From an optimization exercise on the open Yosys and OpenROAD flow, aimed at small area and a short achievable clock period; shortcuts taken in it are not production practice.
Function was checked by simulation only, so behaviour that the tests miss may differ from the original.
The series may have gaps, and a smaller design here may also do less where the tests do not look.
No activity file was given, so power comes from the tool's default toggle rates.

### Selected gate families, run 1

Bar = 100 um.
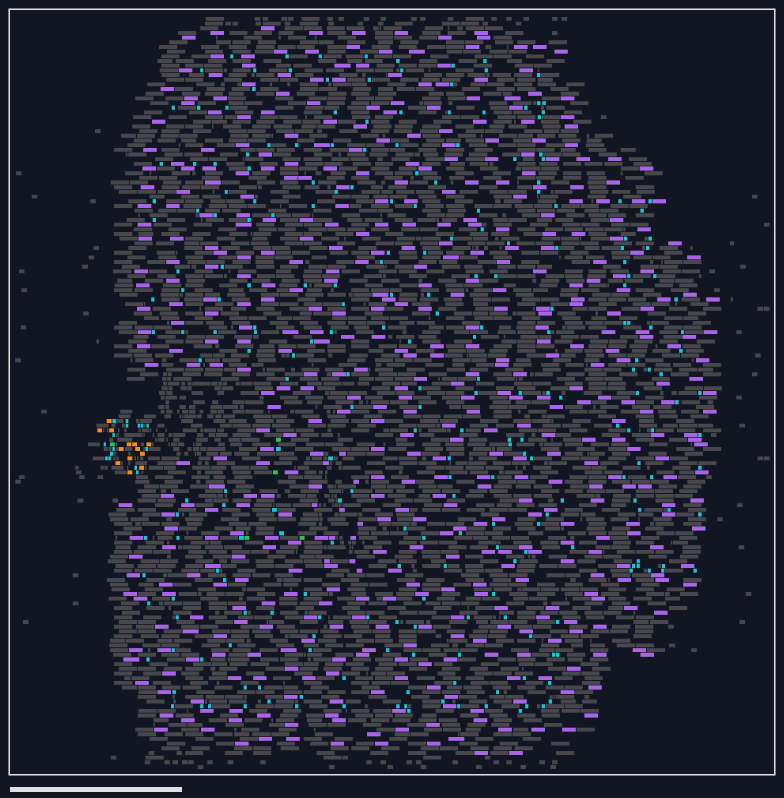
### Cell placement, run 1

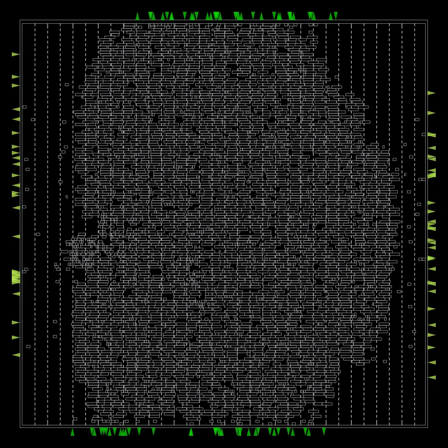
### Cell area per tile, run 1

22 x 22 tiles, from white (low) to dark blue (high), 0 to 100% covered.
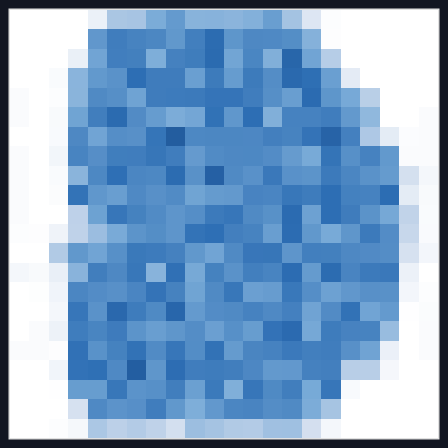
### Routed metal per tile, run 1

22 x 22 tiles, from white (low) to dark blue (high), scaled to the fullest tile. Values are wire area over tile area, all layers added.
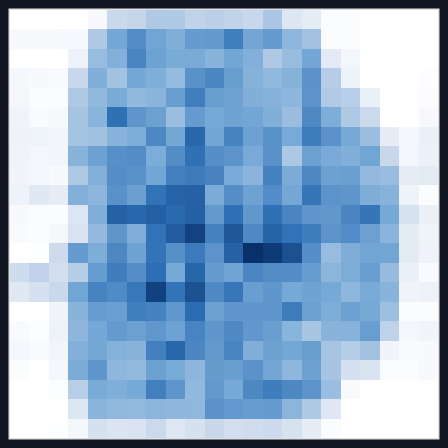
--- flow/run.sh ---
#!/bin/bash
# synth_recipe.tcl (not shown) runs the flow's synth.tcl, then flattens the netlist and writes it again
# the make line also repeats each setting of config.mk as NAME=value (left out here)
make -C /OpenROAD-flow-scripts/flow DESIGN_CONFIG=/design/flow/config.mk WORK_HOME=/design/flow/orfs CLKGATE_MAP_FILE= SYNTH_SCRIPT=/design/flow/synth_recipe.tcl finish
--- flow/config.mk ---
export PLATFORM = sky130hd
export DESIGN_NAME = rbFIFO
export DESIGN_NICKNAME = rbFIFO
export VERILOG_FILES = /design/flow/design.v
export SDC_FILE = /design/flow/constraint.sdc
export NUM_CORES = 4
export LEC_CHECK = 0
export CAP_MARGIN = 20
export CORE_MARGIN = 2
export CORE_UTILIZATION = 40
export SLEW_MARGIN = 20
--- flow/design.v ---
module rbFIFO(clock,rst,dataIn,push,pop,dataOut,full,empty);
    parameter	    MSBD = 63;
    parameter	    LAST = 31;
    parameter	    MSBA = 4;
    input	    clock;
    input           rst;
    input [MSBD:0]  dataIn;
    input	    push;
    input	    pop;
    output [MSBD:0] dataOut;
    output	    full;
    output	    empty;
    reg [MSBD:0]    mem[0:LAST];
    reg [MSBA:0]    tail;
    reg [MSBA:0]    head;
    reg		    empty;
    reg		    full;
    always @ (posedge clock) begin
	if (rst) begin tail = 0;
			head = 0;
			full = 0;
	              empty = 1;
    end
	else if (push & ~full) begin
	    mem[tail] = dataIn;
	    tail = tail + 1;
	    if (head == tail) full = 1;
	    empty = 0;
	end  
	else if (pop & ~empty) begin
	    head = head + 1;
	    if (tail == head)empty = 1;
	    full = 0;
	end  
    end  
    assign dataOut = mem[head];
endmodule  
--- flow/constraint.sdc ---
create_clock -name core_clock -period 5.5 [get_ports {clock}]
set_input_delay 1.1000 -clock core_clock [delete_from_list [all_inputs] [get_ports {clock}]]
set_output_delay 1.1000 -clock core_clock [all_outputs]
set_load 0.01 [all_outputs]
==> reports/summary.txt, run 1 <==
Drc violations -> 0
Overall routing resource usage -> 19.5%
Tmin final -> 5.27 ns
Crit path max fanout -> 26
CP startpoint kind -> register
Final setup TNS -> 0 ns
Die X -> 444 um
Antenna violations before repair -> 13
Reg2reg start -> full$_SDFFE_PP0P_
Buffers added on ports -> 133
CTS buffer count -> 196
Sequential cell area -> 61900 sq um
Worst setup slack after layout -> 0.227 ns
Final Hold Fails -> 0
Clock root cell -> clkbuf_16
Fin. max-slew vios -> 0
Avg Cell Area, Syn -> 23.9 sq um
DP Worst Slack -> 0.874 ns
Power Total -> 31300 uW
FF-to-FF path depth -> 5
Hpwl dp -> 96200 um
Worst skew pair latency -> 0.84 ns
Data arrival, critical path -> 4.17 ns
Net Count, Synth -> 3314
Global-route wire length before repair -> 273000 um
CTS Buffer Depth -> 3
LEAKAGE -> 0.0264 uW
#FFs+latches synth -> 2065
Synthesized cell area -> 77600 sq um
Period utilization -> 95.9%
Via count of the first global-routing pass -> 36605
Fmax -> 0.190 GHz
Final setup fails -> 0
Post-Place Cell Area -> 82800 sq um
CP dominant cell by count -> buf_4
CTS tree -> yes
Initial Util -> 40.3%
Area of the multi-input gates -> 14800 sq um
Via count -> 36241
Gpl congestion -> 0.728
RSZ-0062 raised after global routing -> false
Ys async rst share -> 0%
Cell area after layout -> 89000 sq um
Via density -> 5.82
Critical path required time -> 4.40 ns
CP endpoint kind -> output pin
P per Cell Area -> 352 nW/um^2
H-tree depth -> 4
CTS clk-pin slew, worst paths -> 0.06 ns
Die Ht -> 444 um
Outcome -> complete, no violations
Sink Count -> 2065
DP Cell Count -> 5863
Worst min path class -> reg -> reg
Global route total overflow -> 0
Synth warnings -> 1
Routed WL -> 193000 um
CP Capture Point -> dataOut[32]
DR WL/cell -> 31.1 um
Antenna Violating Nets Remaining -> 0
Layout cells sized above 1 -> 25.6%
Final net count -> 3612
Core Area -> 193000 sq um
RR Endpoint -> mem[22][15]$_DFFE_PP_
I/O pin total -> 134
Main area contributors after synthesis -> edfxtp_1 79%, mux4_2 14%, o22ai_1 2.0%
Die area -> 198000 sq um
Area Overhead vs Synth -> 14.6%
CP max stage delay -> 0.71 ns
Slew Limit Headroom -> 27.3%
Area leader, netlist -> edfxtp_1
Cells after Synth -> 3241
Peak VDD IR -> 393 uV
Kind of critical path -> reg -> out
Maximum number of pins on one net before global-route repair -> 97
Clock Skew -> 0.0205 ns
Maxcap violations -> 0
1st-pass router iterations -> 6
Commonest register cell after synthesis -> edfxtp_1
Sequential-to-total area share from yosys stat -> 79.7%
Synth unique cells -> 49
Post-synth EDFFs -> 2048
FF-to-FF setup slack -> 2.52 ns
Cell Chain, Critical Path -> nor2b_1, nand2_4, buf_4, o22ai_1, nor4_1, buf_4, clkdlybuf4s50_1
Yosys top cell area share -> 79.2%
DR iter-0 viols -> 4420
Critical-path top delay cell -> dfxtp_1
Slew @ Worst Pin -> 1.09 ns
Notes on 'Selected gate families' above:
- XOR/XNOR gates: orange (cells 13; where middle left)
- multiplexers: purple (cells 518)
- AND-OR and OR-AND gates: green (cells 5)
- inverting AOI/OAI gates: cyan (cells 265; where spread over the die)
commonest non-fill, non-tap cell in the layout: edfxtp_1
multi-input gate share of total cell area: 16.6%

Notes on 'Cell placement' above:
# fillers: 15743
Site Rows: 161
FF+latch count: 2065
Final Non-Filler Cells: 6225

Notes on 'Cell area per tile' above:
- nearly empty tiles: 19%
- mean over tiles: 43%
- tiles over 75% full: 4.5%
- fullest tile: 82%

Notes on 'Routed metal per tile' above:
- nearly empty tiles: 14%
- emptiest ninth of the die: upper right
- tiles over half the peak: 41%

run 1: metrics by stage:
step / hold slack, ns / utilization, %
2_1_floorplan: 0.501 / -
3_3_place_gp: 0.535 / 43.0
3_5_place_dp: 0.544 / 43.0
4_1_cts: 0.559 / 46.2
5_1_grt: 0.589 / 46.2
6_report: 0.551 / 46.2
run 1: critical path: cells and delay by family (launching register included):
kind	cells	cell delay, ns
AOI/OAI and AO/OA	1	0.22
buffers and inverters	3	1.01
DFF	1	0.71
and+or+nand+nor	3	1.35
run 1: cells by family after synthesis:
| logic type | after synthesis | share of synthesized area (%) |
|---|---|---|
| xor gates and xnor gates | 13 | 0.147 |
| and+or+nand+nor | 190 | 1.35 |
| adders and majority gates | 5 | 0.0806 |
| AOI/OAI and AO/OA | 270 | 2.19 |
| muxes | 518 | 14.9 |
| DFF | 2065 | 79.7 |
| buffers and inverters | 180 | 1.61 |
run 1: where the power goes:
group | internal (uW) | switching (uW)
Sequential | 17400 | 26.0
Combinational | 472 | 595
Clock | 7130 | 5760
Total | 25000 | 6380
run 1: synthesized netlist by cell type, types with 17 or more instances:
cell and count:
clkbuf_1 31, edfxtp_1 2048, nor4_1 52, nor2_1 48, mux4_2 491, buf_6 32, dfxtp_1 17, buf_4 24
nand2_1 17, buf_2 75, o22ai_1 242
run 1: area by class of cell:
cell class	instances	share of cell area [%]
multi-input combinational	996	16.6
clock inverter	106	1.00
clock buffer	250	5.81
timing repair buffer	277	3.44
antenna	2	0.00563
inverter	3	0.0127
tap	2526	3.55
sequential	2065	69.5
run 1: registers in the layout, indices dropped and copies added (netlist names), named ones only:
| name | cells |
|---|---|
| empty | 1 |
| full | 1 |
| head | 5 |
| mem | 2048 |
| tail | 5 |
run 1: worst min-delay path by stage:
| stage | endpoint | cells after the start | from | slack, ns |
|---|---|---|---|---|
| CTS | full$_SDFFE_PP0P_ | 2 | full$_SDFFE_PP0P_ | 0.56 |
| floorplan | tail[0]$_SDFFE_PP0P_ | 2 | tail[0]$_SDFFE_PP0P_ | 0.50 |
| global placement | full$_SDFFE_PP0P_ | 2 | full$_SDFFE_PP0P_ | 0.53 |
| finish | full$_SDFFE_PP0P_ | 2 | full$_SDFFE_PP0P_ | 0.55 |
| detailed placement | full$_SDFFE_PP0P_ | 2 | full$_SDFFE_PP0P_ | 0.54 |
| global route | tail[1]$_SDFFE_PP0P_ | 2 | tail[1]$_SDFFE_PP0P_ | 0.59 |
run 1: placed cells by master, fill, tap and decap left out, drive strengths merged, types with 10 or more instances in the layout:
cell           synthesis  layout
nor4                  52      52
mux4                 507     507
xnor2                 10      10
nor3                  16      16
clkinv                 0      82
clkbuf                33     250
bufinv                 0      10
clkdlybuf4s50          0     128
o22ai                242     242
nor2                  48      48
dfxtp                 17      17
inv                    3      14
nand3b                12      12
buf                  144     149
edfxtp              2048    2048
nand2                 19      19
run 1: metal layers:
| metal | global-route usage [%] | up-vias | wire length [um] |
|---|---|---|---|
| met1 | 28.0 | 19906 | 81800 |
| met4 | 4.56 | 10 | 3270 |
| li1 | - | 14718 | - |
| met5 | 0 | - | 62 |
| met3 | 3.18 | 226 | 13800 |
| met2 | 31.4 | 1381 | 94400 |
run 1: what timing repair did:
| action | 4_1_cts | 5_1_grt |
|---|---|---|
| endpoints found under the setup margin | 4 | 0 |
| hold buffers | 0 | 0 |
| setup buffers | 2 | 0 |
| resized for setup | 0 | 0 |
==> inputs of run 2 (changes only) <==
==> flow/design.v (replaced) <==
module rbFIFO(clock,rst,dataIn,push,pop,dataOut,full,empty);
    input         clock;
    input         rst;
    input  [63:0] dataIn;
    input         push;
    input         pop;
    output [63:0] dataOut;
    output        full;
    output        empty;
    reg    [63:0] mem [1:31];
    reg    [63:0] dout;
    reg     [4:0] rt;       
    reg     [4:0] rh;       
    reg           full;
    reg           empty;
    function [4:0] inc;
        input [4:0] s;
        inc = {s[3:0], s[4] ^ s[2]};
    endfunction
    wire [4:0] rt_inc    = inc(rt);
    wire [4:0] rh_inc    = inc(rh);
    wire       ram_empty = (rh == rt) & ~full;    
    wire       afull     = (rt_inc == rh);         
    wire       push_eff  = push & ~full;
    wire       pop_eff   = pop & ~empty & ~push_eff;
    reg  [31:1] wsel;
    reg  [31:1] rsel;
    integer i;
    always @* begin
        for (i = 1; i < 32; i = i + 1) begin
            wsel[i] = (rt == i) & ~full;
            rsel[i] = (rh == i);
        end
    end
    reg [63:0] rdata;
    always @* begin
        rdata = 64'd0;
        for (i = 1; i < 32; i = i + 1)
            rdata = rdata | (mem[i] & {64{rsel[i]}});
    end
    always @(posedge clock) begin
        for (i = 1; i < 32; i = i + 1)
            if (wsel[i]) mem[i] <= dataIn;
    end
    always @(posedge clock) begin
        if (empty)
            dout <= dataIn;
        else if (pop_eff & ~ram_empty)
            dout <= rdata;
    end
    always @(posedge clock) begin
        if (rst) begin
            rt    <= 5'd1;
            rh    <= 5'd1;
            full  <= 1'b0;
            empty <= 1'b1;
        end else if (push_eff) begin
            if (~empty) rt <= rt_inc;
            full  <= afull;
            empty <= 1'b0;
        end else if (pop_eff) begin
            if (ram_empty) empty <= 1'b1;
            else rh <= rh_inc;
            full <= 1'b0;
        end
    end
    assign dataOut = dout;
endmodule
--- a/flow/config.mk
+++ b/flow/config.mk
@@ -6,6 +6,8 @@
 export NUM_CORES = 4
 export LEC_CHECK = 0
+export ABC_CLOCK_PERIOD_IN_PS = 2500
 export CAP_MARGIN = 20
 export CORE_MARGIN = 2
 export CORE_UTILIZATION = 40
+export SETUP_SLACK_MARGIN = 3.0
 export SLEW_MARGIN = 20
==> reports/summary.txt, run 2 <==
Buffers added on ports -> 133 (unchanged)
Final net count -> 5121 (+42%)
Crit path max fanout -> 6 (-77%)
Via count of the first global-routing pass -> 47428 (+30%)
Period utilization -> 52.4% (-43 points)
Via density -> 6.72 (+15%)
I/O pin total -> 134 (unchanged)
Final setup fails -> 0 (unchanged)
Hpwl dp -> 117000 um (+22%)
DP Worst Slack -> 1.65 ns (+0.778 ns)
Kind of critical path -> reg -> reg
Clock Skew -> 0.0723 ns (+0.0518 ns)
Critical path required time -> 6.10 ns (+1.70 ns)
LEAKAGE -> 0.0306 uW (+16%)
Fmax -> 0.347 GHz (+83%)
Count leader, synth -> edfxtp_1
Maximum number of pins on one net before global-route repair -> 79 (-19%)
Peak VDD IR -> 272 uV (-31%)
Post-Place Cell Area -> 81600 sq um (-1.5%)
CTS clk-pin slew, worst paths -> 0.06 ns (about the same)
Outcome -> complete, no violations
CP startpoint kind -> register
CTS tree -> yes
Synthesized cell area -> 76900 sq um (-0.89%)
H-tree depth -> 4 (unchanged)
Max FFs per register -> 1984 (-3.1%)
RSZ-0062 raised after global routing -> true
Cell area after layout -> 95900 sq um (+7.8%)
Clock root cell -> clkbuf_16
Global route total overflow -> 0 (unchanged)
Quantity of hold-fixing buffers added after cts -> 0 (unchanged)
Initial Util -> 40.4% (+0.059 points)
Data arrival, critical path -> 3.49 ns (-0.68 ns)
CTS buffer count -> 196 (unchanged)
Routed WL -> 304000 um (+57%)
Sw frac -> 21.2% (+0.84 points)
Top post-synthesis cells by count -> 2048 x edfxtp_1, 685 x nand3_1, 362 x a22oi_1, 234 x nand4_1, 233 x clkbuf_1
Maxcap violations -> 0 (unchanged)
Sw power -> 6690 uW (+4.9%)
Combinational share of power -> 3.3% (about the same)
Commonest register cell after synthesis -> edfxtp_1
Sequential-to-total area share from yosys stat -> 80.3% (+0.59 points)
Antenna Violating Nets Remaining -> 0 (unchanged)
FF-to-FF setup slack -> 2.62 ns (+0.10 ns)
Worst skew pair latency -> 0.87 ns (+0.03 ns)
Die Ht -> 443 um (-0.44%)
Slew Limit Headroom -> 24.4% (-2.9 points)
Clk network pwr share -> 41.2% (about the same)
P per Cell Area -> 329 nW/um^2 (-6.5%)
Antenna violations before repair -> 30 (+17)
Fin. max-slew vios -> 0 (unchanged)
Cells after Synth -> 4456 (+37%)
Yosys top cell area share -> 80.0% (+0.71 points)
Gpl congestion -> 0.787 (+8.1%)
Ys async rst share -> 0% (unchanged)
Synth unique cells -> 60 (+22%)
1st-pass router iterations -> 6 (unchanged)
CTS Buffer Depth -> 3 (unchanged)
Layout cells sized above 1 -> 23.1% (-2.5 points)
Most frequent cells in the layout -> 2048 x edfxtp_1, 646 x nand3_1, 360 x a22oi_1, 234 x nand4_1, 234 x buf_4
#FFs+latches synth -> 2060 (-0.24%)
Commonest non-fill, non-tap cell in the layout -> edfxtp_1
Total length of routed met2 wires -> 132000 um (+40%)
Worst setup slack after layout -> 2.62 ns (+2.39 ns)
Core Area -> 191000 sq um (-1.0%)
Register share of total power -> 55.5% (about the same)
Global-route wire length before repair -> 396000 um (+45%)
Site Rows -> 160 (-0.62%)
Area Overhead vs Synth -> 24.7%
Tmin final -> 2.88 ns (-2.39 ns)
Int Power -> 24900 uW (-0.27%)
Post-synth EDFFs -> 2048 (unchanged)
Final Hold Fails -> 0 (unchanged)
DR WL met3 -> 47600 um (+240%)
Main area contributors after synthesis -> edfxtp_1 80%, nand3_1 4.5%, a22oi_1 3.5%
DR top layer -> met5
Final setup TNS -> 0 ns (unchanged)
Slew @ Worst Pin -> 1.13 ns (+0.0441 ns)
Power Total -> 31600 uW (+0.79%)
Drc violations -> 0 (unchanged)
Net Count, Synth -> 4524 (+37%)
CP endpoint kind -> register
Sink Count -> 2060 (-0.24%)
Synth warnings -> 2 (+1)
Worst min path class -> reg -> reg
DR iter-0 viols -> 9690 (+120%)
Die X -> 443 um (-0.44%)
Met1 wire length -> 104000 um (+28%)
Avg Cell Area, Syn -> 17.3 sq um (-28%)
Die area -> 196000 sq um (-0.88%)
Area leader, netlist -> edfxtp_1
run 2: path summary, 6_finish.rpt:
kind	cells after the start	start	endpoint
max	9	rh[4]$_SDFFE_PP0P_	dout[35]$_DFFE_PP_
min	2	full$_SDFFE_PP0P_	full$_SDFFE_PP0P_
min reg2reg	2	full$_SDFFE_PP0P_	full$_SDFFE_PP0P_
max reg2reg	9	rh[4]$_SDFFE_PP0P_	dout[35]$_DFFE_PP_
run 2: logic make-up after synthesis:
group	synth area share (%)
mux	1.99
compound gates	7.29
simple gates	8.42
buf+inv	1.89
xor+xnor	0.125
flops	80.3
run 2: power groups by stage:
stage	registers [uW]	clock network [uW]	logic (uW)
6_report	17500	13000	1040
5_1_grt	17500	13600	1070
4_1_cts	17500	13000	965
3_5_place_dp	17900	0	853
3_3_place_gp	17900	0	835
2_1_floorplan	17800	0	265
run 2: timing repair:
| item | 4_1_cts | 5_1_grt |
|---|---|---|
| gates resized for setup | 688 | 178 |
| setup endpoints to repair | 1578 | 673 |
| cloned | 115 | 22 |
| hold endpoints to repair | 0 | 0 |
| pin swaps | 175 | 132 |
| buffers inserted | 272 | 65 |
run 2: critical path, stage by stage, from the launching register on:
cell	delay [ns]
dfxtp_4	0.38
buf_12	0.14
buf_12	0.14
buf_12	0.12
buf_16	0.16
mux2i_2	0.26
o221ai_1	0.16
a221o_1	0.31
or4_4	0.57
o32a_1	0.34
run 2: metal layers:
layer / vias to the layer above / global-route usage (%)
li1: 19763 / -
met1: 26326 / 37.9
met2: 4730 / 43.7
met3: 1079 / 9.80
met4: 40 / 15.6
met5: - / 0
run 2: cell type report:
class,count,area [sq um]
diodes,14,35.0
clock buffers,259,5250
clock inverters,93,734
fillers,15165,94700
inverters,4,31.3
multi-input cells,2091,15400
flip-flops and latches,2060,61800
well taps,2511,3140
repair buffers,698,9560
repair inverters,2,20.0
run 2: per-stage QoR:
| step | utilization [%] | cells | hold slack, ns |
|---|---|---|---|
| after floorplan | - | 4456 | 0.561 |
| after global placement | 42.8 | 6888 | 0.584 |
| after detailed placement | 42.8 | 6891 | 0.587 |
| after CTS | 49.4 | 7630 | 0.558 |
| after global routing | 50.3 | 7723 | 0.592 |
| final | 50.3 | 7732 | 0.557 |
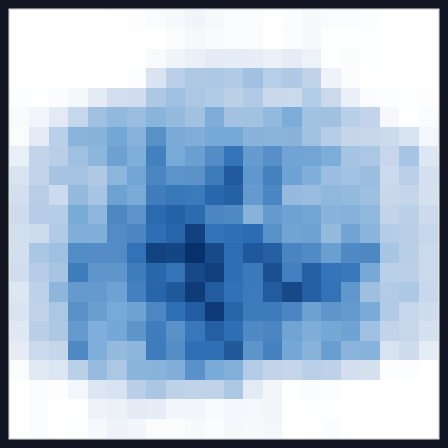
*Routed metal per tile, run 2*
22 x 22 tiles, from white (low) to dark blue (high), scaled to the fullest tile. Values are wire area over tile area, all layers added.
- mean over tiles: 0.28
- nearly empty tiles: 21%
- tiles over half the peak: 29%
- densest ninth of the die: centre
overall routing resource usage: 29.3%
DR WL/cell: 39.4 um
via count: 51938

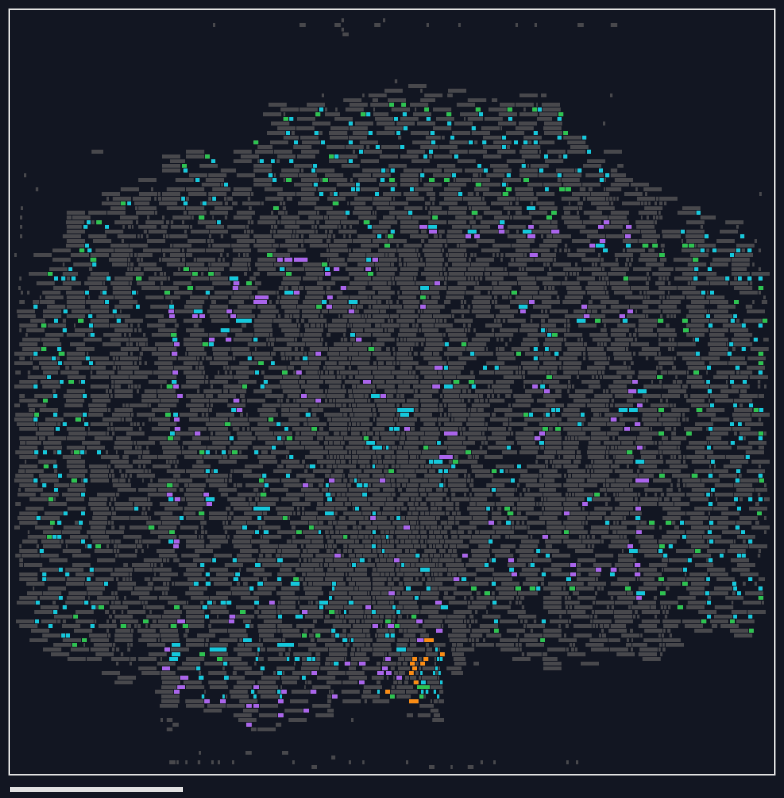
*Selected gate families, run 2*
Bar = 100 um.
- inverting AOI/OAI gates: cyan (cells 504; where spread over the die)
- XOR/XNOR gates: orange (cells 11; where bottom centre)
- multiplexers: purple (cells 152)
- AND-OR and OR-AND gates: green (cells 186)
Final Non-Filler Cells: 7732
multi-input gate share of total cell area: 16.0%

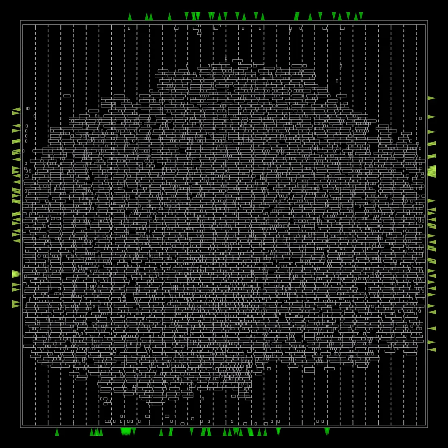
*Cell placement, run 2*
FF+latch count: 2060
# fillers: 15165
fraction of area in registers: 64.4%
Final Core Density: 50.3%

==> inputs of run 3 (changes only) <==
--- a/flow/config.mk
+++ b/flow/config.mk
@@ -9,5 +9,5 @@
 export CAP_MARGIN = 20
 export CORE_MARGIN = 2
-export CORE_UTILIZATION = 40
+export CORE_UTILIZATION = 65
 export SETUP_SLACK_MARGIN = 3.0
 export SLEW_MARGIN = 20
==> reports/summary.txt, run 3 <==
Outcome -> complete, no violations
Antenna Violating Nets Remaining -> 0 (unchanged)
#FFs+latches synth -> 2060 (unchanged)
Global route total overflow -> 0 (unchanged)
Via count of the first global-routing pass -> 46719 (-1.5%)
Count leader, synth -> edfxtp_1
Buffers added on ports -> 133 (unchanged)
Cells after Synth -> 4456 (unchanged)
Ys async rst share -> 0% (unchanged)
CTS buffer count -> 196 (unchanged)
DP Cell Count -> 5909 (-14%)
DP Worst Slack -> 1.89 ns (+0.241 ns)
Most frequent cells in the layout -> 2048 x edfxtp_1, 679 x nand3_1, 330 x a22oi_1, 234 x nand4_1, 206 x clkbuf_16
Gpl congestion -> 0.812 (+3.2%)
Max FFs per register -> 1984 (unchanged)
Hpwl dp -> 108000 um (-8.1%)
LEAKAGE -> 0.0291 uW (-4.7%)
Layout cells sized above 1 -> 19.6% (-3.6 points)
Worst min path class -> reg -> reg
Worst skew pair latency -> 0.84 ns (-0.03 ns)
CTS clk-pin slew, worst paths -> 0.06 ns (about the same)
Sw frac -> 20.6% (-0.63 points)
Slew Limit Headroom -> 21.0% (-3.4 points)
Final net count -> 4929 (-3.7%)
Kind of critical path -> reg -> reg
Commonest register cell after synthesis -> edfxtp_1
Int Power -> 25000 uW (+0.51%)
Sink Count -> 2060 (unchanged)
Clk network pwr share -> 41.4% (+0.2 points)
Cell Chain, Critical Path -> buf_12, buf_6, and3b_4, and2_4, buf_12, buf_12, buf_6, a221o_1, or4_4, o32a_1
Worst setup slack after layout -> 2.72 ns (+0.105 ns)
CTS tree -> yes
Antenna violations before repair -> 18 (-40%)
Die X -> 348 um (-21%)
Area Overhead vs Synth -> 18.9%
FF-to-FF path depth -> 10 (+1)
Combinational share of power -> 3.0% (-0.3 points)
CP dominant cell by count -> buf_12
Synth warnings -> 2 (unchanged)
Hold Startpoint -> rt[0]$_SDFFE_PP1P_
CP startpoint kind -> register
Critical-path top delay cell -> or4_4
H-tree depth -> 4 (unchanged)
Clock Skew -> 0.0275 ns (-0.0448 ns)
Final Hold Fails -> 0 (unchanged)
Avg Cell Area, Syn -> 17.3 sq um (unchanged)
RSZ-0062 raised after global routing -> true
Synthesized cell area -> 76900 sq um (unchanged)
Reg2reg start -> rh[0]$_SDFFE_PP1P_
Final setup TNS -> 0 ns (unchanged)
Crit path max fanout -> 5 (-1)
Register share of total power -> 55.6% (about the same)
Synth unique cells -> 60 (unchanged)
CTS Buffer Depth -> 3 (unchanged)
FF-to-FF setup slack -> 2.72 ns (+0.10 ns)
Data arrival, critical path -> 3.34 ns (-0.15 ns)
CP endpoint kind -> register
Final Non-Filler Cells -> 6569 (-15%)
Final setup fails -> 0 (unchanged)
Hold WS -> 0.582 ns (+0.0244 ns)
Die Ht -> 348 um (-21%)
Sequential-to-total area share from yosys stat -> 80.3% (unchanged)
CP max stage delay -> 0.42 ns (-0.15 ns)
Clock root cell -> clkbuf_16
Via density -> 7.59 (+13%)
Top post-synthesis cells by count -> 2048 x edfxtp_1, 685 x nand3_1, 362 x a22oi_1, 234 x nand4_1, 233 x clkbuf_1
Maximum number of pins on one net before global-route repair -> 133 (+68%)
Area leader, netlist -> edfxtp_1
Global-route wire length before repair -> 358000 um (-9.5%)
Die area -> 121000 sq um (-38%)
DR iter-0 viols -> 9692 (+0.021%)
I/O pin total -> 134 (unchanged)
1st-pass router iterations -> 8 (+2)
Net Count, Synth -> 4524 (unchanged)
Main area contributors after synthesis -> edfxtp_1 80%, nand3_1 4.5%, a22oi_1 3.5%
Worst hold endpoint -> rt[1]$_SDFFE_PP0P_
Peak VDD IR -> 351 uV (+29%)
Hold Crit Depth -> 2 (unchanged)
Post-synth EDFFs -> 2048 (unchanged)
Yosys top cell area share -> 80.0% (unchanged)
Tmin final -> 2.78 ns (-0.105 ns)
Drc violations -> 0 (unchanged)
Sw power -> 6480 uW (-3.2%)
Maxcap violations -> 0 (unchanged)
Critical path required time -> 6.06 ns (-0.04 ns)
RR Endpoint -> dout[25]$_DFFE_PP_
Commonest non-fill, non-tap cell in the layout -> edfxtp_1
Fmax -> 0.360 GHz (+3.8%)
Slew @ Worst Pin -> 1.18 ns (+0.0538 ns)
P per Cell Area -> 344 nW/um^2 (+4.6%)
Site Rows -> 126 (-21%)
## run 3: cell counts after synthesis
No cell type changed its count.
## run 3: power groups by stage
stage               Clock (uW)  Combinational, uW  Sequential [uW]
floorplan                    0                265            17800
CTS                      13000                912            17500
detailed placement           0                839            17800
global placement             0                824            17800
global route             13600                995            17500
finish                   13000                959            17500
## run 3: worst max path at each step
| stage | startpoint | to | slack (ns) | cells after the start |
|---|---|---|---|---|
| 2_1_floorplan | rt[4]$_SDFFE_PP0P_ | mem[29][0]$_DFFE_PP_ | 2.40 | 4 |
| 3_3_place_gp | pop | dout[34]$_DFFE_PP_ | 1.88 | 6 |
| 3_5_place_dp | pop | dout[34]$_DFFE_PP_ | 1.89 | 6 |
| 4_1_cts | dout[61]$_DFFE_PP_ | dataOut[61] | 2.78 | 1 |
| 5_1_grt | rh[0]$_SDFFE_PP1P_ | dout[20]$_DFFE_PP_ | 2.71 | 10 |
| 6_report | rh[0]$_SDFFE_PP1P_ | dout[25]$_DFFE_PP_ | 2.72 | 10 |
## run 3: logic make-up after synthesis
kind of cell	count (synthesis)	synth area share, %
xor gates and xnor gates	11	0.125
buffers and inverters	339	1.89
DFF	2060	80.3
and+or+nand+nor	1204	8.42
muxes	152	1.99
AOI/OAI and AO/OA	690	7.29
## run 3: cell type report
type	instances	area [sq um]
fill	6349	26300
timing repair buffer	513	6450
antenna	10	25.0
sequential	2060	61800
clock inverter	121	937
clock buffer	239	5170
inverter	4	31.3
multi-input combinational	2086	15200
tap	1536	1920
## run 3: critical path, delay by kind of cell, from the launching register on
| family | cells | cell delay, ns |
|---|---|---|
| buffers and inverters | 5 | 0.66 |
| flip-flops | 1 | 0.35 |
| AND/OR/NAND/NOR | 3 | 0.83 |
| AO/OA/AOI/OAI | 2 | 0.66 |
## run 3: what timing repair did
action,4_1_cts,5_1_grt
gates cloned,73,7
hold buffers,0,0
pin swaps,134,69
setup buffers,167,42
resized for setup,584,125
setup endpoints to repair,1028,804
## run 3: metal layers
| metal | global-route usage [%] | vias to the layer above | share of wire (%) |
|---|---|---|---|
| met5 | 0 | - | 0.056 |
| met4 | 24.4 | 20 | 7.0 |
| met3 | 11.1 | 1022 | 15 |
| met2 | 64.1 | 4629 | 44 |
| met1 | 58.8 | 24861 | 33 |
| li1 | - | 19345 | - |
## run 3: metrics by stage
stage	total power [uW]	instance area (sq um)
after global placement	18700	80300
after floorplan	18100	77000
after detailed placement	18700	80300
after global routing	32100	91500
after CTS	31400	90600
final	31500	91500
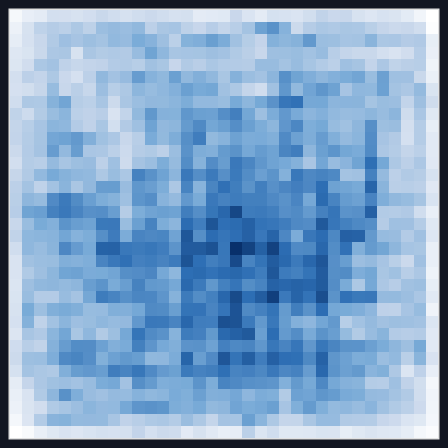
*Routed metal per tile, run 3*
35 x 35 tiles, from white (low) to dark blue (high), scaled to the fullest tile. Values are wire area over tile area, all layers added.
- fullest tile: 0.88
- densest ninth of the die: centre
- nearly empty tiles: 0.20%
overall routing resource usage: 43.1%
via count: 49877
DR WL/cell: 39.9 um
Routed WL: 262000 um

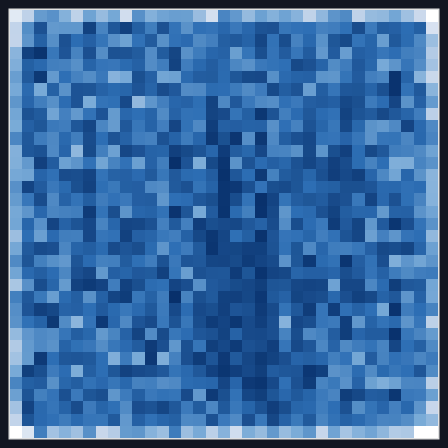
*Cell area per tile, run 3*
35 x 35 tiles, from white (low) to dark blue (high), 0 to 100% covered.
Initial Util: 65.3%
Final Core Density: 77.7%
Core Area: 118000 sq um

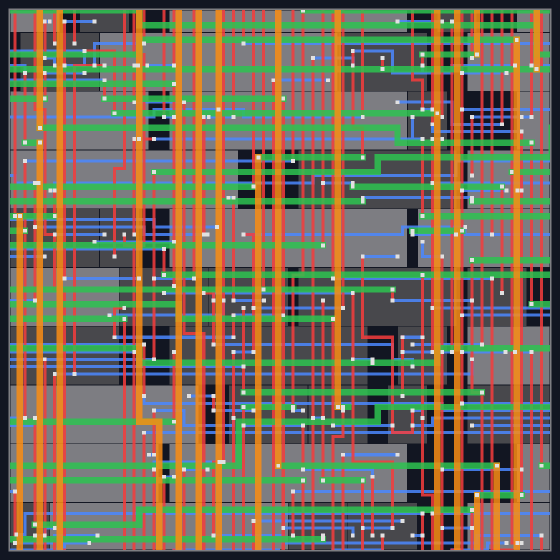
*A small window of the routed layout, run 3*
Window x 161 to 186, y 161 to 186 um. Cells in grey, sequential cells in the stronger grey; small squares are vias.
- met2: red
- met3: green
- met1: blue
- met4: orange
- netlist names of flops here include: `mem` (10)
- cells with their middle in the window: 28
- most frequent: edfxtp_1 (10), nand3_1 (5), buf_4 (3)
- sequential cells in the window: 10

==> inputs of run 4 (changes only) <==
--- a/flow/config.mk
+++ b/flow/config.mk
@@ -6,8 +6,6 @@
 export NUM_CORES = 4
 export LEC_CHECK = 0
-export ABC_CLOCK_PERIOD_IN_PS = 2500
 export CAP_MARGIN = 20
 export CORE_MARGIN = 2
-export CORE_UTILIZATION = 65
-export SETUP_SLACK_MARGIN = 3.0
+export CORE_UTILIZATION = 40
 export SLEW_MARGIN = 20
==> reports/summary.txt, run 4 <==
Sink Count -> 2060 (unchanged)
Fmax -> 0.266 GHz (-26%)
Synth unique cells -> 60 (unchanged)
Slew Limit Headroom -> 22.6% (+1.6 points)
Area leader, netlist -> edfxtp_1
RSZ-0062 raised after global routing -> false
Register share of total power -> 56.1% (+0.5 points)
Cts repair resizes -> 0 (-100%)
CP startpoint kind -> register
Peak VDD IR -> 279 uV (-21%)
Sequential-to-total area share from yosys stat -> 80.3% (unchanged)
#FFs+latches synth -> 2060 (unchanged)
Die Ht -> 443 um (+27%)
CTS clk-pin slew, worst paths -> 0.07 ns (about the same)
H-tree depth -> 4 (unchanged)
Core Area -> 191000 sq um (+62%)
Layout cells sized above 1 -> 10.2% (-9.3 points)
Clock Skew -> 0.0338 ns (+0.00630 ns)
Int Power -> 24900 uW (-0.61%)
Clk network pwr share -> 41.2% (-0.2 points)
Worst skew pair latency -> 0.83 ns (about the same)
Ys async rst share -> 0% (unchanged)
CTS buffer count -> 196 (unchanged)
Critical-path top delay cell -> or4b_4
Commonest non-fill, non-tap cell in the layout -> edfxtp_1
Final setup TNS -> 0 ns (unchanged)
Max FFs per register -> 1984 (unchanged)
P per Cell Area -> 357 nW/um^2 (+3.7%)
Maximum number of pins on one net before global-route repair -> 131 (-1.5%)
Hold WS -> 0.624 ns (+0.0423 ns)
1st-pass router iterations -> 5 (-3)
Top post-synthesis cells by count -> 2048 x edfxtp_1, 685 x nand3_1, 362 x a22oi_1, 234 x nand4_1, 233 x clkbuf_1
Maxcap violations -> 0 (unchanged)
CP endpoint kind -> register
Tmin final -> 3.76 ns (+0.980 ns)
Critical path required time -> 6.06 ns (about the same)
Final net count -> 4649 (-5.7%)
Final Core Density -> 45.9% (-32 points)
Quantity of hold-fixing buffers added after cts -> 0 (unchanged)
CTS tree -> yes
Combinational share of power -> 2.7% (-0.3 points)
Yosys top cell area share -> 80.0% (unchanged)
Number of setup buffers added after CTS -> 0 (-100%)
Outcome -> complete, no violations
Cell Chain, Critical Path -> buf_4, or4b_4, buf_4, o221ai_1, a221o_1, or4_1, o32a_1
I/O pin total -> 134 (unchanged)
Synthesized cell area -> 76900 sq um (unchanged)
Sequential cell area -> 61700 sq um (about the same)
CTS Buffer Depth -> 3 (unchanged)
Global-route wire length before repair -> 334000 um (-6.8%)
Slew @ Worst Pin -> 1.16 ns (-0.0234 ns)
Post-synth EDFFs -> 2048 (unchanged)
Crit path max fanout -> 36 (+31)
Global route total overflow -> 0 (unchanged)
Most frequent cells in the layout -> 2048 x edfxtp_1, 685 x nand3_1, 362 x a22oi_1, 234 x nand4_1, 202 x clkbuf_16
LEAKAGE -> 0.0267 uW (-8.5%)
Sw power -> 6390 uW (-1.3%)
CP dominant cell by count -> buf_4
Clock root cell -> clkbuf_16
Site Rows -> 160 (+27%)
Data arrival, critical path -> 4.32 ns (+0.98 ns)
Initial Util -> 40.4% (-25 points)
Hpwl dp -> 118000 um (+9.4%)
DR iter-0 viols -> 6171 (-36%)
Synth warnings -> 2 (unchanged)
Final setup fails -> 0 (unchanged)
Main area contributors after synthesis -> edfxtp_1 80%, nand3_1 4.5%, a22oi_1 3.5%
Drc violations -> 0 (unchanged)
Worst min path class -> reg -> reg
run 4: cell count changes in the layout (fill, tap and decap cells not counted), sizes merged, moves of 8 or more:
cell and delta:
buf -297, clkdlybuf4s50 +64, clkinv -14, bufbuf -10, and2 -9, and3b -8, clkbuf +8, diode -8
run 4: logic make-up after synthesis:
family / Yosys count / share of synthesized area [%]
xor+xnor: 11 / 0.125
mux: 152 / 1.99
flops: 2060 / 80.3
compound gates: 690 / 7.29
simple gates: 1204 / 8.42
buf+inv: 339 / 1.89
run 4: cell type report:
type / count / share of cell area (%)
tap: 2511 / 3.59
sequential: 2060 / 70.5
clock buffer: 255 / 6.00
multi-input combinational: 2057 / 16.1
inverter: 4 / 0.0229
clock inverter: 101 / 0.836
timing repair buffer: 262 / 2.95
antenna: 2 / 0.00572
run 4: worst paths after layout:
check / from / endpoint / slack [ns] / depth (start not counted)
min reg2reg: rt[1]$_SDFFE_PP0P_ / rt[2]$_SDFFE_PP0P_ / 0.62 / 2
max: rh[1]$_SDFFE_PP0P_ / dout[30]$_DFFE_PP_ / 1.74 / 7
min: rt[1]$_SDFFE_PP0P_ / rt[2]$_SDFFE_PP0P_ / 0.62 / 2
max reg2reg: rh[1]$_SDFFE_PP0P_ / dout[30]$_DFFE_PP_ / 1.74 / 7
run 4: power groups by stage:
stage	registers, uW	clock network, uW	logic [uW]
after floorplan	17800	0	261
after global placement	17900	0	838
after detailed placement	17900	0	856
after CTS	17500	13000	859
after global routing	17500	13600	907
final	17500	12900	853
run 4: metrics by stage:
step | worst slack (ns) | total power, uW | instance area [sq um] | std cells
after floorplan | 1.39 | 18100 | 76900 | 4456
after global placement | 1.78 | 18700 | 81600 | 6890
after detailed placement | 1.74 | 18700 | 81600 | 6891
after CTS | 1.76 | 31400 | 87600 | 7247
after global routing | 1.70 | 32000 | 87600 | 7252
final | 1.74 | 31300 | 87600 | 7252
run 4: metal layers:
| layer | GRT usage, % | vias to the layer above | part of all wire (%) |
|---|---|---|---|
| met5 | 0 | - | 0.047 |
| met1 | 32.5 | 24131 | 39 |
| met4 | 7.28 | 18 | 3.0 |
| met3 | 4.15 | 435 | 9.8 |
| met2 | 38.6 | 2731 | 48 |
| li1 | - | 18711 | - |
run 4: critical path: cells and delay by family, from the launching register on:
kind | cells | cell delay (ns)
AND/OR/NAND/NOR | 2 | 1.35
AO/OA/AOI/OAI | 3 | 0.77
flip-flops | 1 | 0.51
buffers and inverters | 2 | 0.83
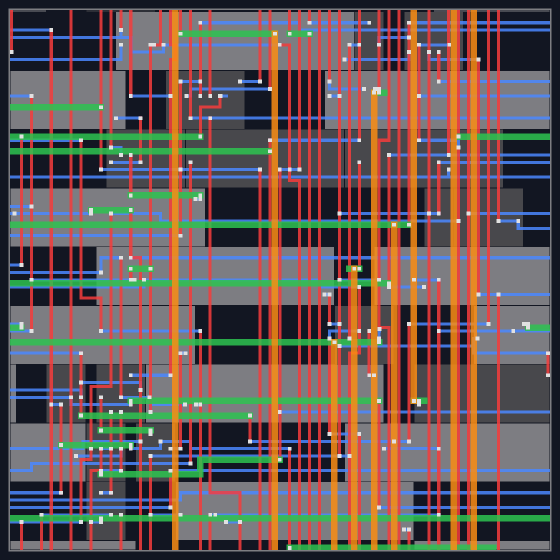
*A small window of the routed layout, run 4*
Window x 209 to 234, y 209 to 234 um. Cells in grey, sequential cells in the stronger grey; small squares are vias.

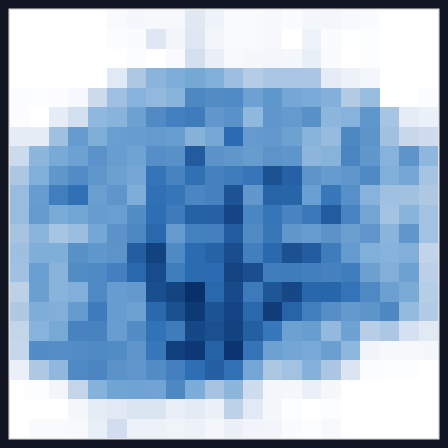
*Routed metal per tile, run 4*
22 x 22 tiles, from white (low) to dark blue (high), scaled to the fullest tile. Values are wire area over tile area, all layers added.
- emptiest ninth of the die: upper left
- densest ninth of the die: centre
- fullest tile: 0.50
- nearly empty tiles: 16%
- tiles over half the peak: 46%
- mean over tiles: 0.20
Routed WL: 237000 um
overall routing resource usage: 23.7%
via count: 46026
DR WL/cell: 32.6 um

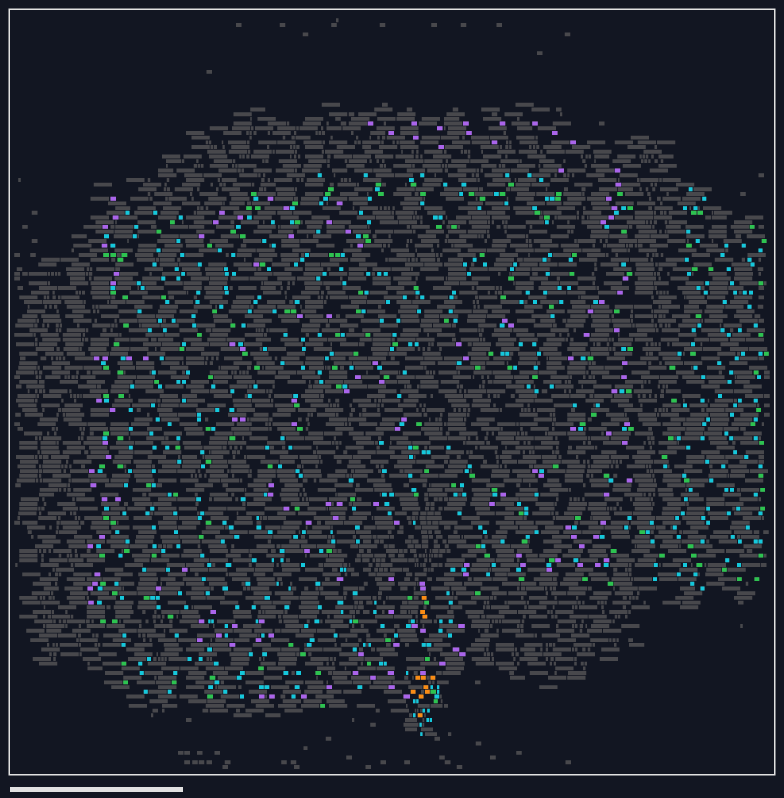
*Selected gate families, run 4*
Bar = 100 um.
- AND-OR and OR-AND gates: green (cells 186)
- XOR/XNOR gates: orange (cells 11; where bottom centre)
- multiplexers: purple (cells 152)
- inverting AOI/OAI gates: cyan (cells 504)
multi-input gate share of total cell area: 16.1%
Final Non-Filler Cells: 7252

==> inputs of run 5 (changes only) <==
==> flow/design.v (replaced) <==
module rbFIFO(clock,rst,dataIn,push,pop,dataOut,full,empty);
    input         clock;
    input         rst;
    input  [63:0] dataIn;
    input         push;
    input         pop;
    output [63:0] dataOut;
    output        full;
    output        empty;
    reg    [63:0] mem [1:31];
    reg    [63:0] dout;
    reg     [4:0] rt;         
    reg     [4:0] rh;         
    reg    [31:1] rsel;       
    reg           full;
    reg           empty;
    reg           ram_empty;  
    reg           afull;      
    function [4:0] inc;
        input [4:0] s;
        inc = {s[3:0], s[4] ^ s[2]};
    endfunction
    wire push_eff = push & ~full;
    wire pop_eff  = pop & ~empty & ~push_eff;
    wire load     = empty | (pop_eff & ~ram_empty);
    reg [4:0] rt_n, rh_n;
    reg       full_n, empty_n, adv;
    always @* begin
        rt_n    = rt;
        rh_n    = rh;
        full_n  = full;
        empty_n = empty;
        adv     = 1'b0;
        if (rst) begin
            rt_n    = 5'd1;
            rh_n    = 5'd1;
            full_n  = 1'b0;
            empty_n = 1'b1;
        end else if (push_eff) begin
            if (~empty) rt_n = inc(rt);
            full_n  = afull;
            empty_n = 1'b0;
        end else if (pop_eff) begin
            if (ram_empty) empty_n = 1'b1;
            else begin
                rh_n = inc(rh);
                adv  = 1'b1;
            end
            full_n = 1'b0;
        end
    end
    integer i;
    always @(posedge clock) begin
        rt        <= rt_n;
        rh        <= rh_n;
        full      <= full_n;
        empty     <= empty_n;
        ram_empty <= (rh_n == rt_n) & ~full_n;
        afull     <= (inc(rt_n) == rh_n);
        if (rst)
            rsel <= 31'd1;
        else if (adv)
            for (i = 1; i < 32; i = i + 1)
                rsel[inc(i)] <= rsel[i];
    end
    always @(posedge clock) begin
        for (i = 1; i < 32; i = i + 1)
            if ((rt == i) & ~full) mem[i] <= dataIn;
    end
    wire [63:0] wd [0:31];
    wire [31:0] sd;
    assign wd[0] = dataIn;
    assign sd[0] = empty;
    genvar g, b;
    generate
        for (g = 1; g < 32; g = g + 1) begin : gw
            assign wd[g] = mem[g];
            assign sd[g] = rsel[g] & ~empty;
        end
    endgenerate
    wire [63:0] rdata;
    wire [63:0] dout_n;
    generate
        for (b = 0; b < 64; b = b + 1) begin : gb
            wire [10:0] n;
            for (g = 0; g < 10; g = g + 1) begin : gs
                rbfifo_aoi222 u (.a0(wd[3*g][b]), .s0(sd[3*g]),
                                 .a1(wd[3*g+1][b]), .s1(sd[3*g+1]),
                                 .a2(wd[3*g+2][b]), .s2(sd[3*g+2]),
                                 .y(n[g]));
            end
            rbfifo_aoi22 u10 (.a0(wd[30][b]), .s0(sd[30]),
                              .a1(wd[31][b]), .s1(sd[31]), .y(n[10]));
            assign rdata[b] = ~&n;
            rbfifo_mux2 um (.a(dout[b]), .b(rdata[b]), .s(load), .y(dout_n[b]));
        end
    endgenerate
    always @(posedge clock)
        dout <= dout_n;
    assign dataOut = dout;
endmodule
module rbfifo_aoi222(a0, s0, a1, s1, a2, s2, y);
    input  a0, s0, a1, s1, a2, s2;
    output y;
    assign y = ~((a0 & s0) | (a1 & s1) | (a2 & s2));
endmodule
module rbfifo_aoi22(a0, s0, a1, s1, y);
    input  a0, s0, a1, s1;
    output y;
    assign y = ~((a0 & s0) | (a1 & s1));
endmodule
module rbfifo_mux2(a, b, s, y);
    input  a, b, s;
    output y;
    assign y = s ? b : a;
endmodule
--- a/flow/config.mk
+++ b/flow/config.mk
@@ -8,4 +8,7 @@
 export CAP_MARGIN = 20
 export CORE_MARGIN = 2
-export CORE_UTILIZATION = 40
+export CORE_UTILIZATION = 65
+export SETUP_SLACK_MARGIN = 3.0
 export SLEW_MARGIN = 20
+export SYNTH_HIERARCHICAL = 1
+export SYNTH_MINIMUM_KEEP_SIZE = 0
==> reports/summary.txt, run 5 <==
CTS Buffer Depth -> 3 (unchanged)
Commonest register cell after synthesis -> edfxtp_1
Sink Count -> 2093 (+1.6%)
Peak VDD IR -> 383 uV (+37%)
Hpwl dp -> 103000 um (-13%)
Synthesized cell area -> 72700 sq um (-5.5%)
Combinational share of power -> 3.6% (+0.9 points)
Global-route wire length before repair -> 326000 um (-2.3%)
CP max stage delay -> 0.42 ns
LEAKAGE -> 0.0279 uW (+4.7%)
Via density -> 7.88
Max FFs per register -> 1984 (unchanged)
Hold WS -> 0.476 ns (-0.148 ns)
Cell Chain, Critical Path -> buf_6, buf_12, buf_12, buf_16, buf_12, buf_12, nor2b_4, buf_12, buf_12, a222oi_1, nand4_1, nor2_2, nand4_1, mux2_4
Maxcap violations -> 0 (unchanged)
Outcome -> complete, no violations
Compound-Gate Fraction of Synth Area -> 10.3% (+3.0 points)
Top post-synthesis cells by count -> 1984 x edfxtp_1, 640 x a222oi_1, 192 x nand4_1, 110 x nor2_1, 109 x dfxtp_1
RSZ-0062 raised after global routing -> true
Site Rows -> 122 (-24%)
Antenna Violating Nets Remaining -> 0
CP dominant cell by count -> buf_12
Post-synthesis adder-cell area fraction -> 0% (unchanged)
Fin. max-slew vios -> 0
DR WL/cell -> 43.2 um (+32%)
CTS tree -> yes
CP startpoint kind -> register
Data arrival, critical path -> 3.53 ns (-0.79 ns)
Die X -> 338 um
Register share of total power -> 55.5% (-0.6 points)
Period utilization -> 51.9%
Crit path max fanout -> 6 (-83%)
Global route hottest layer -> met2
Global route total overflow -> 0 (unchanged)
Sw power -> 6470 uW (+1.2%)
Final setup fails -> 0 (unchanged)
Cells after Synth -> 3373
CP endpoint kind -> register
#FFs+latches synth -> 2093 (+1.6%)
Most frequent cells in the layout -> 1984 x edfxtp_1, 640 x a222oi_1, 214 x clkbuf_16, 192 x nand4_1, 132 x buf_4
Sequential-to-total area share from yosys stat -> 84.9% (+4.7 points)
Commonest non-fill, non-tap cell in the layout -> edfxtp_1
Xor/xnor share of the synthesized area -> 0.0723% (-0.053 points)
Synth unique cells -> 45 (-25%)
Slew @ Worst Pin -> 1.16 ns (-0.00264 ns)
Critical path required time -> 6.18 ns (+0.12 ns)
Delay-heaviest family, CP -> buffers and inverters
Final setup TNS -> 0 ns (unchanged)
Via count of the first global-routing pass -> 42260
Tmin final -> 2.85 ns (-0.907 ns)
Routed WL -> 246000 um (+3.9%)
H-tree depth -> 4 (unchanged)
Met3 layer usage reported by global route -> 14.2% (+10 points)
Largest family of logic cells by synthesized area -> compound AO/OA/AOI/OAI gates
Grt met1 use -> 57.8% (+25 points)
Post-synth EDFFs -> 1984 (-3.1%)
Synth warnings -> 9 (+7)
Worst skew pair latency -> 0.81 ns (-0.02 ns)
Main area contributors after synthesis -> edfxtp_1 82%, a222oi_1 8.8%, dfxtp_1 3.0%
P per Cell Area -> 365 nW/um^2 (+2.1%)
Critical-path top delay cell -> a222oi_1
Die Ht -> 338 um (-24%)
Met2 Use GR -> 59.5% (+21 points)
Drc violations -> 0 (unchanged)
Ys async rst share -> 0% (unchanged)
Avg Cell Area, Syn -> 21.6 sq um
CTS clk-pin slew, worst paths -> 0.06 ns (about the same)
Post-Synth Simple-Gate Area -> 3.08% (-5.3 points)
Proportion of synthesized area in mux cells -> 1.51% (-0.49 points)
Clk network pwr share -> 40.9% (-0.3 points)
Int Power -> 25500 uW (+2.5%)
Layout cells sized above 1 -> 23.3% (+13 points)
Clock root cell -> clkbuf_16
Clock Skew -> 0.0243 ns (-0.00945 ns)
Yosys top cell area share -> 81.9% (+2.0 points)
1st-pass router iterations -> 11 (+6)
Maximum number of pins on one net before global-route repair -> 59 (-55%)
WP buf/inv -> 8 (+6)
Kind of critical path -> reg -> reg
Worst min path class -> reg -> reg
DR iter-0 viols -> 11479 (+86%)
Fmax -> 0.351 GHz (+32%)
Via count -> 44832 (-2.6%)
I/O pin total -> 134 (unchanged)
Area leader, netlist -> edfxtp_1
Overall routing resource usage -> 41.4% (+18 points)
Gpl congestion -> 0.821
Buffers added on ports -> 133
Final net count -> 4091 (-12%)
CTS buffer count -> 194 (-1.0%)
Slew Limit Headroom -> 22.7% (+0.18 points)
## run 5: cell types whose count changed in the layout (fill, tap and decap cells not counted), sizes merged, moves of 57 or more
cell,change
o32a,-61
a22oi,-297
a22o,-63
mux2i,-131
o221ai,-57
dfxtp,+97
buf,+188
a222oi,+636
clkdlybuf4s50,-80
edfxtp,-64
nor2,+62
nand3,-682
## run 5: routing by layer
| layer | wire length (um) | up-vias |
|---|---|---|
| li1 | - | 16971 |
| met1 | 80200 | 22323 |
| met2 | 106000 | 4728 |
| met3 | 45100 | 800 |
| met4 | 14300 | 10 |
| met5 | 67 | - |
## run 5: metrics by stage
| step | util (%) | setup WS [ns] | total power, uW | instances | area (sq um) |
|---|---|---|---|---|---|
| finish | 79.1 | 2.65 | 32000 | 5692 | 87700 |
| global route | 79.1 | 2.60 | 32600 | 5678 | 87600 |
| CTS | 78.2 | 2.45 | 31900 | 5609 | 86600 |
| detailed placement | 69.9 | 1.57 | 19100 | 5091 | 77500 |
| global placement | 69.9 | 1.71 | 19000 | 5090 | 77400 |
| floorplan | - | 2.47 | 18400 | 3373 | 73000 |
## run 5: worst register-to-register path, stage by stage (launching register included)
cell,delay (ns)
dfxtp_4,0.34
buf_6,0.09
buf_12,0.11
buf_12,0.10
buf_16,0.11
buf_12,0.11
buf_12,0.11
nor2b_4,0.07
buf_12,0.19
buf_12,0.19
a222oi_1,0.42
nand4_1,0.22
nor2_2,0.23
nand4_1,0.15
mux2_4,0.30
## run 5: worst paths after layout
| check | slack (ns) | cells after the start | start | end |
|---|---|---|---|---|
| min | 0.48 | 2 | rsel[26]$_SDFFE_PP0P_ | rsel[21]$_SDFFE_PP0P_ |
| max reg2reg | 2.65 | 14 | empty$_SDFFE_PP1P_ | dout[31]$_DFF_P_ |
| min reg2reg | 0.48 | 2 | rsel[26]$_SDFFE_PP0P_ | rsel[21]$_SDFFE_PP0P_ |
| max | 2.65 | 14 | empty$_SDFFE_PP1P_ | dout[31]$_DFF_P_ |
## run 5: layout make-up
cell class | count | area (sq um)
diodes | 16 | 40.0
clock buffers | 288 | 5590
clock inverters | 73 | 582
fillers | 5666 | 23200
inverters | 3 | 11.3
multi-input cells | 1280 | 11800
flip-flops and latches | 2093 | 61800
well taps | 1488 | 1860
repair buffers | 451 | 5960
## run 5: cells by family (layout without fill, tap and decap cells)
logic type                after synthesis  in the layout
buffers and inverters                  23            815
muxes                                  76             76
DFF                                  2093           2093
xor gates and xnor gates                6              6
AOI/OAI and AO/OA                     749            749
and+or+nand+nor                       426            449
other                                   0             16
## run 5: power by group through the flow
| stage | logic (uW) | registers [uW] | clock network [uW] |
|---|---|---|---|
| finish | 1140 | 17700 | 13100 |
| global route | 1190 | 17700 | 13700 |
| CTS | 1080 | 17700 | 13100 |
| detailed placement | 980 | 18100 | 0 |
| global placement | 949 | 18100 | 0 |
| floorplan | 354 | 18100 | 0 |
## run 5: repair_timing
item | 4_1_cts | 5_1_grt
pin swaps | 116 | 107
hold buffers | 0 | 0
setup buffers | 102 | 44
setup endpoints to repair | 1279 | 675
gates resized for setup | 477 | 115
gates cloned | 55 | 22
## run 5: Yosys stat by module, one instance, submodules excluded
module	cells inside	flops+latches	cell area (sq um)
rbfifo_aoi22	1	0	12.5
rbfifo_aoi222	1	0	10.0
rbFIFO	2605	2093	64500
rbfifo_mux2	1	0	15.0
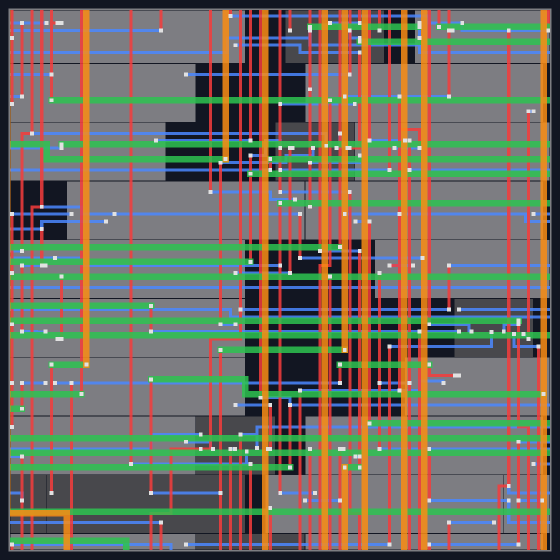
*A small window of the routed layout, run 5*
Window x 157 to 182, y 157 to 182 um. Cells in grey, sequential cells in the stronger grey; small squares are vias.
- met1: blue
- met2: red
- met4: orange
- met3: green
- cells with their middle in the window: 21
- netlist names of flops here include: `mem` (16)
- sequential cells in the window: 16
- most frequent: edfxtp_1 (16), a222oi_1 (3)

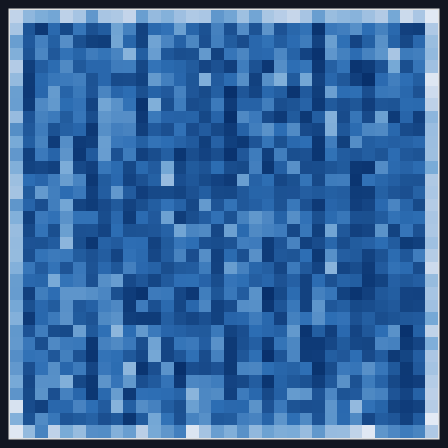
*Cell area per tile, run 5*
34 x 34 tiles, from white (low) to dark blue (high), 0 to 100% covered.
- tiles over 75% full: 59%
- fullest tile: 100%
- mean over tiles: 75%
Initial Util: 65.6%
Final Core Density: 79.1%
Core Area: 111000 sq um

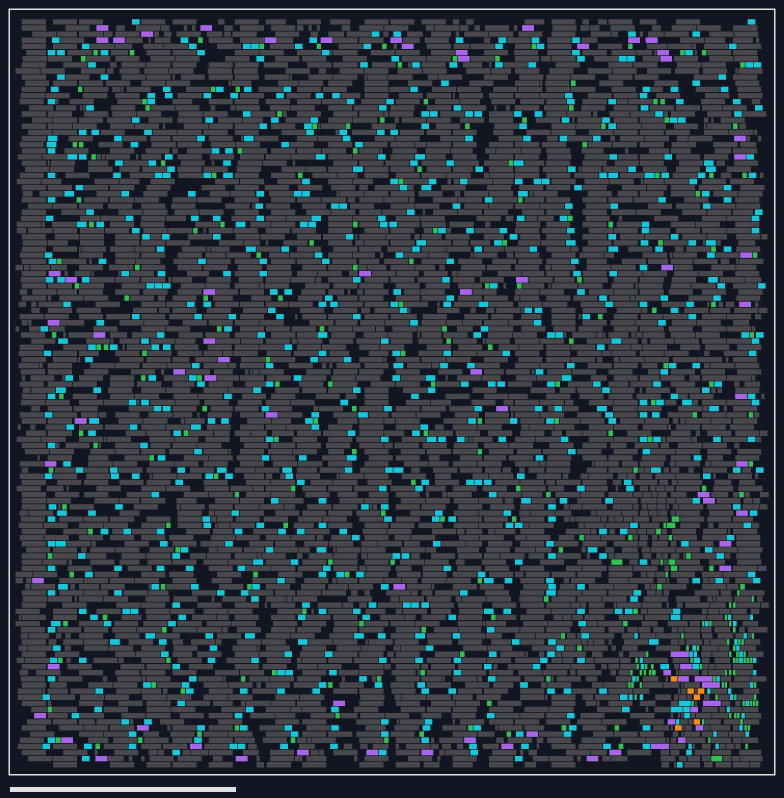
*Selected gate families, run 5*
Bar = 100 um.
- inverting AOI/OAI gates: cyan (cells 747; where spread over the die)
- XOR/XNOR gates: orange (cells 6; where lower right)
- multiplexers: purple (cells 76; where spread over the die)
- NAND gates: green (cells 271; where spread over the die)

==> inputs of run 6 (changes only) <==
--- a/flow/design.v
+++ b/flow/design.v
@@ -13,4 +13,5 @@
     reg     [4:0] rh;         
     reg    [31:1] rsel;       
+    reg    [31:1] wsel;       
     reg           full;
     reg           empty;
@@ -25,5 +26,5 @@
     wire load     = empty | (pop_eff & ~ram_empty);
     reg [4:0] rt_n, rh_n;
-    reg       full_n, empty_n, adv;
+    reg       full_n, empty_n;
     always @* begin
         rt_n    = rt;
@@ -31,5 +32,4 @@
         full_n  = full;
         empty_n = empty;
-        adv     = 1'b0;
         if (rst) begin
             rt_n    = 5'd1;
@@ -43,8 +43,5 @@
         end else if (pop_eff) begin
             if (ram_empty) empty_n = 1'b1;
-            else begin
-                rh_n = inc(rh);
-                adv  = 1'b1;
-            end
+            else rh_n = inc(rh);
             full_n = 1'b0;
         end
@@ -58,13 +55,12 @@
         ram_empty <= (rh_n == rt_n) & ~full_n;
         afull     <= (inc(rt_n) == rh_n);
-        if (rst)
-            rsel <= 31'd1;
-        else if (adv)
-            for (i = 1; i < 32; i = i + 1)
-                rsel[inc(i)] <= rsel[i];
+        for (i = 1; i < 32; i = i + 1)
+            wsel[i] <= (rt_n == i) & ~full_n;
+        for (i = 1; i < 32; i = i + 1)
+            rsel[i] <= (rh_n == i) & ~empty_n;
     end
     always @(posedge clock) begin
         for (i = 1; i < 32; i = i + 1)
-            if ((rt == i) & ~full) mem[i] <= dataIn;
+            if (wsel[i]) mem[i] <= dataIn;
     end
     wire [63:0] wd [0:31];
@@ -76,5 +72,5 @@
         for (g = 1; g < 32; g = g + 1) begin : gw
             assign wd[g] = mem[g];
-            assign sd[g] = rsel[g] & ~empty;
+            assign sd[g] = rsel[g];
         end
     endgenerate
--- a/flow/config.mk
+++ b/flow/config.mk
@@ -9,5 +9,5 @@
 export CORE_MARGIN = 2
 export CORE_UTILIZATION = 65
-export SETUP_SLACK_MARGIN = 3.0
+export SETUP_SLACK_MARGIN = 3.1
 export SLEW_MARGIN = 20
 export SYNTH_HIERARCHICAL = 1
==> reports/summary.txt, run 6 <==
Sw power -> 6330 uW (-2.2%)
Gpl congestion -> 0.800 (-2.5%)
Via count -> 41889 (-6.6%)
CP startpoint kind -> register
Final Hold Fails -> 0
Drc violations -> 0 (unchanged)
Avg Cell Area, Syn -> 21.8 sq um (+1.2%)
CTS Buffer Depth -> 3 (unchanged)
Layout cells sized above 1 -> 18.5% (-4.8 points)
CTS buffer count -> 197 (+1.5%)
Combinational share of power -> 2.8% (-0.8 points)
Area leader, netlist -> edfxtp_1
Sequential-to-total area share from yosys stat -> 85.3% (+0.40 points)
Buffers added on ports -> 133 (unchanged)
Maxcap violations -> 0 (unchanged)
I/O pin total -> 134 (unchanged)
Main area contributors after synthesis -> edfxtp_1 82%, a222oi_1 8.8%, dfxtp_1 3.8%
Hpwl dp -> 101000 um (-1.8%)
Cells after Synth -> 3349 (-0.71%)
Clk network pwr share -> 41.5% (+0.6 points)
Final setup TNS -> 0 ns (unchanged)
Synth unique cells -> 46 (+2.2%)
RSZ-0062 raised after global routing -> true
Outcome -> complete, no violations
Tmin final -> 2.42 ns (-0.434 ns)
P per Cell Area -> 384 nW/um^2 (+5.4%)
WP buf/inv -> 3 (-5)
H-tree depth -> 4 (unchanged)
Critical path required time -> 6.18 ns (about the same)
Ys async rst share -> 0% (unchanged)
DR iter-0 viols -> 9202 (-20%)
Antenna violations before repair -> 14
Data arrival, critical path -> 3.10 ns (-0.43 ns)
Critical-path top delay cell -> a222oi_1
Worst min path class -> reg -> reg
Global route total overflow -> 0 (unchanged)
Site Rows -> 123 (+0.82%)
Peak VDD IR -> 359 uV (-6.1%)
Register share of total power -> 55.7% (+0.2 points)
Post-synth EDFFs -> 1984 (unchanged)
Quantity of hold-fixing buffers added after cts -> 0 (unchanged)
Via count of the first global-routing pass -> 40802 (-3.5%)
Int Power -> 26000 uW (+1.8%)
Count leader, synth -> edfxtp_1
CP max stage delay -> 0.46 ns (+0.04 ns)
Slew @ Worst Pin -> 1.16 ns (-0.00320 ns)
Commonest register cell after synthesis -> edfxtp_1
Sink Count -> 2124 (+1.5%)
Initial Util -> 65.2% (-0.37 points)
Die X -> 339 um (+0.26%)
1st-pass router iterations -> 10 (-1)
DP Cell Count -> 5066 (-0.49%)
Final Core Density -> 75.0% (-4.1 points)
Cell area after layout -> 84000 sq um (-4.1%)
Via density -> 7.68 (-2.5%)
Synth warnings -> 9 (unchanged)
Worst skew pair latency -> 0.80 ns (about the same)
Maximum number of pins on one net before global-route repair -> 50 (-15%)
Antenna Violating Nets Remaining -> 0 (unchanged)
Cell Chain, Critical Path -> buf_4, buf_12, buf_8, a222oi_1, nand4_1, nor2_2, nand4_1, mux2_4
Commonest non-fill, non-tap cell in the layout -> edfxtp_1
#FFs+latches synth -> 2124 (+1.5%)
CP dominant cell by count -> nand4_1
Crit path max fanout -> 19 (+13)
Synthesized cell area -> 73100 sq um (+0.53%)
Overall routing resource usage -> 37.6% (-3.7 points)
Period utilization -> 44.0% (-7.9 points)
Fin. max-slew vios -> 0 (unchanged)
Area Overhead vs Synth -> 15.0%
Post-Place Cell Area -> 77300 sq um (-0.22%)
Clock Skew -> 0.0201 ns (-0.00429 ns)
Final net count -> 3851 (-5.9%)
Kind of critical path -> reg -> reg
Routed WL -> 217000 um (-12%)
CTS tree -> yes
Die area -> 115000 sq um
Fmax -> 0.414 GHz (+18%)
CP endpoint kind -> register
LEAKAGE -> 0.0265 uW (-5.1%)
DR WL/cell -> 39.8 um (-7.9%)
Die Ht -> 339 um (+0.26%)
Most frequent cells in the layout -> 1984 x edfxtp_1, 640 x a222oi_1, 207 x clkbuf_16, 193 x nand4_1, 126 x nor2_1
Delay-heaviest family, CP -> buffers and inverters
CTS clk-pin slew, worst paths -> 0.06 ns (about the same)
Yosys top cell area share -> 81.5% (-0.43 points)
Net Count, Synth -> 3417
Sw frac -> 19.6%
Core Area -> 112000 sq um (+1.1%)
Final setup fails -> 0 (unchanged)
Clock root cell -> clkbuf_16
Max FFs per register -> 1984 (unchanged)
Slew Limit Headroom -> 23.0% (+0.21 points)
Global-route wire length before repair -> 301000 um (-7.8%)
Top post-synthesis cells by count -> 1984 x edfxtp_1, 640 x a222oi_1, 193 x nand4_1, 140 x dfxtp_1, 132 x nor2_1
[run 6: cell count changes after synthesis, moves of 4 or more]
| cell | delta |
|---|---|
| o21ai_1 | +4 |
| dfxtp_1 | +31 |
| nor2_1 | +22 |
| clkbuf_1 | -10 |
| nor4_1 | +4 |
| nand3_1 | +7 |
| o21bai_1 | +4 |
| nand2_1 | -61 |
| and2b_1 | -4 |
| or3_1 | +5 |
| nor3b_1 | +5 |
| a21oi_1 | -17 |
| nor2b_1 | -28 |
[run 6: worst register-to-register path, stage by stage (launching register included)]
cell and delay [ns]:
dfxtp_4 0.34, buf_4 0.18, buf_12 0.20, buf_8 0.29, a222oi_1 0.46, nand4_1 0.21
nor2_2 0.23, nand4_1 0.13, mux2_4 0.28
[run 6: kinds of logic (layout without fill, tap and decap cells)]
group                     after synthesis  count (layout)  synth area share, %
buffers and inverters                  16             615               0.0890
AOI/OAI and AO/OA                     745             745                 10.2
muxes                                  73              73                 1.44
other                                   0               8                    0
xor gates and xnor gates                8               8               0.0959
DFF                                  2124            2124                 85.3
and+or+nand+nor                       383             384                 2.81
[run 6: routing by layer]
layer | track usage [%] | share of wire [%] | vias up
li1 | - | - | 16444
met1 | 51.8 | 34 | 21166
met2 | 57.3 | 46 | 3700
met3 | 10.9 | 16 | 567
met4 | 16.0 | 4.1 | 12
met5 | 0 | 0.11 | -
[run 6: final timing paths]
kind                     from               end  slack [ns]  cells past startpoint
max             empty$_DFF_P_  dout[37]$_DFF_P_        3.08                      8
min          dout[31]$_DFF_P_  dout[31]$_DFF_P_        0.48                      1
max reg2reg     empty$_DFF_P_  dout[37]$_DFF_P_        3.08                      8
min reg2reg  dout[31]$_DFF_P_  dout[31]$_DFF_P_        0.48                      1
[run 6: power by group through the flow]
stage	registers, uW	logic (uW)	clock network (uW)
finish	18000	901	13400
floorplan	18300	307	0
global route	18000	959	14100
global placement	18300	865	0
CTS	18000	882	13500
detailed placement	18300	892	0
[run 6: metrics by stage]
step	hold slack [ns]	total power [uW]	setup slack (ns)
after floorplan	0.493	18600	2.78
after global placement	0.475	19200	1.69
after detailed placement	0.469	19200	1.63
after CTS	0.480	32300	3.02
after global routing	0.491	33000	3.06
final	0.478	32300	3.08
[run 6: timing repair]
item                       4_1_cts  5_1_grt
buffers inserted                14        2
gates cloned                     2        0
pin swaps                        0        8
setup endpoints to repair      161       77
gates resized for setup        417       42
[run 6: cell type report]
class | count | area [sq um] | area share [%]
inverters | 5 | 18.8 | 0.0223
diodes | 8 | 20.0 | 0.0238
well taps | 1500 | 1880 | 2.23
clock inverters | 87 | 803 | 0.956
clock buffers | 278 | 5580 | 6.64
flip-flops and latches | 2124 | 62700 | 74.6
repair buffers | 245 | 2180 | 2.59
multi-input cells | 1210 | 10800 | 12.9
[run 6: modules after synthesis (local to each module, per instance)]
module	copies in the design	cell area (sq um)	flops+latches	cells inside
rbfifo_aoi22	64	12.5	0	1
rbfifo_aoi222	640	10.0	0	1
rbfifo_mux2	64	15.0	0	1
rbFIFO	1	64900	2124	2581
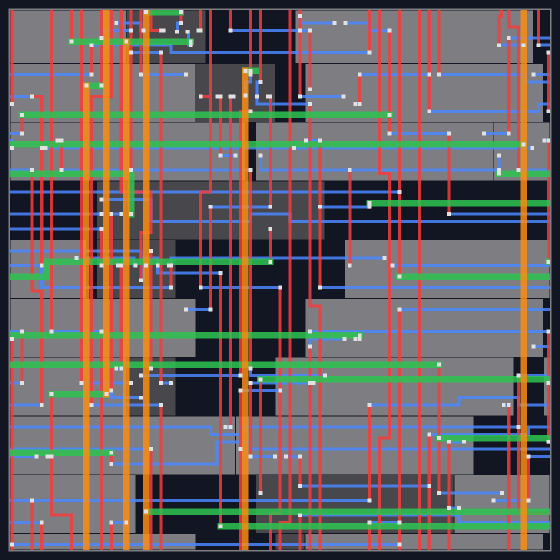
*A small window of the routed layout, run 6*
Window x 157 to 182, y 157 to 182 um. Cells in grey, sequential cells in the stronger grey; small squares are vias.
- met3: green
- met1: blue
- met2: red
- met4: orange
- sequential cells in the window: 12
- netlist names of flops here include: `mem` (12)
- most frequent: edfxtp_1 (12), a222oi_1 (3), clkbuf_16 (2)
- cells with their middle in the window: 19

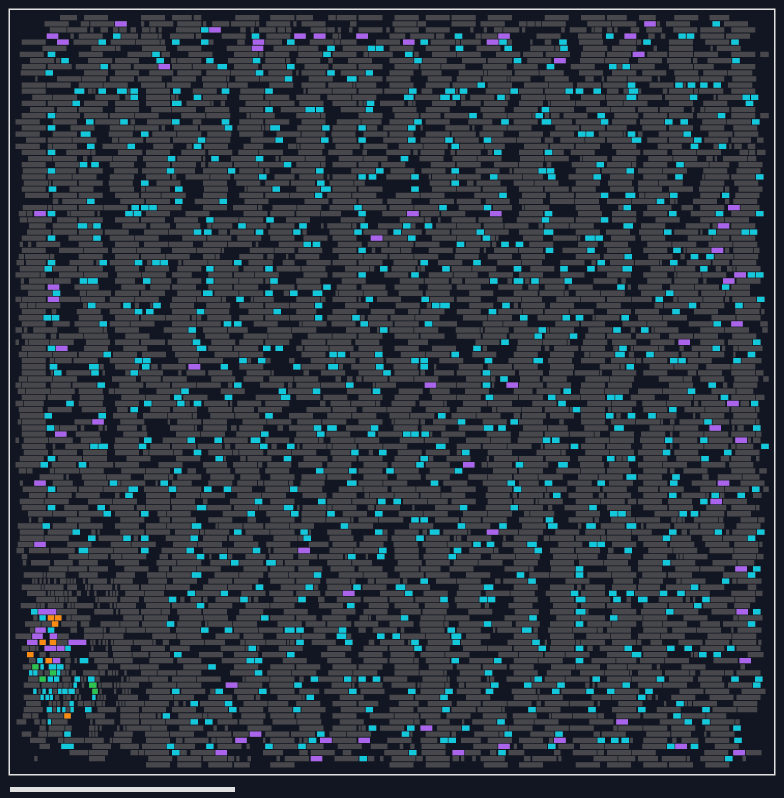
*Selected gate families, run 6*
Bar = 100 um.
- multiplexers: purple (cells 73; where spread over the die)
- AND-OR and OR-AND gates: green (cells 5; where lower left)
- XOR/XNOR gates: orange (cells 8; where lower left)
- inverting AOI/OAI gates: cyan (cells 740; where spread over the die)
multi-input gate share of total cell area: 12.9%
Final Non-Filler Cells: 5457

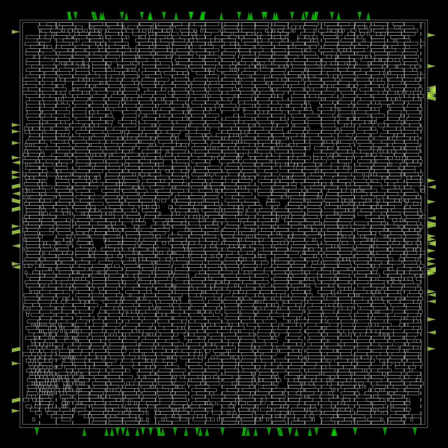
*Cell placement, run 6*
fraction of area in registers: 74.6%
# fillers: 6338

==> inputs of run 7 (changes only) <==
--- a/flow/design.v
+++ b/flow/design.v
@@ -47,4 +47,5 @@
         end
     end
+    wire ram_empty_n = (rh_n == rt_n) & ~full_n;
     integer i;
     always @(posedge clock) begin
@@ -53,10 +54,10 @@
         full      <= full_n;
         empty     <= empty_n;
-        ram_empty <= (rh_n == rt_n) & ~full_n;
+        ram_empty <= ram_empty_n;
         afull     <= (inc(rt_n) == rh_n);
         for (i = 1; i < 32; i = i + 1)
             wsel[i] <= (rt_n == i) & ~full_n;
         for (i = 1; i < 32; i = i + 1)
-            rsel[i] <= (rh_n == i) & ~empty_n;
+            rsel[i] <= (rh_n == i) & ~ram_empty_n;
     end
     always @(posedge clock) begin
@@ -67,5 +68,5 @@
     wire [31:0] sd;
     assign wd[0] = dataIn;
-    assign sd[0] = empty;
+    assign sd[0] = ram_empty;
     genvar g, b;
     generate
--- a/flow/config.mk
+++ b/flow/config.mk
@@ -9,4 +9,6 @@
 export CORE_MARGIN = 2
 export CORE_UTILIZATION = 65
+export CTS_CLUSTER_DIAMETER = 100
+export CTS_CLUSTER_SIZE = 30
 export SETUP_SLACK_MARGIN = 3.1
 export SLEW_MARGIN = 20
==> reports/summary.txt, run 7 <==
Outcome -> complete, no violations
Global-route wire length before repair -> 289000 um (-4.1%)
CTS Buffer Depth -> 3 (unchanged)
Initial Util -> 65.7% (+0.50 points)
Final net count -> 3729 (-3.2%)
Cells after Synth -> 3339 (-0.30%)
Slew @ Worst Pin -> 1.14 ns (-0.0132 ns)
Area leader, netlist -> edfxtp_1
Hpwl dp -> 102000 um (+0.42%)
CTS clk-pin slew, worst paths -> 0.11 ns (+0.05 ns)
Final setup fails -> 0 (unchanged)
Commonest non-fill, non-tap cell in the layout -> edfxtp_1
Sequential-to-total area share from yosys stat -> 85.4% (about the same)
Overall routing resource usage -> 35.7% (-2.0 points)
Commonest register cell after synthesis -> edfxtp_1
Area Overhead vs Synth -> 9.54%
Cell Chain, Critical Path -> buf_2, nor3b_4, buf_6, mux2i_4, or2_4, nor2_2, a211oi_2, nor4_4, buf_4, buf_6, buf_12, nor4_4
Slew Limit Headroom -> 23.8% (+0.88 points)
Delay-heaviest family, CP -> simple AND/OR/NAND/NOR gates
Via count of the first global-routing pass -> 39741 (-2.6%)
Peak VDD IR -> 250 uV (-31%)
Cell area after layout -> 80000 sq um (-4.8%)
H-tree depth -> 3 (-1)
Clock root cell -> clkbuf_16
Global route total overflow -> 0 (unchanged)
CP max stage delay -> 0.29 ns (-0.17 ns)
Quantity of hold-fixing buffers added after cts -> 0 (unchanged)
LEAKAGE -> 0.0245 uW (-7.7%)
Yosys top cell area share -> 81.5% (about the same)
Main area contributors after synthesis -> edfxtp_1 82%, a222oi_1 8.8%, dfxtp_1 3.8%
Fin. max-slew vios -> 0 (unchanged)
Post-synth EDFFs -> 1984 (unchanged)
Synth unique cells -> 43 (-6.5%)
Die X -> 339 um (about the same)
1st-pass router iterations -> 11 (+1)
Power Total -> 26600 uW (-18%)
RSZ-0062 raised after global routing -> true
Crit path max fanout -> 8 (-11)
Die area -> 115000 sq um (about the same)
Layout cells sized above 1 -> 16.4% (-2.0 points)
Antenna violations before repair -> 5 (-9)
Ys async rst share -> 0% (unchanged)
Worst min path class -> reg -> reg
Post-Place Cell Area -> 77200 sq um (-0.16%)
Synth warnings -> 9 (unchanged)
Critical path required time -> 6.10 ns (-0.08 ns)
Avg Cell Area, Syn -> 21.9 sq um (+0.25%)
Gpl congestion -> 0.793 (-0.90%)
Clock Skew -> 0.0266 ns (+0.00658 ns)
Kind of critical path -> in -> reg
DR WL/cell -> 40.0 um (+0.67%)
Synthesized cell area -> 73100 sq um (about the same)
Period utilization -> 45.7% (+1.7 points)
CP endpoint kind -> register
CTS tree -> yes
CTS buffer count -> 80 (-59%)
CP startpoint kind -> input pin
Routed WL -> 209000 um (-3.9%)
Net Count, Synth -> 3407 (-0.29%)
Critical-path top delay cell -> mux2i_4
Count leader, synth -> edfxtp_1
Drc violations -> 0 (unchanged)
Worst skew pair latency -> 0.71 ns (-0.09 ns)
Sink Count -> 2124 (unchanged)
Most frequent cells in the layout -> 1984 x edfxtp_1, 640 x a222oi_1, 192 x nand4_1, 98 x nor2_1, 85 x buf_4
I/O pin total -> 134 (unchanged)
# fillers -> 6681 (+5.4%)
Die Ht -> 339 um (about the same)
Final setup TNS -> 0 ns (unchanged)
Maximum number of pins on one net before global-route repair -> 53 (+6.0%)
Top post-synthesis cells by count -> 1984 x edfxtp_1, 640 x a222oi_1, 192 x nand4_1, 140 x dfxtp_1, 108 x nor2_1
WP buf/inv -> 5 (+2)
Data arrival, critical path -> 3.12 ns (+0.02 ns)
Maxcap violations -> 0 (unchanged)
Final Hold Fails -> 0 (unchanged)
DR iter-0 viols -> 9903 (+7.6%)
Antenna Violating Nets Remaining -> 0 (unchanged)
Via count -> 40610 (-3.1%)
Tmin final -> 2.51 ns (+0.0936 ns)
#FFs+latches synth -> 2124 (unchanged)
Via density -> 7.80 (+1.6%)
Fmax -> 0.398 GHz (-3.7%)
Buffers added on ports -> 133 (unchanged)
Max FFs per register -> 1984 (unchanged)
P per Cell Area -> 332 nW/um^2 (-14%)
[run 7: changes by cell type after synthesis, moves of 3 or more]
cell,previous run,this run
nand3_1,10,7
a21oi_1,15,4
nor2_1,132,108
o21bai_1,4,1
inv_1,3,7
nand2_1,11,17
and3_1,4,0
buf_1,0,3
nor3_1,0,10
nand2b_1,5,9
nor4_1,5,19
or2_1,1,4
[run 7: worst paths after layout]
check,from,to,slack (ns),depth (start not counted)
worst max register to register,full$_DFF_P_,rsel[30]$_DFF_P_,3.02,12
worst min register to register,dout[34]$_DFF_P_,dout[34]$_DFF_P_,0.48,1
worst max-delay path,push,rsel[30]$_DFF_P_,2.99,12
worst min-delay path,dout[34]$_DFF_P_,dout[34]$_DFF_P_,0.48,1
[run 7: power by group]
part | leakage, uW | internal [uW] | switching (uW)
combinational | 0.00427 | 530 | 688
sequential | 0.0191 | 17800 | 208
clock | 0.00107 | 2830 | 4500
[run 7: kinds of logic (layout without fill, tap and decap cells)]
logic type	count (synthesis)	in the layout	share of synthesized area [%]
flip-flops	2124	2124	85.4
AO/OA/AOI/OAI	722	722	10.0
AND/OR/NAND/NOR	389	389	2.92
multiplexers	71	71	1.41
buffers and inverters	24	402	0.142
XOR/XNOR	9	9	0.108
other	0	3	0
[run 7: stage by stage]
step | utilization (%) | hold WS [ns] | setup slack (ns) | instances
2_1_floorplan | - | 0.533 | 2.63 | 3339
3_3_place_gp | 69.4 | 0.472 | 1.53 | 5030
3_5_place_dp | 69.4 | 0.469 | 1.46 | 5030
4_1_cts | 71.8 | 0.488 | 3.09 | 5191
5_1_grt | 72.0 | 0.500 | 2.93 | 5206
6_report | 72.0 | 0.485 | 2.99 | 5208
[run 7: layout make-up]
cell class / instances / area (sq um) / area share (%)
sequential: 2124 / 62700 / 78.4
multi-input combinational: 1191 / 11000 / 13.7
clock buffer: 137 / 2240 / 2.80
timing repair buffer: 257 / 2190 / 2.73
tap: 1488 / 1860 / 2.33
inverter: 7 / 32.5 / 0.0407
clock inverter: 1 / 8.76 / 0.0109
antenna: 3 / 7.51 / 0.00938
[run 7: routing by layer]
metal	GRT usage (%)	vias to the layer above	part of all wire [%]
li1	-	16005	-
met1	51.1	20803	35
met2	55.7	3364	47
met3	7.89	438	15
met4	11.8	0	3.9
met5	0	-	0
[run 7: per-module statistics from Yosys (local to each module, per instance)]
module | times used | area, sq um | cells
rbFIFO | 1 | 64900 | 2571
rbfifo_aoi222 | 640 | 10.0 | 1
rbfifo_mux2 | 64 | 15.0 | 1
rbfifo_aoi22 | 64 | 12.5 | 1
[run 7: what timing repair did]
| action | in CTS | in global routing |
|---|---|---|
| setup buffers | 20 | 13 |
| setup endpoints to repair | 184 | 102 |
| cloned | 3 | 1 |
| pin swaps | 12 | 24 |
| hold endpoints to repair | 0 | 0 |
| gates resized for setup | 384 | 128 |
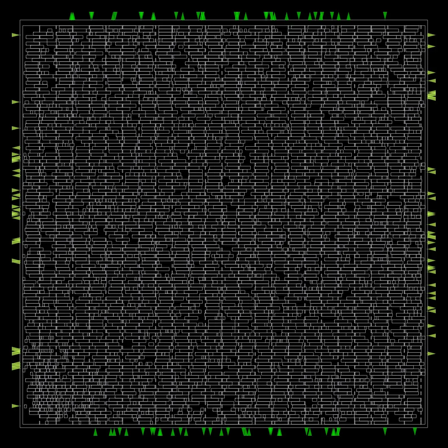
*Cell placement, run 7*
Site Rows: 122
number of tap instances: 1488
fraction of area in registers: 78.4%
Core Area: 111000 sq um
Final Core Density: 72.0%

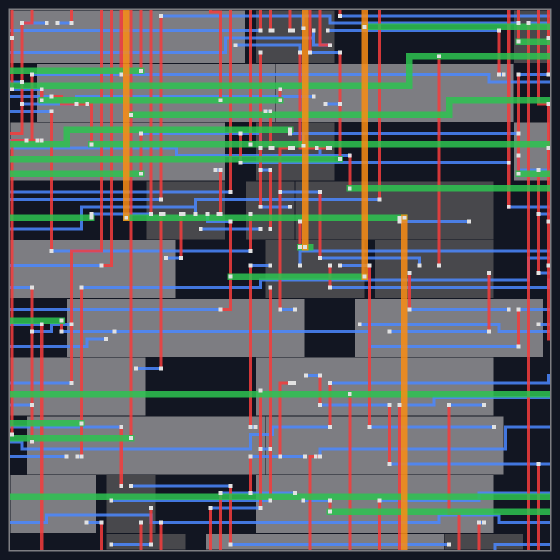
*A small window of the routed layout, run 7*
Window x 157 to 182, y 157 to 182 um. Cells in grey, sequential cells in the stronger grey; small squares are vias.
- met2: red
- met1: blue
- met4: orange
- met3: green
- netlist names of flops here include: `mem` (11), `dout` (1)
- cells with their middle in the window: 20
- most frequent: edfxtp_1 (11), a222oi_1 (3), nand4_1 (2)
- sequential cells in the window: 12

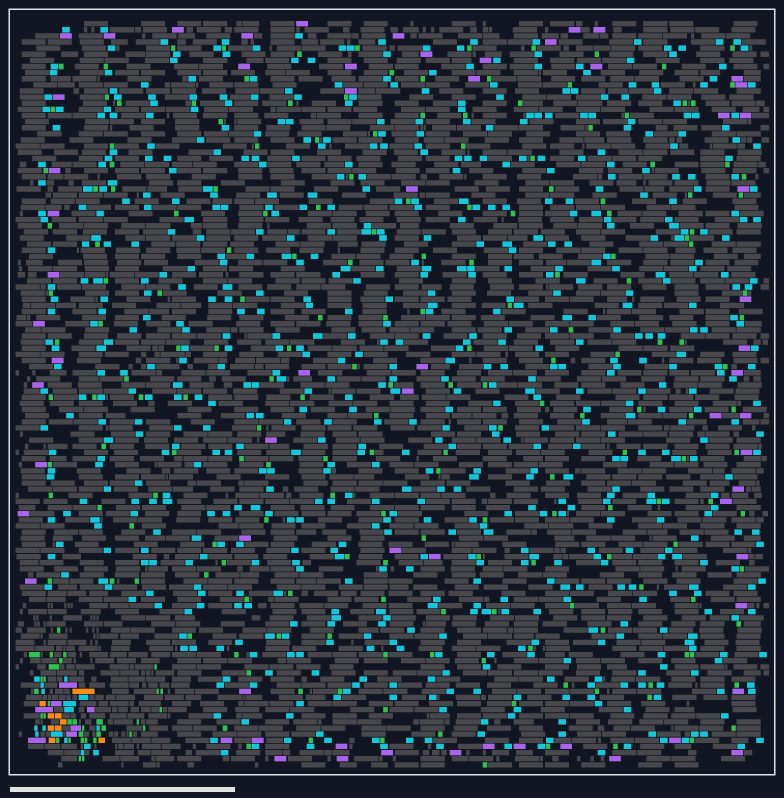
*Selected gate families, run 7*
Bar = 100 um.
- XOR/XNOR gates: orange (cells 9; where lower left)
- NAND gates: green (cells 225; where spread over the die)
- inverting AOI/OAI gates: cyan (cells 720; where spread over the die)
- multiplexers: purple (cells 71; where spread over the die)

==> inputs of run 8 (changes only) <==
--- a/flow/config.mk
+++ b/flow/config.mk
@@ -9,6 +9,4 @@
 export CORE_MARGIN = 2
 export CORE_UTILIZATION = 65
-export CTS_CLUSTER_DIAMETER = 100
-export CTS_CLUSTER_SIZE = 30
 export SETUP_SLACK_MARGIN = 3.1
 export SLEW_MARGIN = 20
==> reports/summary.txt, run 8 <==
Outcome -> complete, no violations
Global-route wire length before repair -> 296000 um (+2.4%)
Clock root cell -> clkbuf_16
#FFs+latches synth -> 2124 (unchanged)
Post-Synth Simple-Gate Area -> 2.92% (unchanged)
CP endpoint kind -> register
Via density -> 7.64 (-2.0%)
Compound-Gate Fraction of Synth Area -> 10.0% (unchanged)
Crit path max fanout -> 8 (unchanged)
Hpwl dp -> 102000 um (unchanged)
Largest family of logic cells by synthesized area -> compound AO/OA/AOI/OAI gates
LEAKAGE -> 0.0264 uW (+7.8%)
CTS buffer count -> 196 (+150%)
Synthesized cell area -> 73100 sq um (unchanged)
Final setup TNS -> 0 ns (unchanged)
Net Count, Synth -> 3407 (unchanged)
FF-to-FF setup slack -> 3.02 ns (about the same)
Yosys top cell area share -> 81.5% (unchanged)
Tmin final -> 2.48 ns (-0.0357 ns)
Period utilization -> 45.0% (-0.65 points)
Fin. max-slew vios -> 0 (unchanged)
Die X -> 339 um (unchanged)
FF-to-FF path depth -> 11 (-1)
Reg2reg start -> empty$_SDFFE_PP1P_
Antenna Violating Nets Remaining -> 0 (unchanged)
Data arrival, critical path -> 3.17 ns (+0.05 ns)
Proportion of synthesized area in mux cells -> 1.41% (unchanged)
Slew Limit Headroom -> 25.1% (+1.2 points)
DP Cell Count -> 5030 (unchanged)
Final net count -> 3838 (+2.9%)
H-tree depth -> 4 (+1)
Fmax -> 0.404 GHz (+1.4%)
Commonest register cell after synthesis -> edfxtp_1
Die Ht -> 339 um (unchanged)
RR Endpoint -> rsel[31]$_DFF_P_
Cells after Synth -> 3339 (unchanged)
Ys async rst share -> 0% (unchanged)
DR iter-0 viols -> 9556 (-3.5%)
Clk network pwr share -> 40.4% (+13 points)
CTS clk-pin slew, worst paths -> 0.07 ns (-0.04 ns)
Most frequent cells in the layout -> 1984 x edfxtp_1, 640 x a222oi_1, 207 x clkbuf_16, 192 x nand4_1, 98 x nor2_1
Main area contributors after synthesis -> edfxtp_1 82%, a222oi_1 8.8%, dfxtp_1 3.8%
Combinational share of power -> 3.7% (-0.9 points)
Maximum number of pins on one net before global-route repair -> 53 (unchanged)
I/O pin total -> 134 (unchanged)
Hold Crit Depth -> 1 (unchanged)
Critical-path top delay cell -> or3_4
Post-synth EDFFs -> 1984 (unchanged)
Buffers added on ports -> 133 (unchanged)
1st-pass router iterations -> 15 (+4)
Top post-synthesis cells by count -> 1984 x edfxtp_1, 640 x a222oi_1, 192 x nand4_1, 140 x dfxtp_1, 108 x nor2_1
Worst hold endpoint -> dout[40]$_DFF_P_
Die area -> 115000 sq um (unchanged)
Commonest non-fill, non-tap cell in the layout -> edfxtp_1
Gpl congestion -> 0.793 (unchanged)
CTS Buffer Depth -> 3 (unchanged)
Sequential-to-total area share from yosys stat -> 85.4% (unchanged)
Cell Chain, Critical Path -> buf_6, nand2b_4, or3_4, buf_4, buf_4, o311ai_2, nor4_4, buf_4, buf_12, buf_16, nor4_4
Avg Cell Area, Syn -> 21.9 sq um (unchanged)
CP max stage delay -> 0.40 ns (+0.11 ns)
Via count of the first global-routing pass -> 41105 (+3.4%)
Initial Util -> 65.7% (unchanged)
CTS tree -> yes
Antenna violations before repair -> 8 (+3)
[run 8: cell counts after synthesis]
Identical to the previous run, type by type.
[run 8: per-layer routing]
metal / share of wire (%) / vias to the layer above / routed length (um) / global-route usage [%]
met5: 0.014 / - / 29 / 0
met4: 3.6 / 4 / 7540 / 13.0
met3: 16 / 464 / 32900 / 9.40
met2: 47 / 3674 / 99100 / 56.9
met1: 34 / 20955 / 71700 / 51.1
li1: - / 16405 / - / -
[run 8: timing repair]
| item | CTS | global route |
|---|---|---|
| setup buffers | 19 | 7 |
| hold buffers | 0 | 0 |
| pin swaps | 8 | 17 |
| gates cloned | 3 | 0 |
| setup endpoints to repair | 181 | 78 |
| resized for setup | 410 | 94 |
[run 8: logic make-up after synthesis]
logic type | Yosys count
multiplexers | 71
flip-flops | 2124
AO/OA/AOI/OAI | 722
AND/OR/NAND/NOR | 389
buffers and inverters | 24
XOR/XNOR | 9
[run 8: power by group through the flow]
stage          registers (uW)  clock network, uW  logic [uW]
2_1_floorplan           18400                  0         444
3_3_place_gp            18400                  0        1150
3_5_place_dp            18400                  0        1190
4_1_cts                 18100              13100        1150
5_1_grt                 18100              13800        1260
6_report                18100              13100        1190
[run 8: worst max-delay path by stage]
stage | to | slack (ns) | depth (start not counted)
finish | rsel[31]$_DFF_P_ | 3.02 | 11
global route | rsel[15]$_DFF_P_ | 2.91 | 11
CTS | rsel[16]$_DFF_P_ | 3.03 | 10
detailed placement | rsel[12]$_DFF_P_ | 1.46 | 8
global placement | rsel[4]$_DFF_P_ | 1.53 | 9
floorplan | dout[0]$_DFF_P_ | 2.63 | 5
[run 8: area by class of cell]
type / instances / area, sq um
well taps: 1488 / 1860
clock buffers: 285 / 5570
multi-input cells: 1191 / 10900
flip-flops and latches: 2124 / 62700
inverters: 7 / 32.5
repair buffers: 250 / 2130
diodes: 5 / 12.5
fillers: 6240 / 27300
clock inverters: 82 / 621
[run 8: per-stage QoR]
stage | util, % | hold WS [ns] | area (sq um) | worst slack (ns)
final | 75.5 | 0.478 | 83900 | 3.02
after floorplan | - | 0.533 | 73200 | 2.63
after global placement | 69.4 | 0.472 | 77200 | 1.53
after CTS | 75.1 | 0.481 | 83500 | 3.03
after detailed placement | 69.4 | 0.469 | 77200 | 1.46
after global routing | 75.5 | 0.492 | 83900 | 2.91
[run 8: modules after synthesis (local to each module, per instance)]
module	times used	cell area, sq um
rbfifo_aoi22	64	12.5
rbfifo_mux2	64	15.0
rbfifo_aoi222	640	10.0
rbFIFO	1	64900
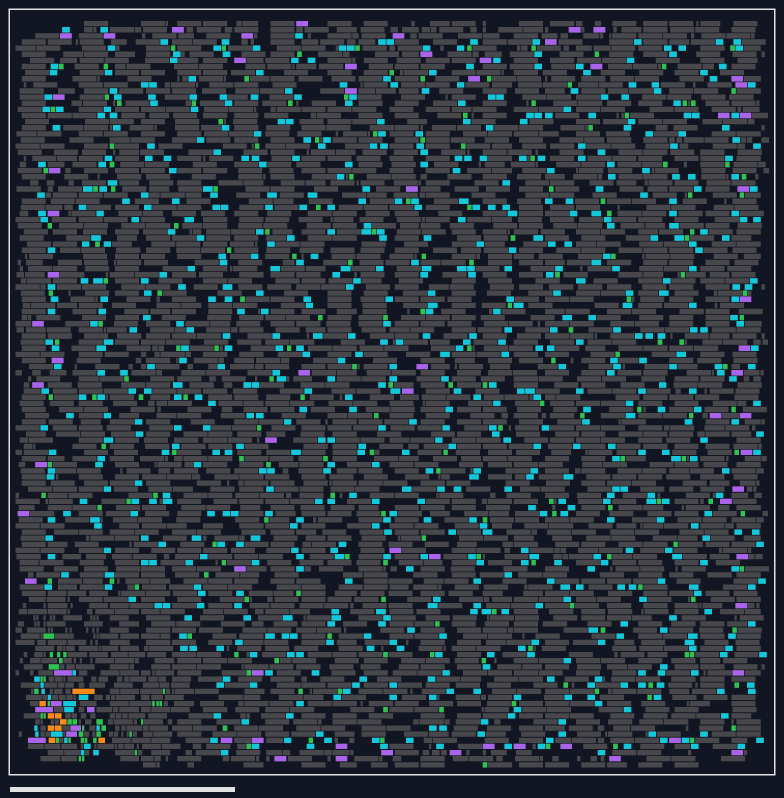
*Selected gate families, run 8*
Bar = 100 um.
- inverting AOI/OAI gates: cyan (cells 720; where spread over the die)
- XOR/XNOR gates: orange (cells 9; where lower left)
- multiplexers: purple (cells 71; where spread over the die)
- NAND gates: green (cells 225; where spread over the die)
Final Non-Filler Cells: 5432
multi-input gate share of total cell area: 13.0%

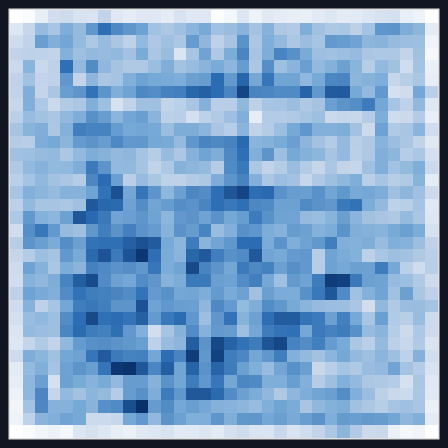
*Routed metal per tile, run 8*
34 x 34 tiles, from white (low) to dark blue (high), scaled to the fullest tile. Values are wire area over tile area, all layers added.
- mean over tiles: 0.32
- nearly empty tiles: 0.40%
- fullest tile: 0.70
via count: 41502
Routed WL: 211000 um
overall routing resource usage: 36.5%
DR WL/cell: 38.9 um

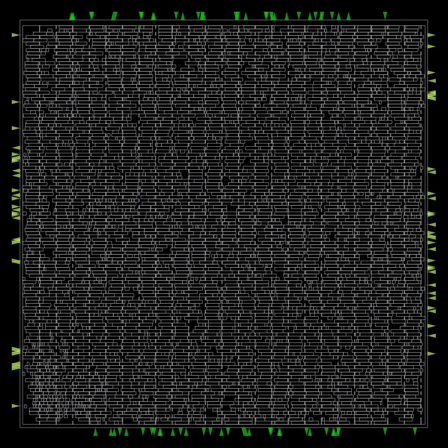
*Cell placement, run 8*
# fillers: 6240
fraction of area in registers: 74.8%
Final Core Density: 75.5%
FF+latch count: 2124

==> inputs of run 9 (changes only) <==
--- a/flow/design.v
+++ b/flow/design.v
@@ -22,42 +22,42 @@
         inc = {s[3:0], s[4] ^ s[2]};
     endfunction
+    wire ram_one = (inc(rh) == rt);          
+    wire ram_29  = (inc(inc(rt)) == rh);     
+    reg [31:1] hcur, hnxt, tcur, tnxt;       
+    integer i;
+    always @* begin
+        for (i = 1; i < 32; i = i + 1) begin
+            hcur[i]      = (rh == i);
+            hnxt[inc(i)] = (rh == i);
+            tcur[i]      = (rt == i);
+            tnxt[inc(i)] = (rt == i);
+        end
+    end
     wire push_eff = push & ~full;
     wire pop_eff  = pop & ~empty & ~push_eff;
-    wire load     = empty | (pop_eff & ~ram_empty);
-    reg [4:0] rt_n, rh_n;
-    reg       full_n, empty_n;
-    always @* begin
-        rt_n    = rt;
-        rh_n    = rh;
-        full_n  = full;
-        empty_n = empty;
-        if (rst) begin
-            rt_n    = 5'd1;
-            rh_n    = 5'd1;
-            full_n  = 1'b0;
-            empty_n = 1'b1;
-        end else if (push_eff) begin
-            if (~empty) rt_n = inc(rt);
-            full_n  = afull;
-            empty_n = 1'b0;
-        end else if (pop_eff) begin
-            if (ram_empty) empty_n = 1'b1;
-            else rh_n = inc(rh);
-            full_n = 1'b0;
-        end
-    end
-    wire ram_empty_n = (rh_n == rt_n) & ~full_n;
-    integer i;
+    wire tadv     = push_eff & ~empty;       
+    wire hadv     = pop_eff & ~ram_empty;    
+    wire load     = empty | hadv;            
+    wire full_n      = ~rst & (push_eff ? afull : (~pop_eff & full));
+    wire empty_n     = rst | (~push_eff & (pop_eff ? ram_empty : empty));
+    wire ram_empty_n = rst | (push_eff ? empty : (pop_eff ? (ram_empty | ram_one) : ram_empty));
+    wire afull_n     = ~rst & (push_eff ? ram_29 : (pop_eff ? full : afull));
     always @(posedge clock) begin
-        rt        <= rt_n;
-        rh        <= rh_n;
         full      <= full_n;
         empty     <= empty_n;
         ram_empty <= ram_empty_n;
-        afull     <= (inc(rt_n) == rh_n);
-        for (i = 1; i < 32; i = i + 1)
-            wsel[i] <= (rt_n == i) & ~full_n;
-        for (i = 1; i < 32; i = i + 1)
-            rsel[i] <= (rh_n == i) & ~ram_empty_n;
+        afull     <= afull_n;
+        if (rst) begin
+            rt <= 5'd1;
+            rh <= 5'd1;
+        end else begin
+            if (tadv) rt <= inc(rt);
+            if (hadv) rh <= inc(rh);
+        end
+        rsel <= (hadv ? hnxt : hcur) & {31{~ram_empty_n}};
+        if (rst)
+            wsel <= 31'd1;
+        else
+            wsel <= (tadv ? tnxt : tcur) & {31{~full_n}};
     end
     always @(posedge clock) begin
@@ -67,13 +67,13 @@
     wire [63:0] wd [0:31];
     wire [31:0] sd;
-    assign wd[0] = dataIn;
-    assign sd[0] = ram_empty;
     genvar g, b;
     generate
         for (g = 1; g < 32; g = g + 1) begin : gw
-            assign wd[g] = mem[g];
-            assign sd[g] = rsel[g];
+            assign wd[g-1] = mem[g];
+            assign sd[g-1] = rsel[g];
         end
     endgenerate
+    assign wd[31] = dataIn;
+    assign sd[31] = ram_empty;
     wire [63:0] rdata;
     wire [63:0] dout_n;
--- a/flow/config.mk
+++ b/flow/config.mk
@@ -9,4 +9,6 @@
 export CORE_MARGIN = 2
 export CORE_UTILIZATION = 65
+export CTS_CLUSTER_DIAMETER = 100
+export CTS_CLUSTER_SIZE = 30
 export SETUP_SLACK_MARGIN = 3.1
 export SLEW_MARGIN = 20
==> reports/summary.txt, run 9 <==
P per Cell Area -> 324 nW/um^2
Peak VDD IR -> 256 uV
Layout cells sized above 1 -> 15.4%
Overall routing resource usage -> 35.8% (-0.77 points)
Area leader, netlist -> edfxtp_1
Yosys top cell area share -> 80.4% (-1.2 points)
DR WL/cell -> 39.1 um (+0.42%)
Post-synthesis adder-cell area fraction -> 0%
Worst hold endpoint -> dout[46]$_DFF_P_
H-tree depth -> 3 (-1)
Hold Startpoint -> dout[46]$_DFF_P_
DP Cell Count -> 5179 (+3.0%)
Area Overhead vs Synth -> 9.15%
Kind of critical path -> in -> reg
CTS Buffer Depth -> 3 (unchanged)
Reg2reg start -> rsel[25]$_DFF_P_
Xor/xnor share of the synthesized area -> 0.160%
Hold Crit Depth -> 1 (unchanged)
Global route total overflow -> 0
Synth unique cells -> 66
Clock root cell -> clkbuf_16
Routed WL -> 210000 um (-0.73%)
Die Ht -> 342 um (+0.71%)
Drc violations -> 0
CP endpoint kind -> register
Post-synth EDFFs -> 1984 (unchanged)
CP startpoint kind -> input pin
Global route hottest layer -> met2
Clock Skew -> 0.0289 ns
Critical path required time -> 6.09 ns
# fillers -> 6724 (+7.8%)
Final setup fails -> 0
Fmax -> 0.420 GHz (+3.9%)
Commonest register cell after synthesis -> edfxtp_1
Grt met1 use -> 50.3% (-0.77 points)
Outcome -> complete, no violations
FF-to-FF path depth -> 4 (-7)
Quantity of hold-fixing buffers added after cts -> 0 (unchanged)
Met3 layer usage reported by global route -> 8.30% (-1.1 points)
Max FFs per register -> 1984
Global-route wire length before repair -> 294000 um (-0.59%)
RSZ-0062 raised after global routing -> true
Slew @ Worst Pin -> 1.10 ns
WP buf/inv -> 3
#FFs+latches synth -> 2124 (unchanged)
LEAKAGE -> 0.0249 uW (-5.7%)
Critical-path top delay cell -> clkdlybuf4s50_1
Crit path max fanout -> 17 (+9)
Avg Cell Area, Syn -> 21.3 sq um (-2.8%)
Fin. max-slew vios -> 0 (unchanged)
Period utilization -> 43.3% (-1.7 points)
Synthesized cell area -> 74100 sq um (+1.5%)
Cells after Synth -> 3484 (+4.3%)
1st-pass router iterations -> 11 (-4)
CTS buffer count -> 80 (-59%)
Post-Place Cell Area -> 78200 sq um (+1.3%)
Antenna violations before repair -> 10 (+2)
Final net count -> 3869 (+0.81%)
Worst skew pair latency -> 0.72 ns
Post-Synth Simple-Gate Area -> 3.49% (+0.57 points)
Ys async rst share -> 0% (unchanged)
CTS clk-pin slew, worst paths -> 0.11 ns (+0.04 ns)
Maxcap violations -> 0
Final setup TNS -> 0 ns (unchanged)
Delay-heaviest family, CP -> buffers and inverters
Die X -> 342 um (+0.71%)
Count leader, synth -> edfxtp_1
Buffers added on ports -> 133 (unchanged)
Sequential-to-total area share from yosys stat -> 84.2% (-1.2 points)
Site Rows -> 123
CP max stage delay -> 0.55 ns (+0.15 ns)
I/O pin total -> 134 (unchanged)
Net Count, Synth -> 3552 (+4.3%)
Final Hold Fails -> 0
Slew Limit Headroom -> 26.5% (+1.4 points)
Cell area after layout -> 80900 sq um (-3.5%)
Largest family of logic cells by synthesized area -> compound AO/OA/AOI/OAI gates
Most frequent cells in the layout -> 1984 x edfxtp_1, 640 x a222oi_1, 196 x nand4_1, 112 x buf_4, 85 x clkbuf_16
Via count -> 41852 (+0.84%)
Maximum number of pins on one net before global-route repair -> 46 (-13%)
RR Endpoint -> dout[10]$_DFF_P_
Commonest non-fill, non-tap cell in the layout -> edfxtp_1
Via count of the first global-routing pass -> 41052 (-0.13%)
Sink Count -> 2124
Proportion of synthesized area in mux cells -> 1.37% (-0.042 points)
FF-to-FF setup slack -> 3.14 ns (+0.12 ns)
Synth warnings -> 9
Cell Chain, Critical Path -> clkdlybuf4s50_1, and2b_2, nand3_4, nand2b_4, buf_12, buf_16, mux2_4
Data arrival, critical path -> 2.97 ns (-0.20 ns)
Worst min path class -> reg -> reg
Hold WS -> 0.488 ns (+0.00933 ns)
Via density -> 7.79 (+2.0%)
Hpwl dp -> 104000 um (+1.9%)
DR iter-0 viols -> 8959 (-6.2%)
Gpl congestion -> 0.848 (+7.0%)
Top post-synthesis cells by count -> 1984 x edfxtp_1, 640 x a222oi_1, 196 x nand4_1, 140 x dfxtp_1, 88 x nor2_1
Antenna Violating Nets Remaining -> 0 (unchanged)
Die area -> 117000 sq um (+1.4%)
Tmin final -> 2.38 ns (-0.0927 ns)
CTS tree -> yes
Compound-Gate Fraction of Synth Area -> 10.5% (+0.44 points)
Met2 Use GR -> 56.3% (-0.61 points)
Main area contributors after synthesis -> edfxtp_1 80%, a222oi_1 8.6%, dfxtp_1 3.8%
## run 9: area by class of cell
type | count | area, sq um | share of cell area (%)
Antenna cell | 3 | 7.51 | 0.00928
Clock buffer | 145 | 2350 | 2.91
Clock inverter | 3 | 25.0 | 0.0309
Inverter | 5 | 22.5 | 0.0278
Multi-Input combinational cell | 1314 | 11600 | 14.3
Sequential cell | 2124 | 62700 | 77.5
Tap cell | 1500 | 1880 | 2.32
Timing Repair Buffer | 276 | 2310 | 2.85
## run 9: layer usage
layer	wire length [um]	vias up
li1	-	16597
met5	35	-
met3	31200	472
met2	98400	3526
met4	7870	4
met1	72100	21253
## run 9: kinds of logic after synthesis
logic type / count (synthesis)
buffers and inverters: 48
AOI/OAI and AO/OA: 782
xor gates and xnor gates: 12
DFF: 2124
and+or+nand+nor: 450
muxes: 68
## run 9: repair_timing
action	in CTS	in global routing
resized for setup	380	50
setup endpoints to repair	148	108
buffers inserted	22	14
gates cloned	2	1
pin swaps	1	4
## run 9: per-module statistics from Yosys (local to each module, per instance)
module / copies in the design / flip-flops and latches
rbfifo_mux2: 64 / 0
rbfifo_aoi22: 64 / 0
rbFIFO: 1 / 2124
rbfifo_aoi222: 640 / 0
## run 9: how the worst max path moves through the flow
| stage | start | endpoint | slack (ns) | cells after the start |
|---|---|---|---|---|
| 2_1_floorplan | pop | dout[0]$_DFF_P_ | 2.76 | 6 |
| 3_3_place_gp | pop | dout[41]$_DFF_P_ | 1.87 | 6 |
| 3_5_place_dp | pop | dout[41]$_DFF_P_ | 1.83 | 6 |
| 4_1_cts | dout[40]$_DFF_P_ | dataOut[40] | 2.97 | 1 |
| 5_1_grt | dout[39]$_DFF_P_ | dataOut[39] | 3.10 | 1 |
| 6_report | pop | dout[6]$_DFF_P_ | 3.12 | 7 |
## run 9: per-stage QoR
step / worst slack [ns] / power [uW]
floorplan: 2.76 / 18600
global placement: 1.87 / 19100
detailed placement: 1.83 / 19100
CTS: 2.97 / 26300
global route: 3.10 / 26900
finish: 3.12 / 26200
## run 9: power breakdown
group          switching, uW  internal, uW  total [uW]
registers                125         17800       17900
clock network           4540          2960        7500
logic                    510           339         849
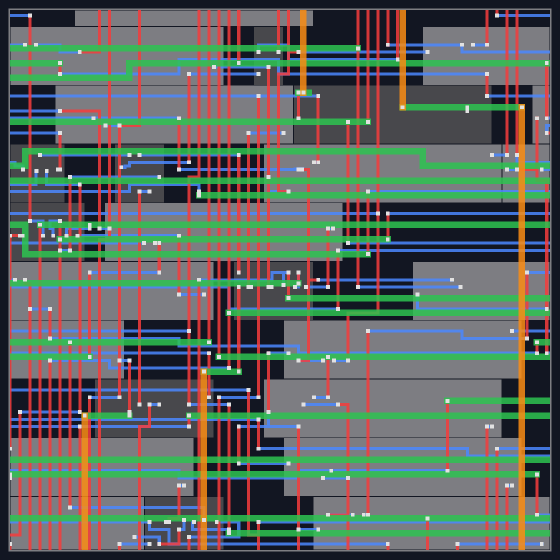
*A small window of the routed layout, run 9*
Window x 158 to 183, y 158 to 183 um. Cells in grey, sequential cells in the stronger grey; small squares are vias.
- met3: green
- met2: red
- met1: blue
- met4: orange
- sequential cells in the window: 14
- most frequent: edfxtp_1 (13), a222oi_1 (4)
- cells with their middle in the window: 22
- netlist names of flops here include: `mem` (13), `dout` (1)

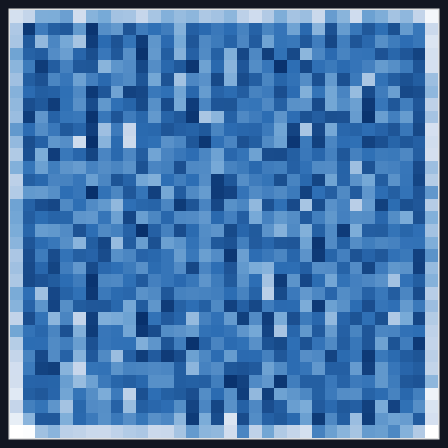
*Cell area per tile, run 9*
34 x 34 tiles, from white (low) to dark blue (high), 0 to 100% covered.
Final Core Density: 71.7%
Initial Util: 65.7%
Core Area: 113000 sq um

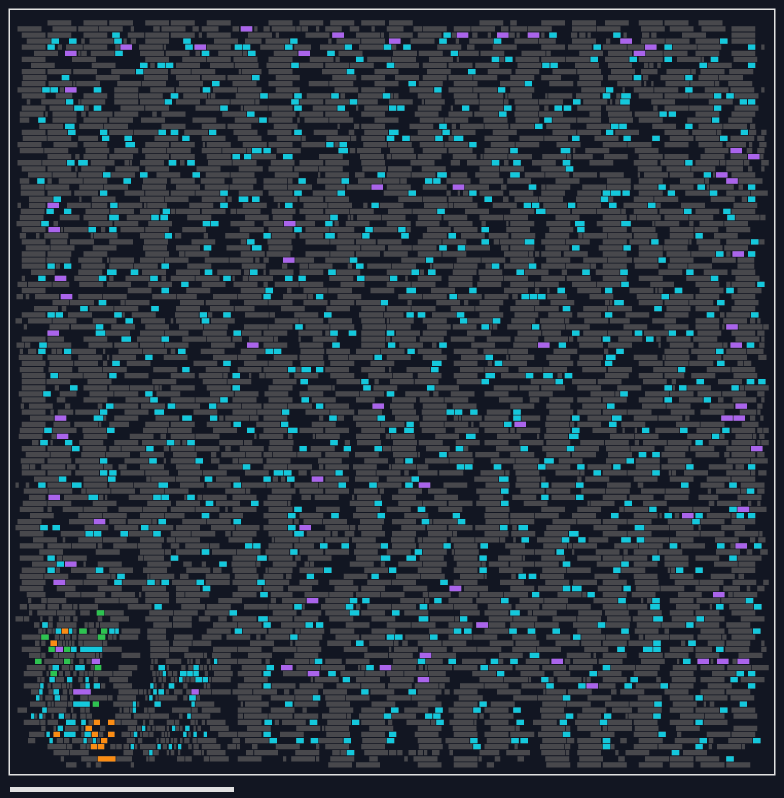
*Selected gate families, run 9*
Bar = 100 um.
- AND-OR and OR-AND gates: green (cells 12; where lower left)
- multiplexers: purple (cells 68; where spread over the die)
- XOR/XNOR gates: orange (cells 12; where lower left)
- inverting AOI/OAI gates: cyan (cells 770; where spread over the die)
Final Non-Filler Cells: 5370
multi-input gate share of total cell area: 14.3%

==> inputs of run 10 (changes only) <==
--- a/flow/config.mk
+++ b/flow/config.mk
@@ -9,7 +9,7 @@
 export CORE_MARGIN = 2
 export CORE_UTILIZATION = 65
-export CTS_CLUSTER_DIAMETER = 100
-export CTS_CLUSTER_SIZE = 30
-export SETUP_SLACK_MARGIN = 3.1
+export CTS_CLUSTER_DIAMETER = 80
+export CTS_CLUSTER_SIZE = 24
+export SETUP_SLACK_MARGIN = 3.15
 export SLEW_MARGIN = 20
 export SYNTH_HIERARCHICAL = 1
==> reports/summary.txt, run 10 <==
Outcome -> complete, no violations
Antenna Violating Nets Remaining -> 0 (unchanged)
Critical-path top delay cell -> dfxtp_4
Buffers added on ports -> 133 (unchanged)
Drc violations -> 0 (unchanged)
Slew @ Worst Pin -> 1.10 ns (-0.00305 ns)
Sw power -> 5390 uW (+4.0%)
Clk network pwr share -> 31.0% (+2.4 points)
Overall routing resource usage -> 35.9% (+0.13 points)
Die X -> 342 um (unchanged)
Yosys top cell area share -> 80.4% (unchanged)
Clock Skew -> 0.0333 ns (+0.00441 ns)
Cells after Synth -> 3484 (unchanged)
Clock root cell -> clkbuf_16
CP endpoint kind -> output pin
Data arrival, critical path -> 1.27 ns (-1.70 ns)
Gpl congestion -> 0.848 (unchanged)
Crit path max fanout -> 2 (-15)
Area Overhead vs Synth -> 10.2%
1st-pass router iterations -> 13 (+2)
Tmin final -> 2.37 ns (-0.0172 ns)
H-tree depth -> 3 (unchanged)
CTS clk-pin slew, worst paths -> 0.09 ns (-0.02 ns)
DR iter-0 viols -> 9214 (+2.8%)
Critical path required time -> 4.40 ns (-1.69 ns)
I/O pin total -> 134 (unchanged)
Main area contributors after synthesis -> edfxtp_1 80%, a222oi_1 8.6%, dfxtp_1 3.8%
Hpwl dp -> 104000 um (unchanged)
CP startpoint kind -> register
Commonest register cell after synthesis -> edfxtp_1
Worst skew pair latency -> 0.74 ns (+0.02 ns)
Commonest non-fill, non-tap cell in the layout -> edfxtp_1
Sink Count -> 2124 (unchanged)
Xor/xnor share of the synthesized area -> 0.160% (unchanged)
Global route total overflow -> 0 (unchanged)
Final Hold Fails -> 0 (unchanged)
Register share of total power -> 65.8% (-2.4 points)
Count leader, synth -> edfxtp_1
Kind of critical path -> reg -> out
Via density -> 7.80 (about the same)
CTS tree -> yes
Most frequent cells in the layout -> 1984 x edfxtp_1, 640 x a222oi_1, 196 x nand4_1, 107 x buf_4, 105 x clkbuf_16
Cell Chain, Critical Path -> buf_6
Delay-heaviest family, CP -> flip-flops
Cell area after layout -> 81700 sq um (+0.96%)
LEAKAGE -> 0.0251 uW (+1.1%)
Worst hold endpoint -> dout[1]$_DFF_P_
Proportion of synthesized area in mux cells -> 1.37% (unchanged)
Final setup fails -> 0 (unchanged)
Post-synthesis adder-cell area fraction -> 0% (unchanged)
Net Count, Synth -> 3552 (unchanged)
Worst min path class -> reg -> reg
CTS buffer count -> 99 (+24%)
Peak VDD IR -> 311 uV (+21%)
Post-synth EDFFs -> 1984 (unchanged)
Post-Place Cell Area -> 78200 sq um (unchanged)
Routed WL -> 211000 um (+0.74%)
Via count -> 42156 (+0.73%)
Largest family of logic cells by synthesized area -> compound AO/OA/AOI/OAI gates
Hold Crit Depth -> 1 (unchanged)
Area leader, netlist -> edfxtp_1
FF-to-FF setup slack -> 3.18 ns (+0.04 ns)
Combinational share of power -> 3.2% (about the same)
RSZ-0062 raised after global routing -> true
CP max stage delay -> 0.41 ns (-0.14 ns)
P per Cell Area -> 333 nW/um^2 (+2.6%)
Int Power -> 21800 uW (+3.5%)
Global-route wire length before repair -> 295000 um (+0.45%)
Initial Util -> 65.7% (unchanged)
Final net count -> 3887 (+0.47%)
FF-to-FF path depth -> 6 (+2)
Reg2reg start -> rsel[4]$_DFF_P_
Synth unique cells -> 66 (unchanged)
Power Total -> 27200 uW (+3.6%)
Maxcap violations -> 0 (unchanged)
CTS Buffer Depth -> 3 (unchanged)
WP buf/inv -> 1 (-2)
Via count of the first global-routing pass -> 41222 (+0.41%)
Core Area -> 113000 sq um (unchanged)
Post-Synth Simple-Gate Area -> 3.49% (unchanged)
Antenna violations before repair -> 11 (+1)
DR WL/cell -> 39.1 um (about the same)
Max FFs per register -> 1984 (unchanged)
Fin. max-slew vios -> 0 (unchanged)
Layout cells sized above 1 -> 15.8% (+0.40 points)
#FFs+latches synth -> 2124 (unchanged)
Die Ht -> 342 um (unchanged)
Maximum number of pins on one net before global-route repair -> 46 (unchanged)
Final setup TNS -> 0 ns (unchanged)
Quantity of hold-fixing buffers added after cts -> 0 (unchanged)
Top post-synthesis cells by count -> 1984 x edfxtp_1, 640 x a222oi_1, 196 x nand4_1, 140 x dfxtp_1, 88 x nor2_1
Sequential-to-total area share from yosys stat -> 84.2% (unchanged)
Fmax -> 0.423 GHz (+0.73%)
Hold Startpoint -> dout[1]$_DFF_P_
Period utilization -> 43.0% (-0.31 points)
Synth warnings -> 9 (unchanged)
Avg Cell Area, Syn -> 21.3 sq um (unchanged)
Synthesized cell area -> 74100 sq um (unchanged)
Hold WS -> 0.484 ns (-0.00372 ns)
Site Rows -> 123 (unchanged)
Ys async rst share -> 0% (unchanged)
RR Endpoint -> dout[2]$_DFF_P_
Slew Limit Headroom -> 26.7% (+0.20 points)
Compound-Gate Fraction of Synth Area -> 10.5% (unchanged)
Sw frac -> 19.8% (+0.089 points)
Die area -> 117000 sq um (unchanged)
run 10: cell counts after synthesis:
Identical to the previous run, type by type.
run 10: timing repair:
action | in CTS | in global routing
setup buffers | 22 | 12
gates cloned | 2 | 2
gates resized for setup | 428 | 42
endpoints found under the setup margin | 160 | 115
pin swaps | 1 | 5
run 10: metrics by stage:
step | utilization [%] | cells | worst slack [ns]
after floorplan | - | 3484 | 2.76
after global placement | 69.3 | 5179 | 1.87
after detailed placement | 69.3 | 5179 | 1.83
after CTS | 72.1 | 5387 | 3.06
after global routing | 72.4 | 5405 | 3.10
final | 72.4 | 5408 | 3.13
run 10: area by class of cell:
type	count	area (sq um)
sequential	2124	62700
fill	6625	31100
multi-input combinational	1315	11600
clock buffer	180	2920
timing repair buffer	274	2440
tap	1500	1880
clock inverter	4	62.6
inverter	5	22.5
antenna	6	15.0
run 10: Yosys stat by module, one instance, submodules excluded:
module	flops+latches	cell area, sq um	copies in the design
rbFIFO	2124	66000	1
rbfifo_mux2	0	15.0	64
rbfifo_aoi22	0	12.5	64
rbfifo_aoi222	0	10.0	640
run 10: kinds of logic (layout without fill, tap and decap cells):
kind of cell,count (synthesis),count (layout)
flops,2124,2124
compound gates,782,783
simple gates,450,452
mux,68,68
buf+inv,48,463
xor+xnor,12,12
other cells,0,6
run 10: worst max-delay path by stage:
stage	start	to	slack, ns	depth (start not counted)
2_1_floorplan	pop	dout[0]$_DFF_P_	2.76	6
3_3_place_gp	pop	dout[41]$_DFF_P_	1.87	6
3_5_place_dp	pop	dout[41]$_DFF_P_	1.83	6
4_1_cts	empty$_DFF_P_	empty	3.06	1
5_1_grt	dout[39]$_DFF_P_	dataOut[39]	3.10	1
6_report	dout[0]$_DFF_P_	dataOut[0]	3.13	1
run 10: power groups by stage:
stage                     sequential, uW  clock, uW  combinational [uW]
after global routing               17900       9010                 927
after CTS                          17900       8450                 845
after floorplan                    18300          0                 294
after detailed placement           18300          0                 845
final                              17900       8420                 869
after global placement             18200          0                 809
run 10: layer usage:
layer | up-vias | part of all wire, % | track usage (%)
met1 | 21348 | 34 | 50.7
met4 | 4 | 3.8 | 12.7
li1 | 16666 | - | -
met5 | - | 0.013 | 0
met2 | 3651 | 47 | 56.0
met3 | 487 | 15 | 8.23
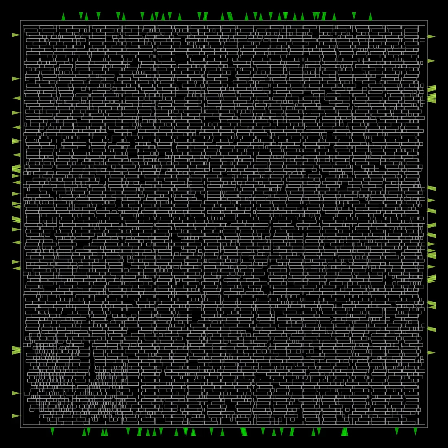
*Cell placement, run 10*
# fillers: 6625
fraction of area in registers: 76.8%
Final Non-Filler Cells: 5408
Final Core Density: 72.4%

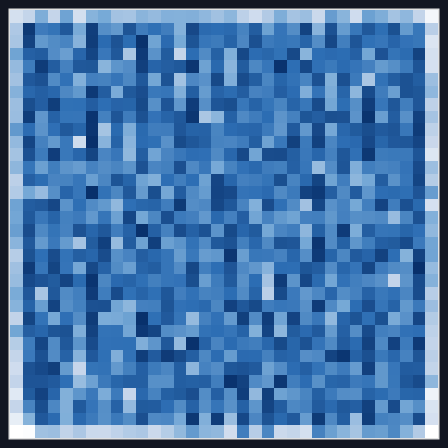
*Cell area per tile, run 10*
34 x 34 tiles, from white (low) to dark blue (high), 0 to 100% covered.
- fullest tile: 100%
- tiles over 75% full: 41%
- mean over tiles: 68%
- nearly empty tiles: 0.30%

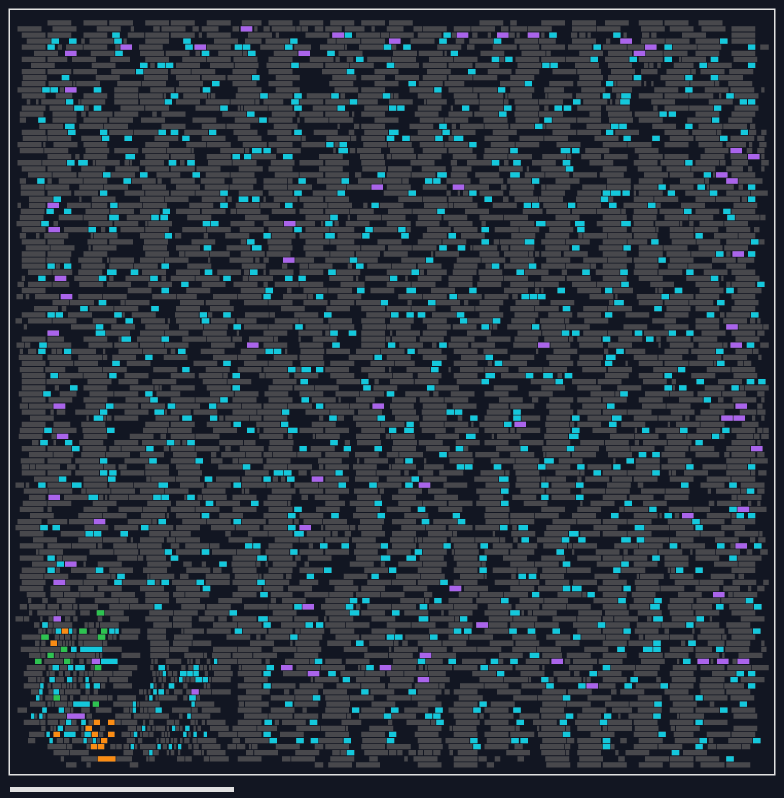
*Selected gate families, run 10*
Bar = 100 um.
multi-input gate share of total cell area: 14.2%


==> screenshots <==
Cell placement.
image #1
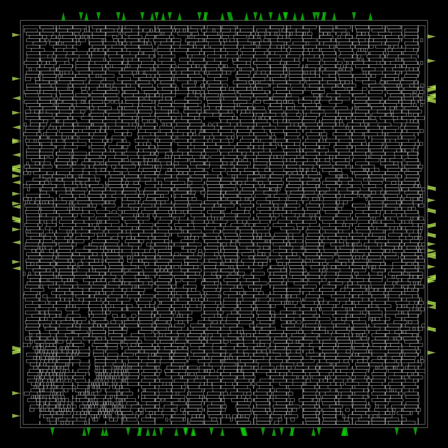
image #2
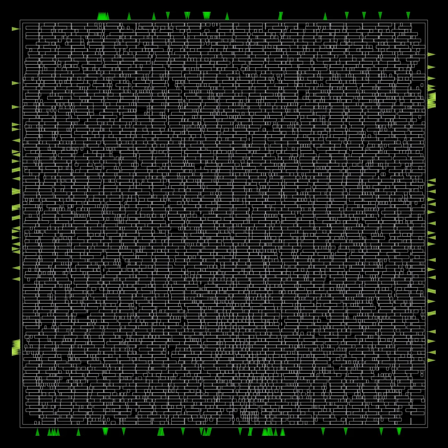
image #3
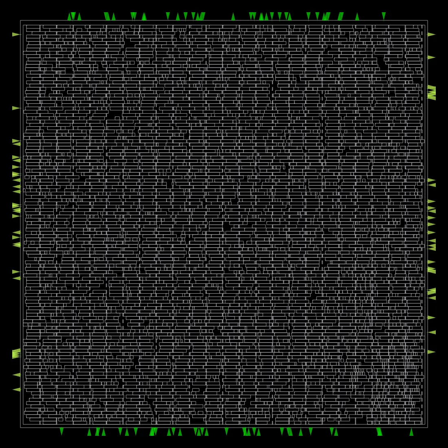
image #4
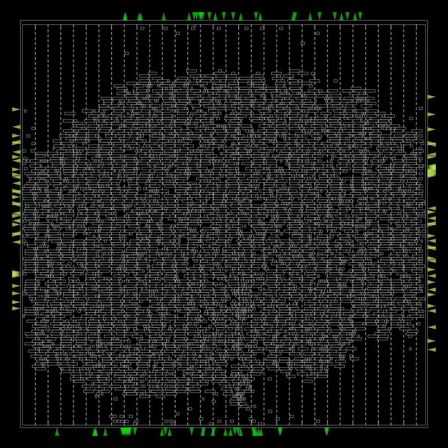
Of these, lowest utilization: image #4
- image #3 = run 5
- image #2 = run 3
- image #4 = run 4
- image #1 = run 9


==> gallery <==
Routed metal per tile.
34 x 34 tiles, from white (low) to dark blue (high), scaled to the fullest tile. Values are wire area over tile area, all layers added.
Plate I
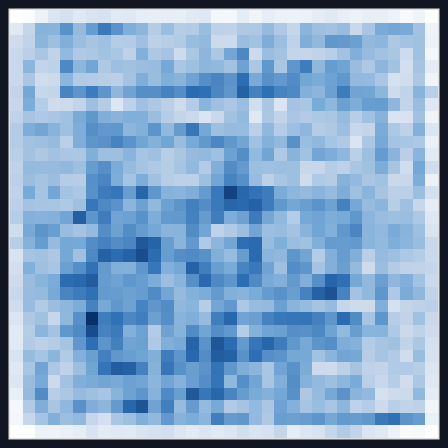
Plate II
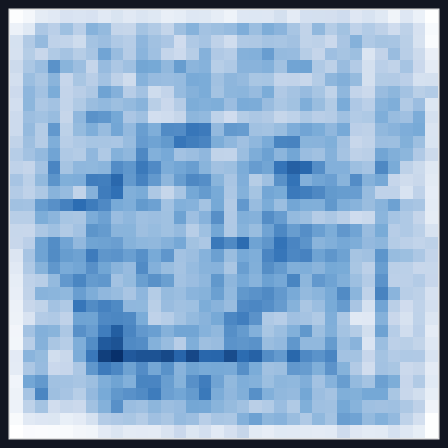
Plate III
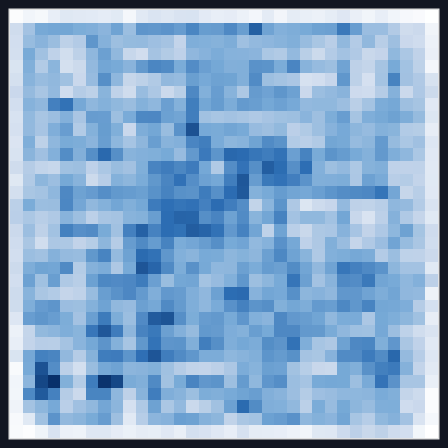
Plate IV
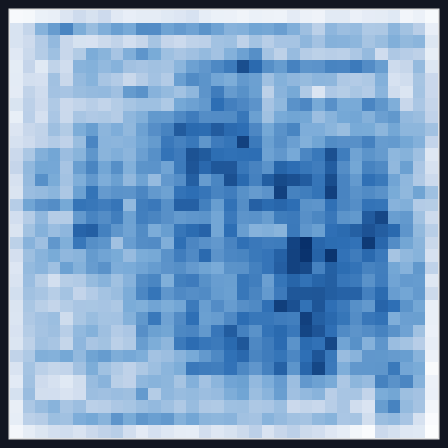
run 5 -> Plate IV
run 10 -> Plate III
run 7 -> Plate I
run 6 -> Plate II

Key to Plate I:
- nearly empty tiles: 0.50%
- fullest tile: 0.74
- tiles over half the peak: 34%

## static timing again, ports no longer ideal
The results above use ideal ports. As a check the final layouts listed here were re-extracted and re-timed, cells and wires unchanged. Step 1: set_driving_cell puts a clkbuf_16 on clock and a buf_2 on each other input, an assumption about the parent block. Step 2, shift: input delay + t, output delay - t, t = (earliest + latest rising clock arrival at the registers) / 2. This alone moves slack from input paths to output paths. Slacks: no drivers / after step 1 / after step 2; pairs: no drivers / after step 1.
run	t, ns	setup WS [ns]	cell pins on the clock port's net
run 1	0.921	0.227 / 0.136 / 1.058	1
run 2	0.932	2.617 / 2.617 / 2.508	1
run 3	0.903	2.721 / 2.697 / 2.484	1
run 4	0.901	1.741 / 1.741 / 1.728	1
run 5	0.877	2.648 / 2.648 / 1.926	1
run 6	0.860	3.082 / 3.013 / 2.279	1
run 7	0.775	2.988 / 3.021 / 2.270	1
run 8	0.861	3.024 / 2.999 / 2.290	1
run 9	0.786	3.117 / 3.065 / 2.385	1
run 10	0.803	3.134 / 3.054 / 2.397	1
After both steps every run listed still meets setup and hold. The setup slack of run 6, which loses most, moves by -0.069 ns with the drivers and by -0.803 ns with both steps.
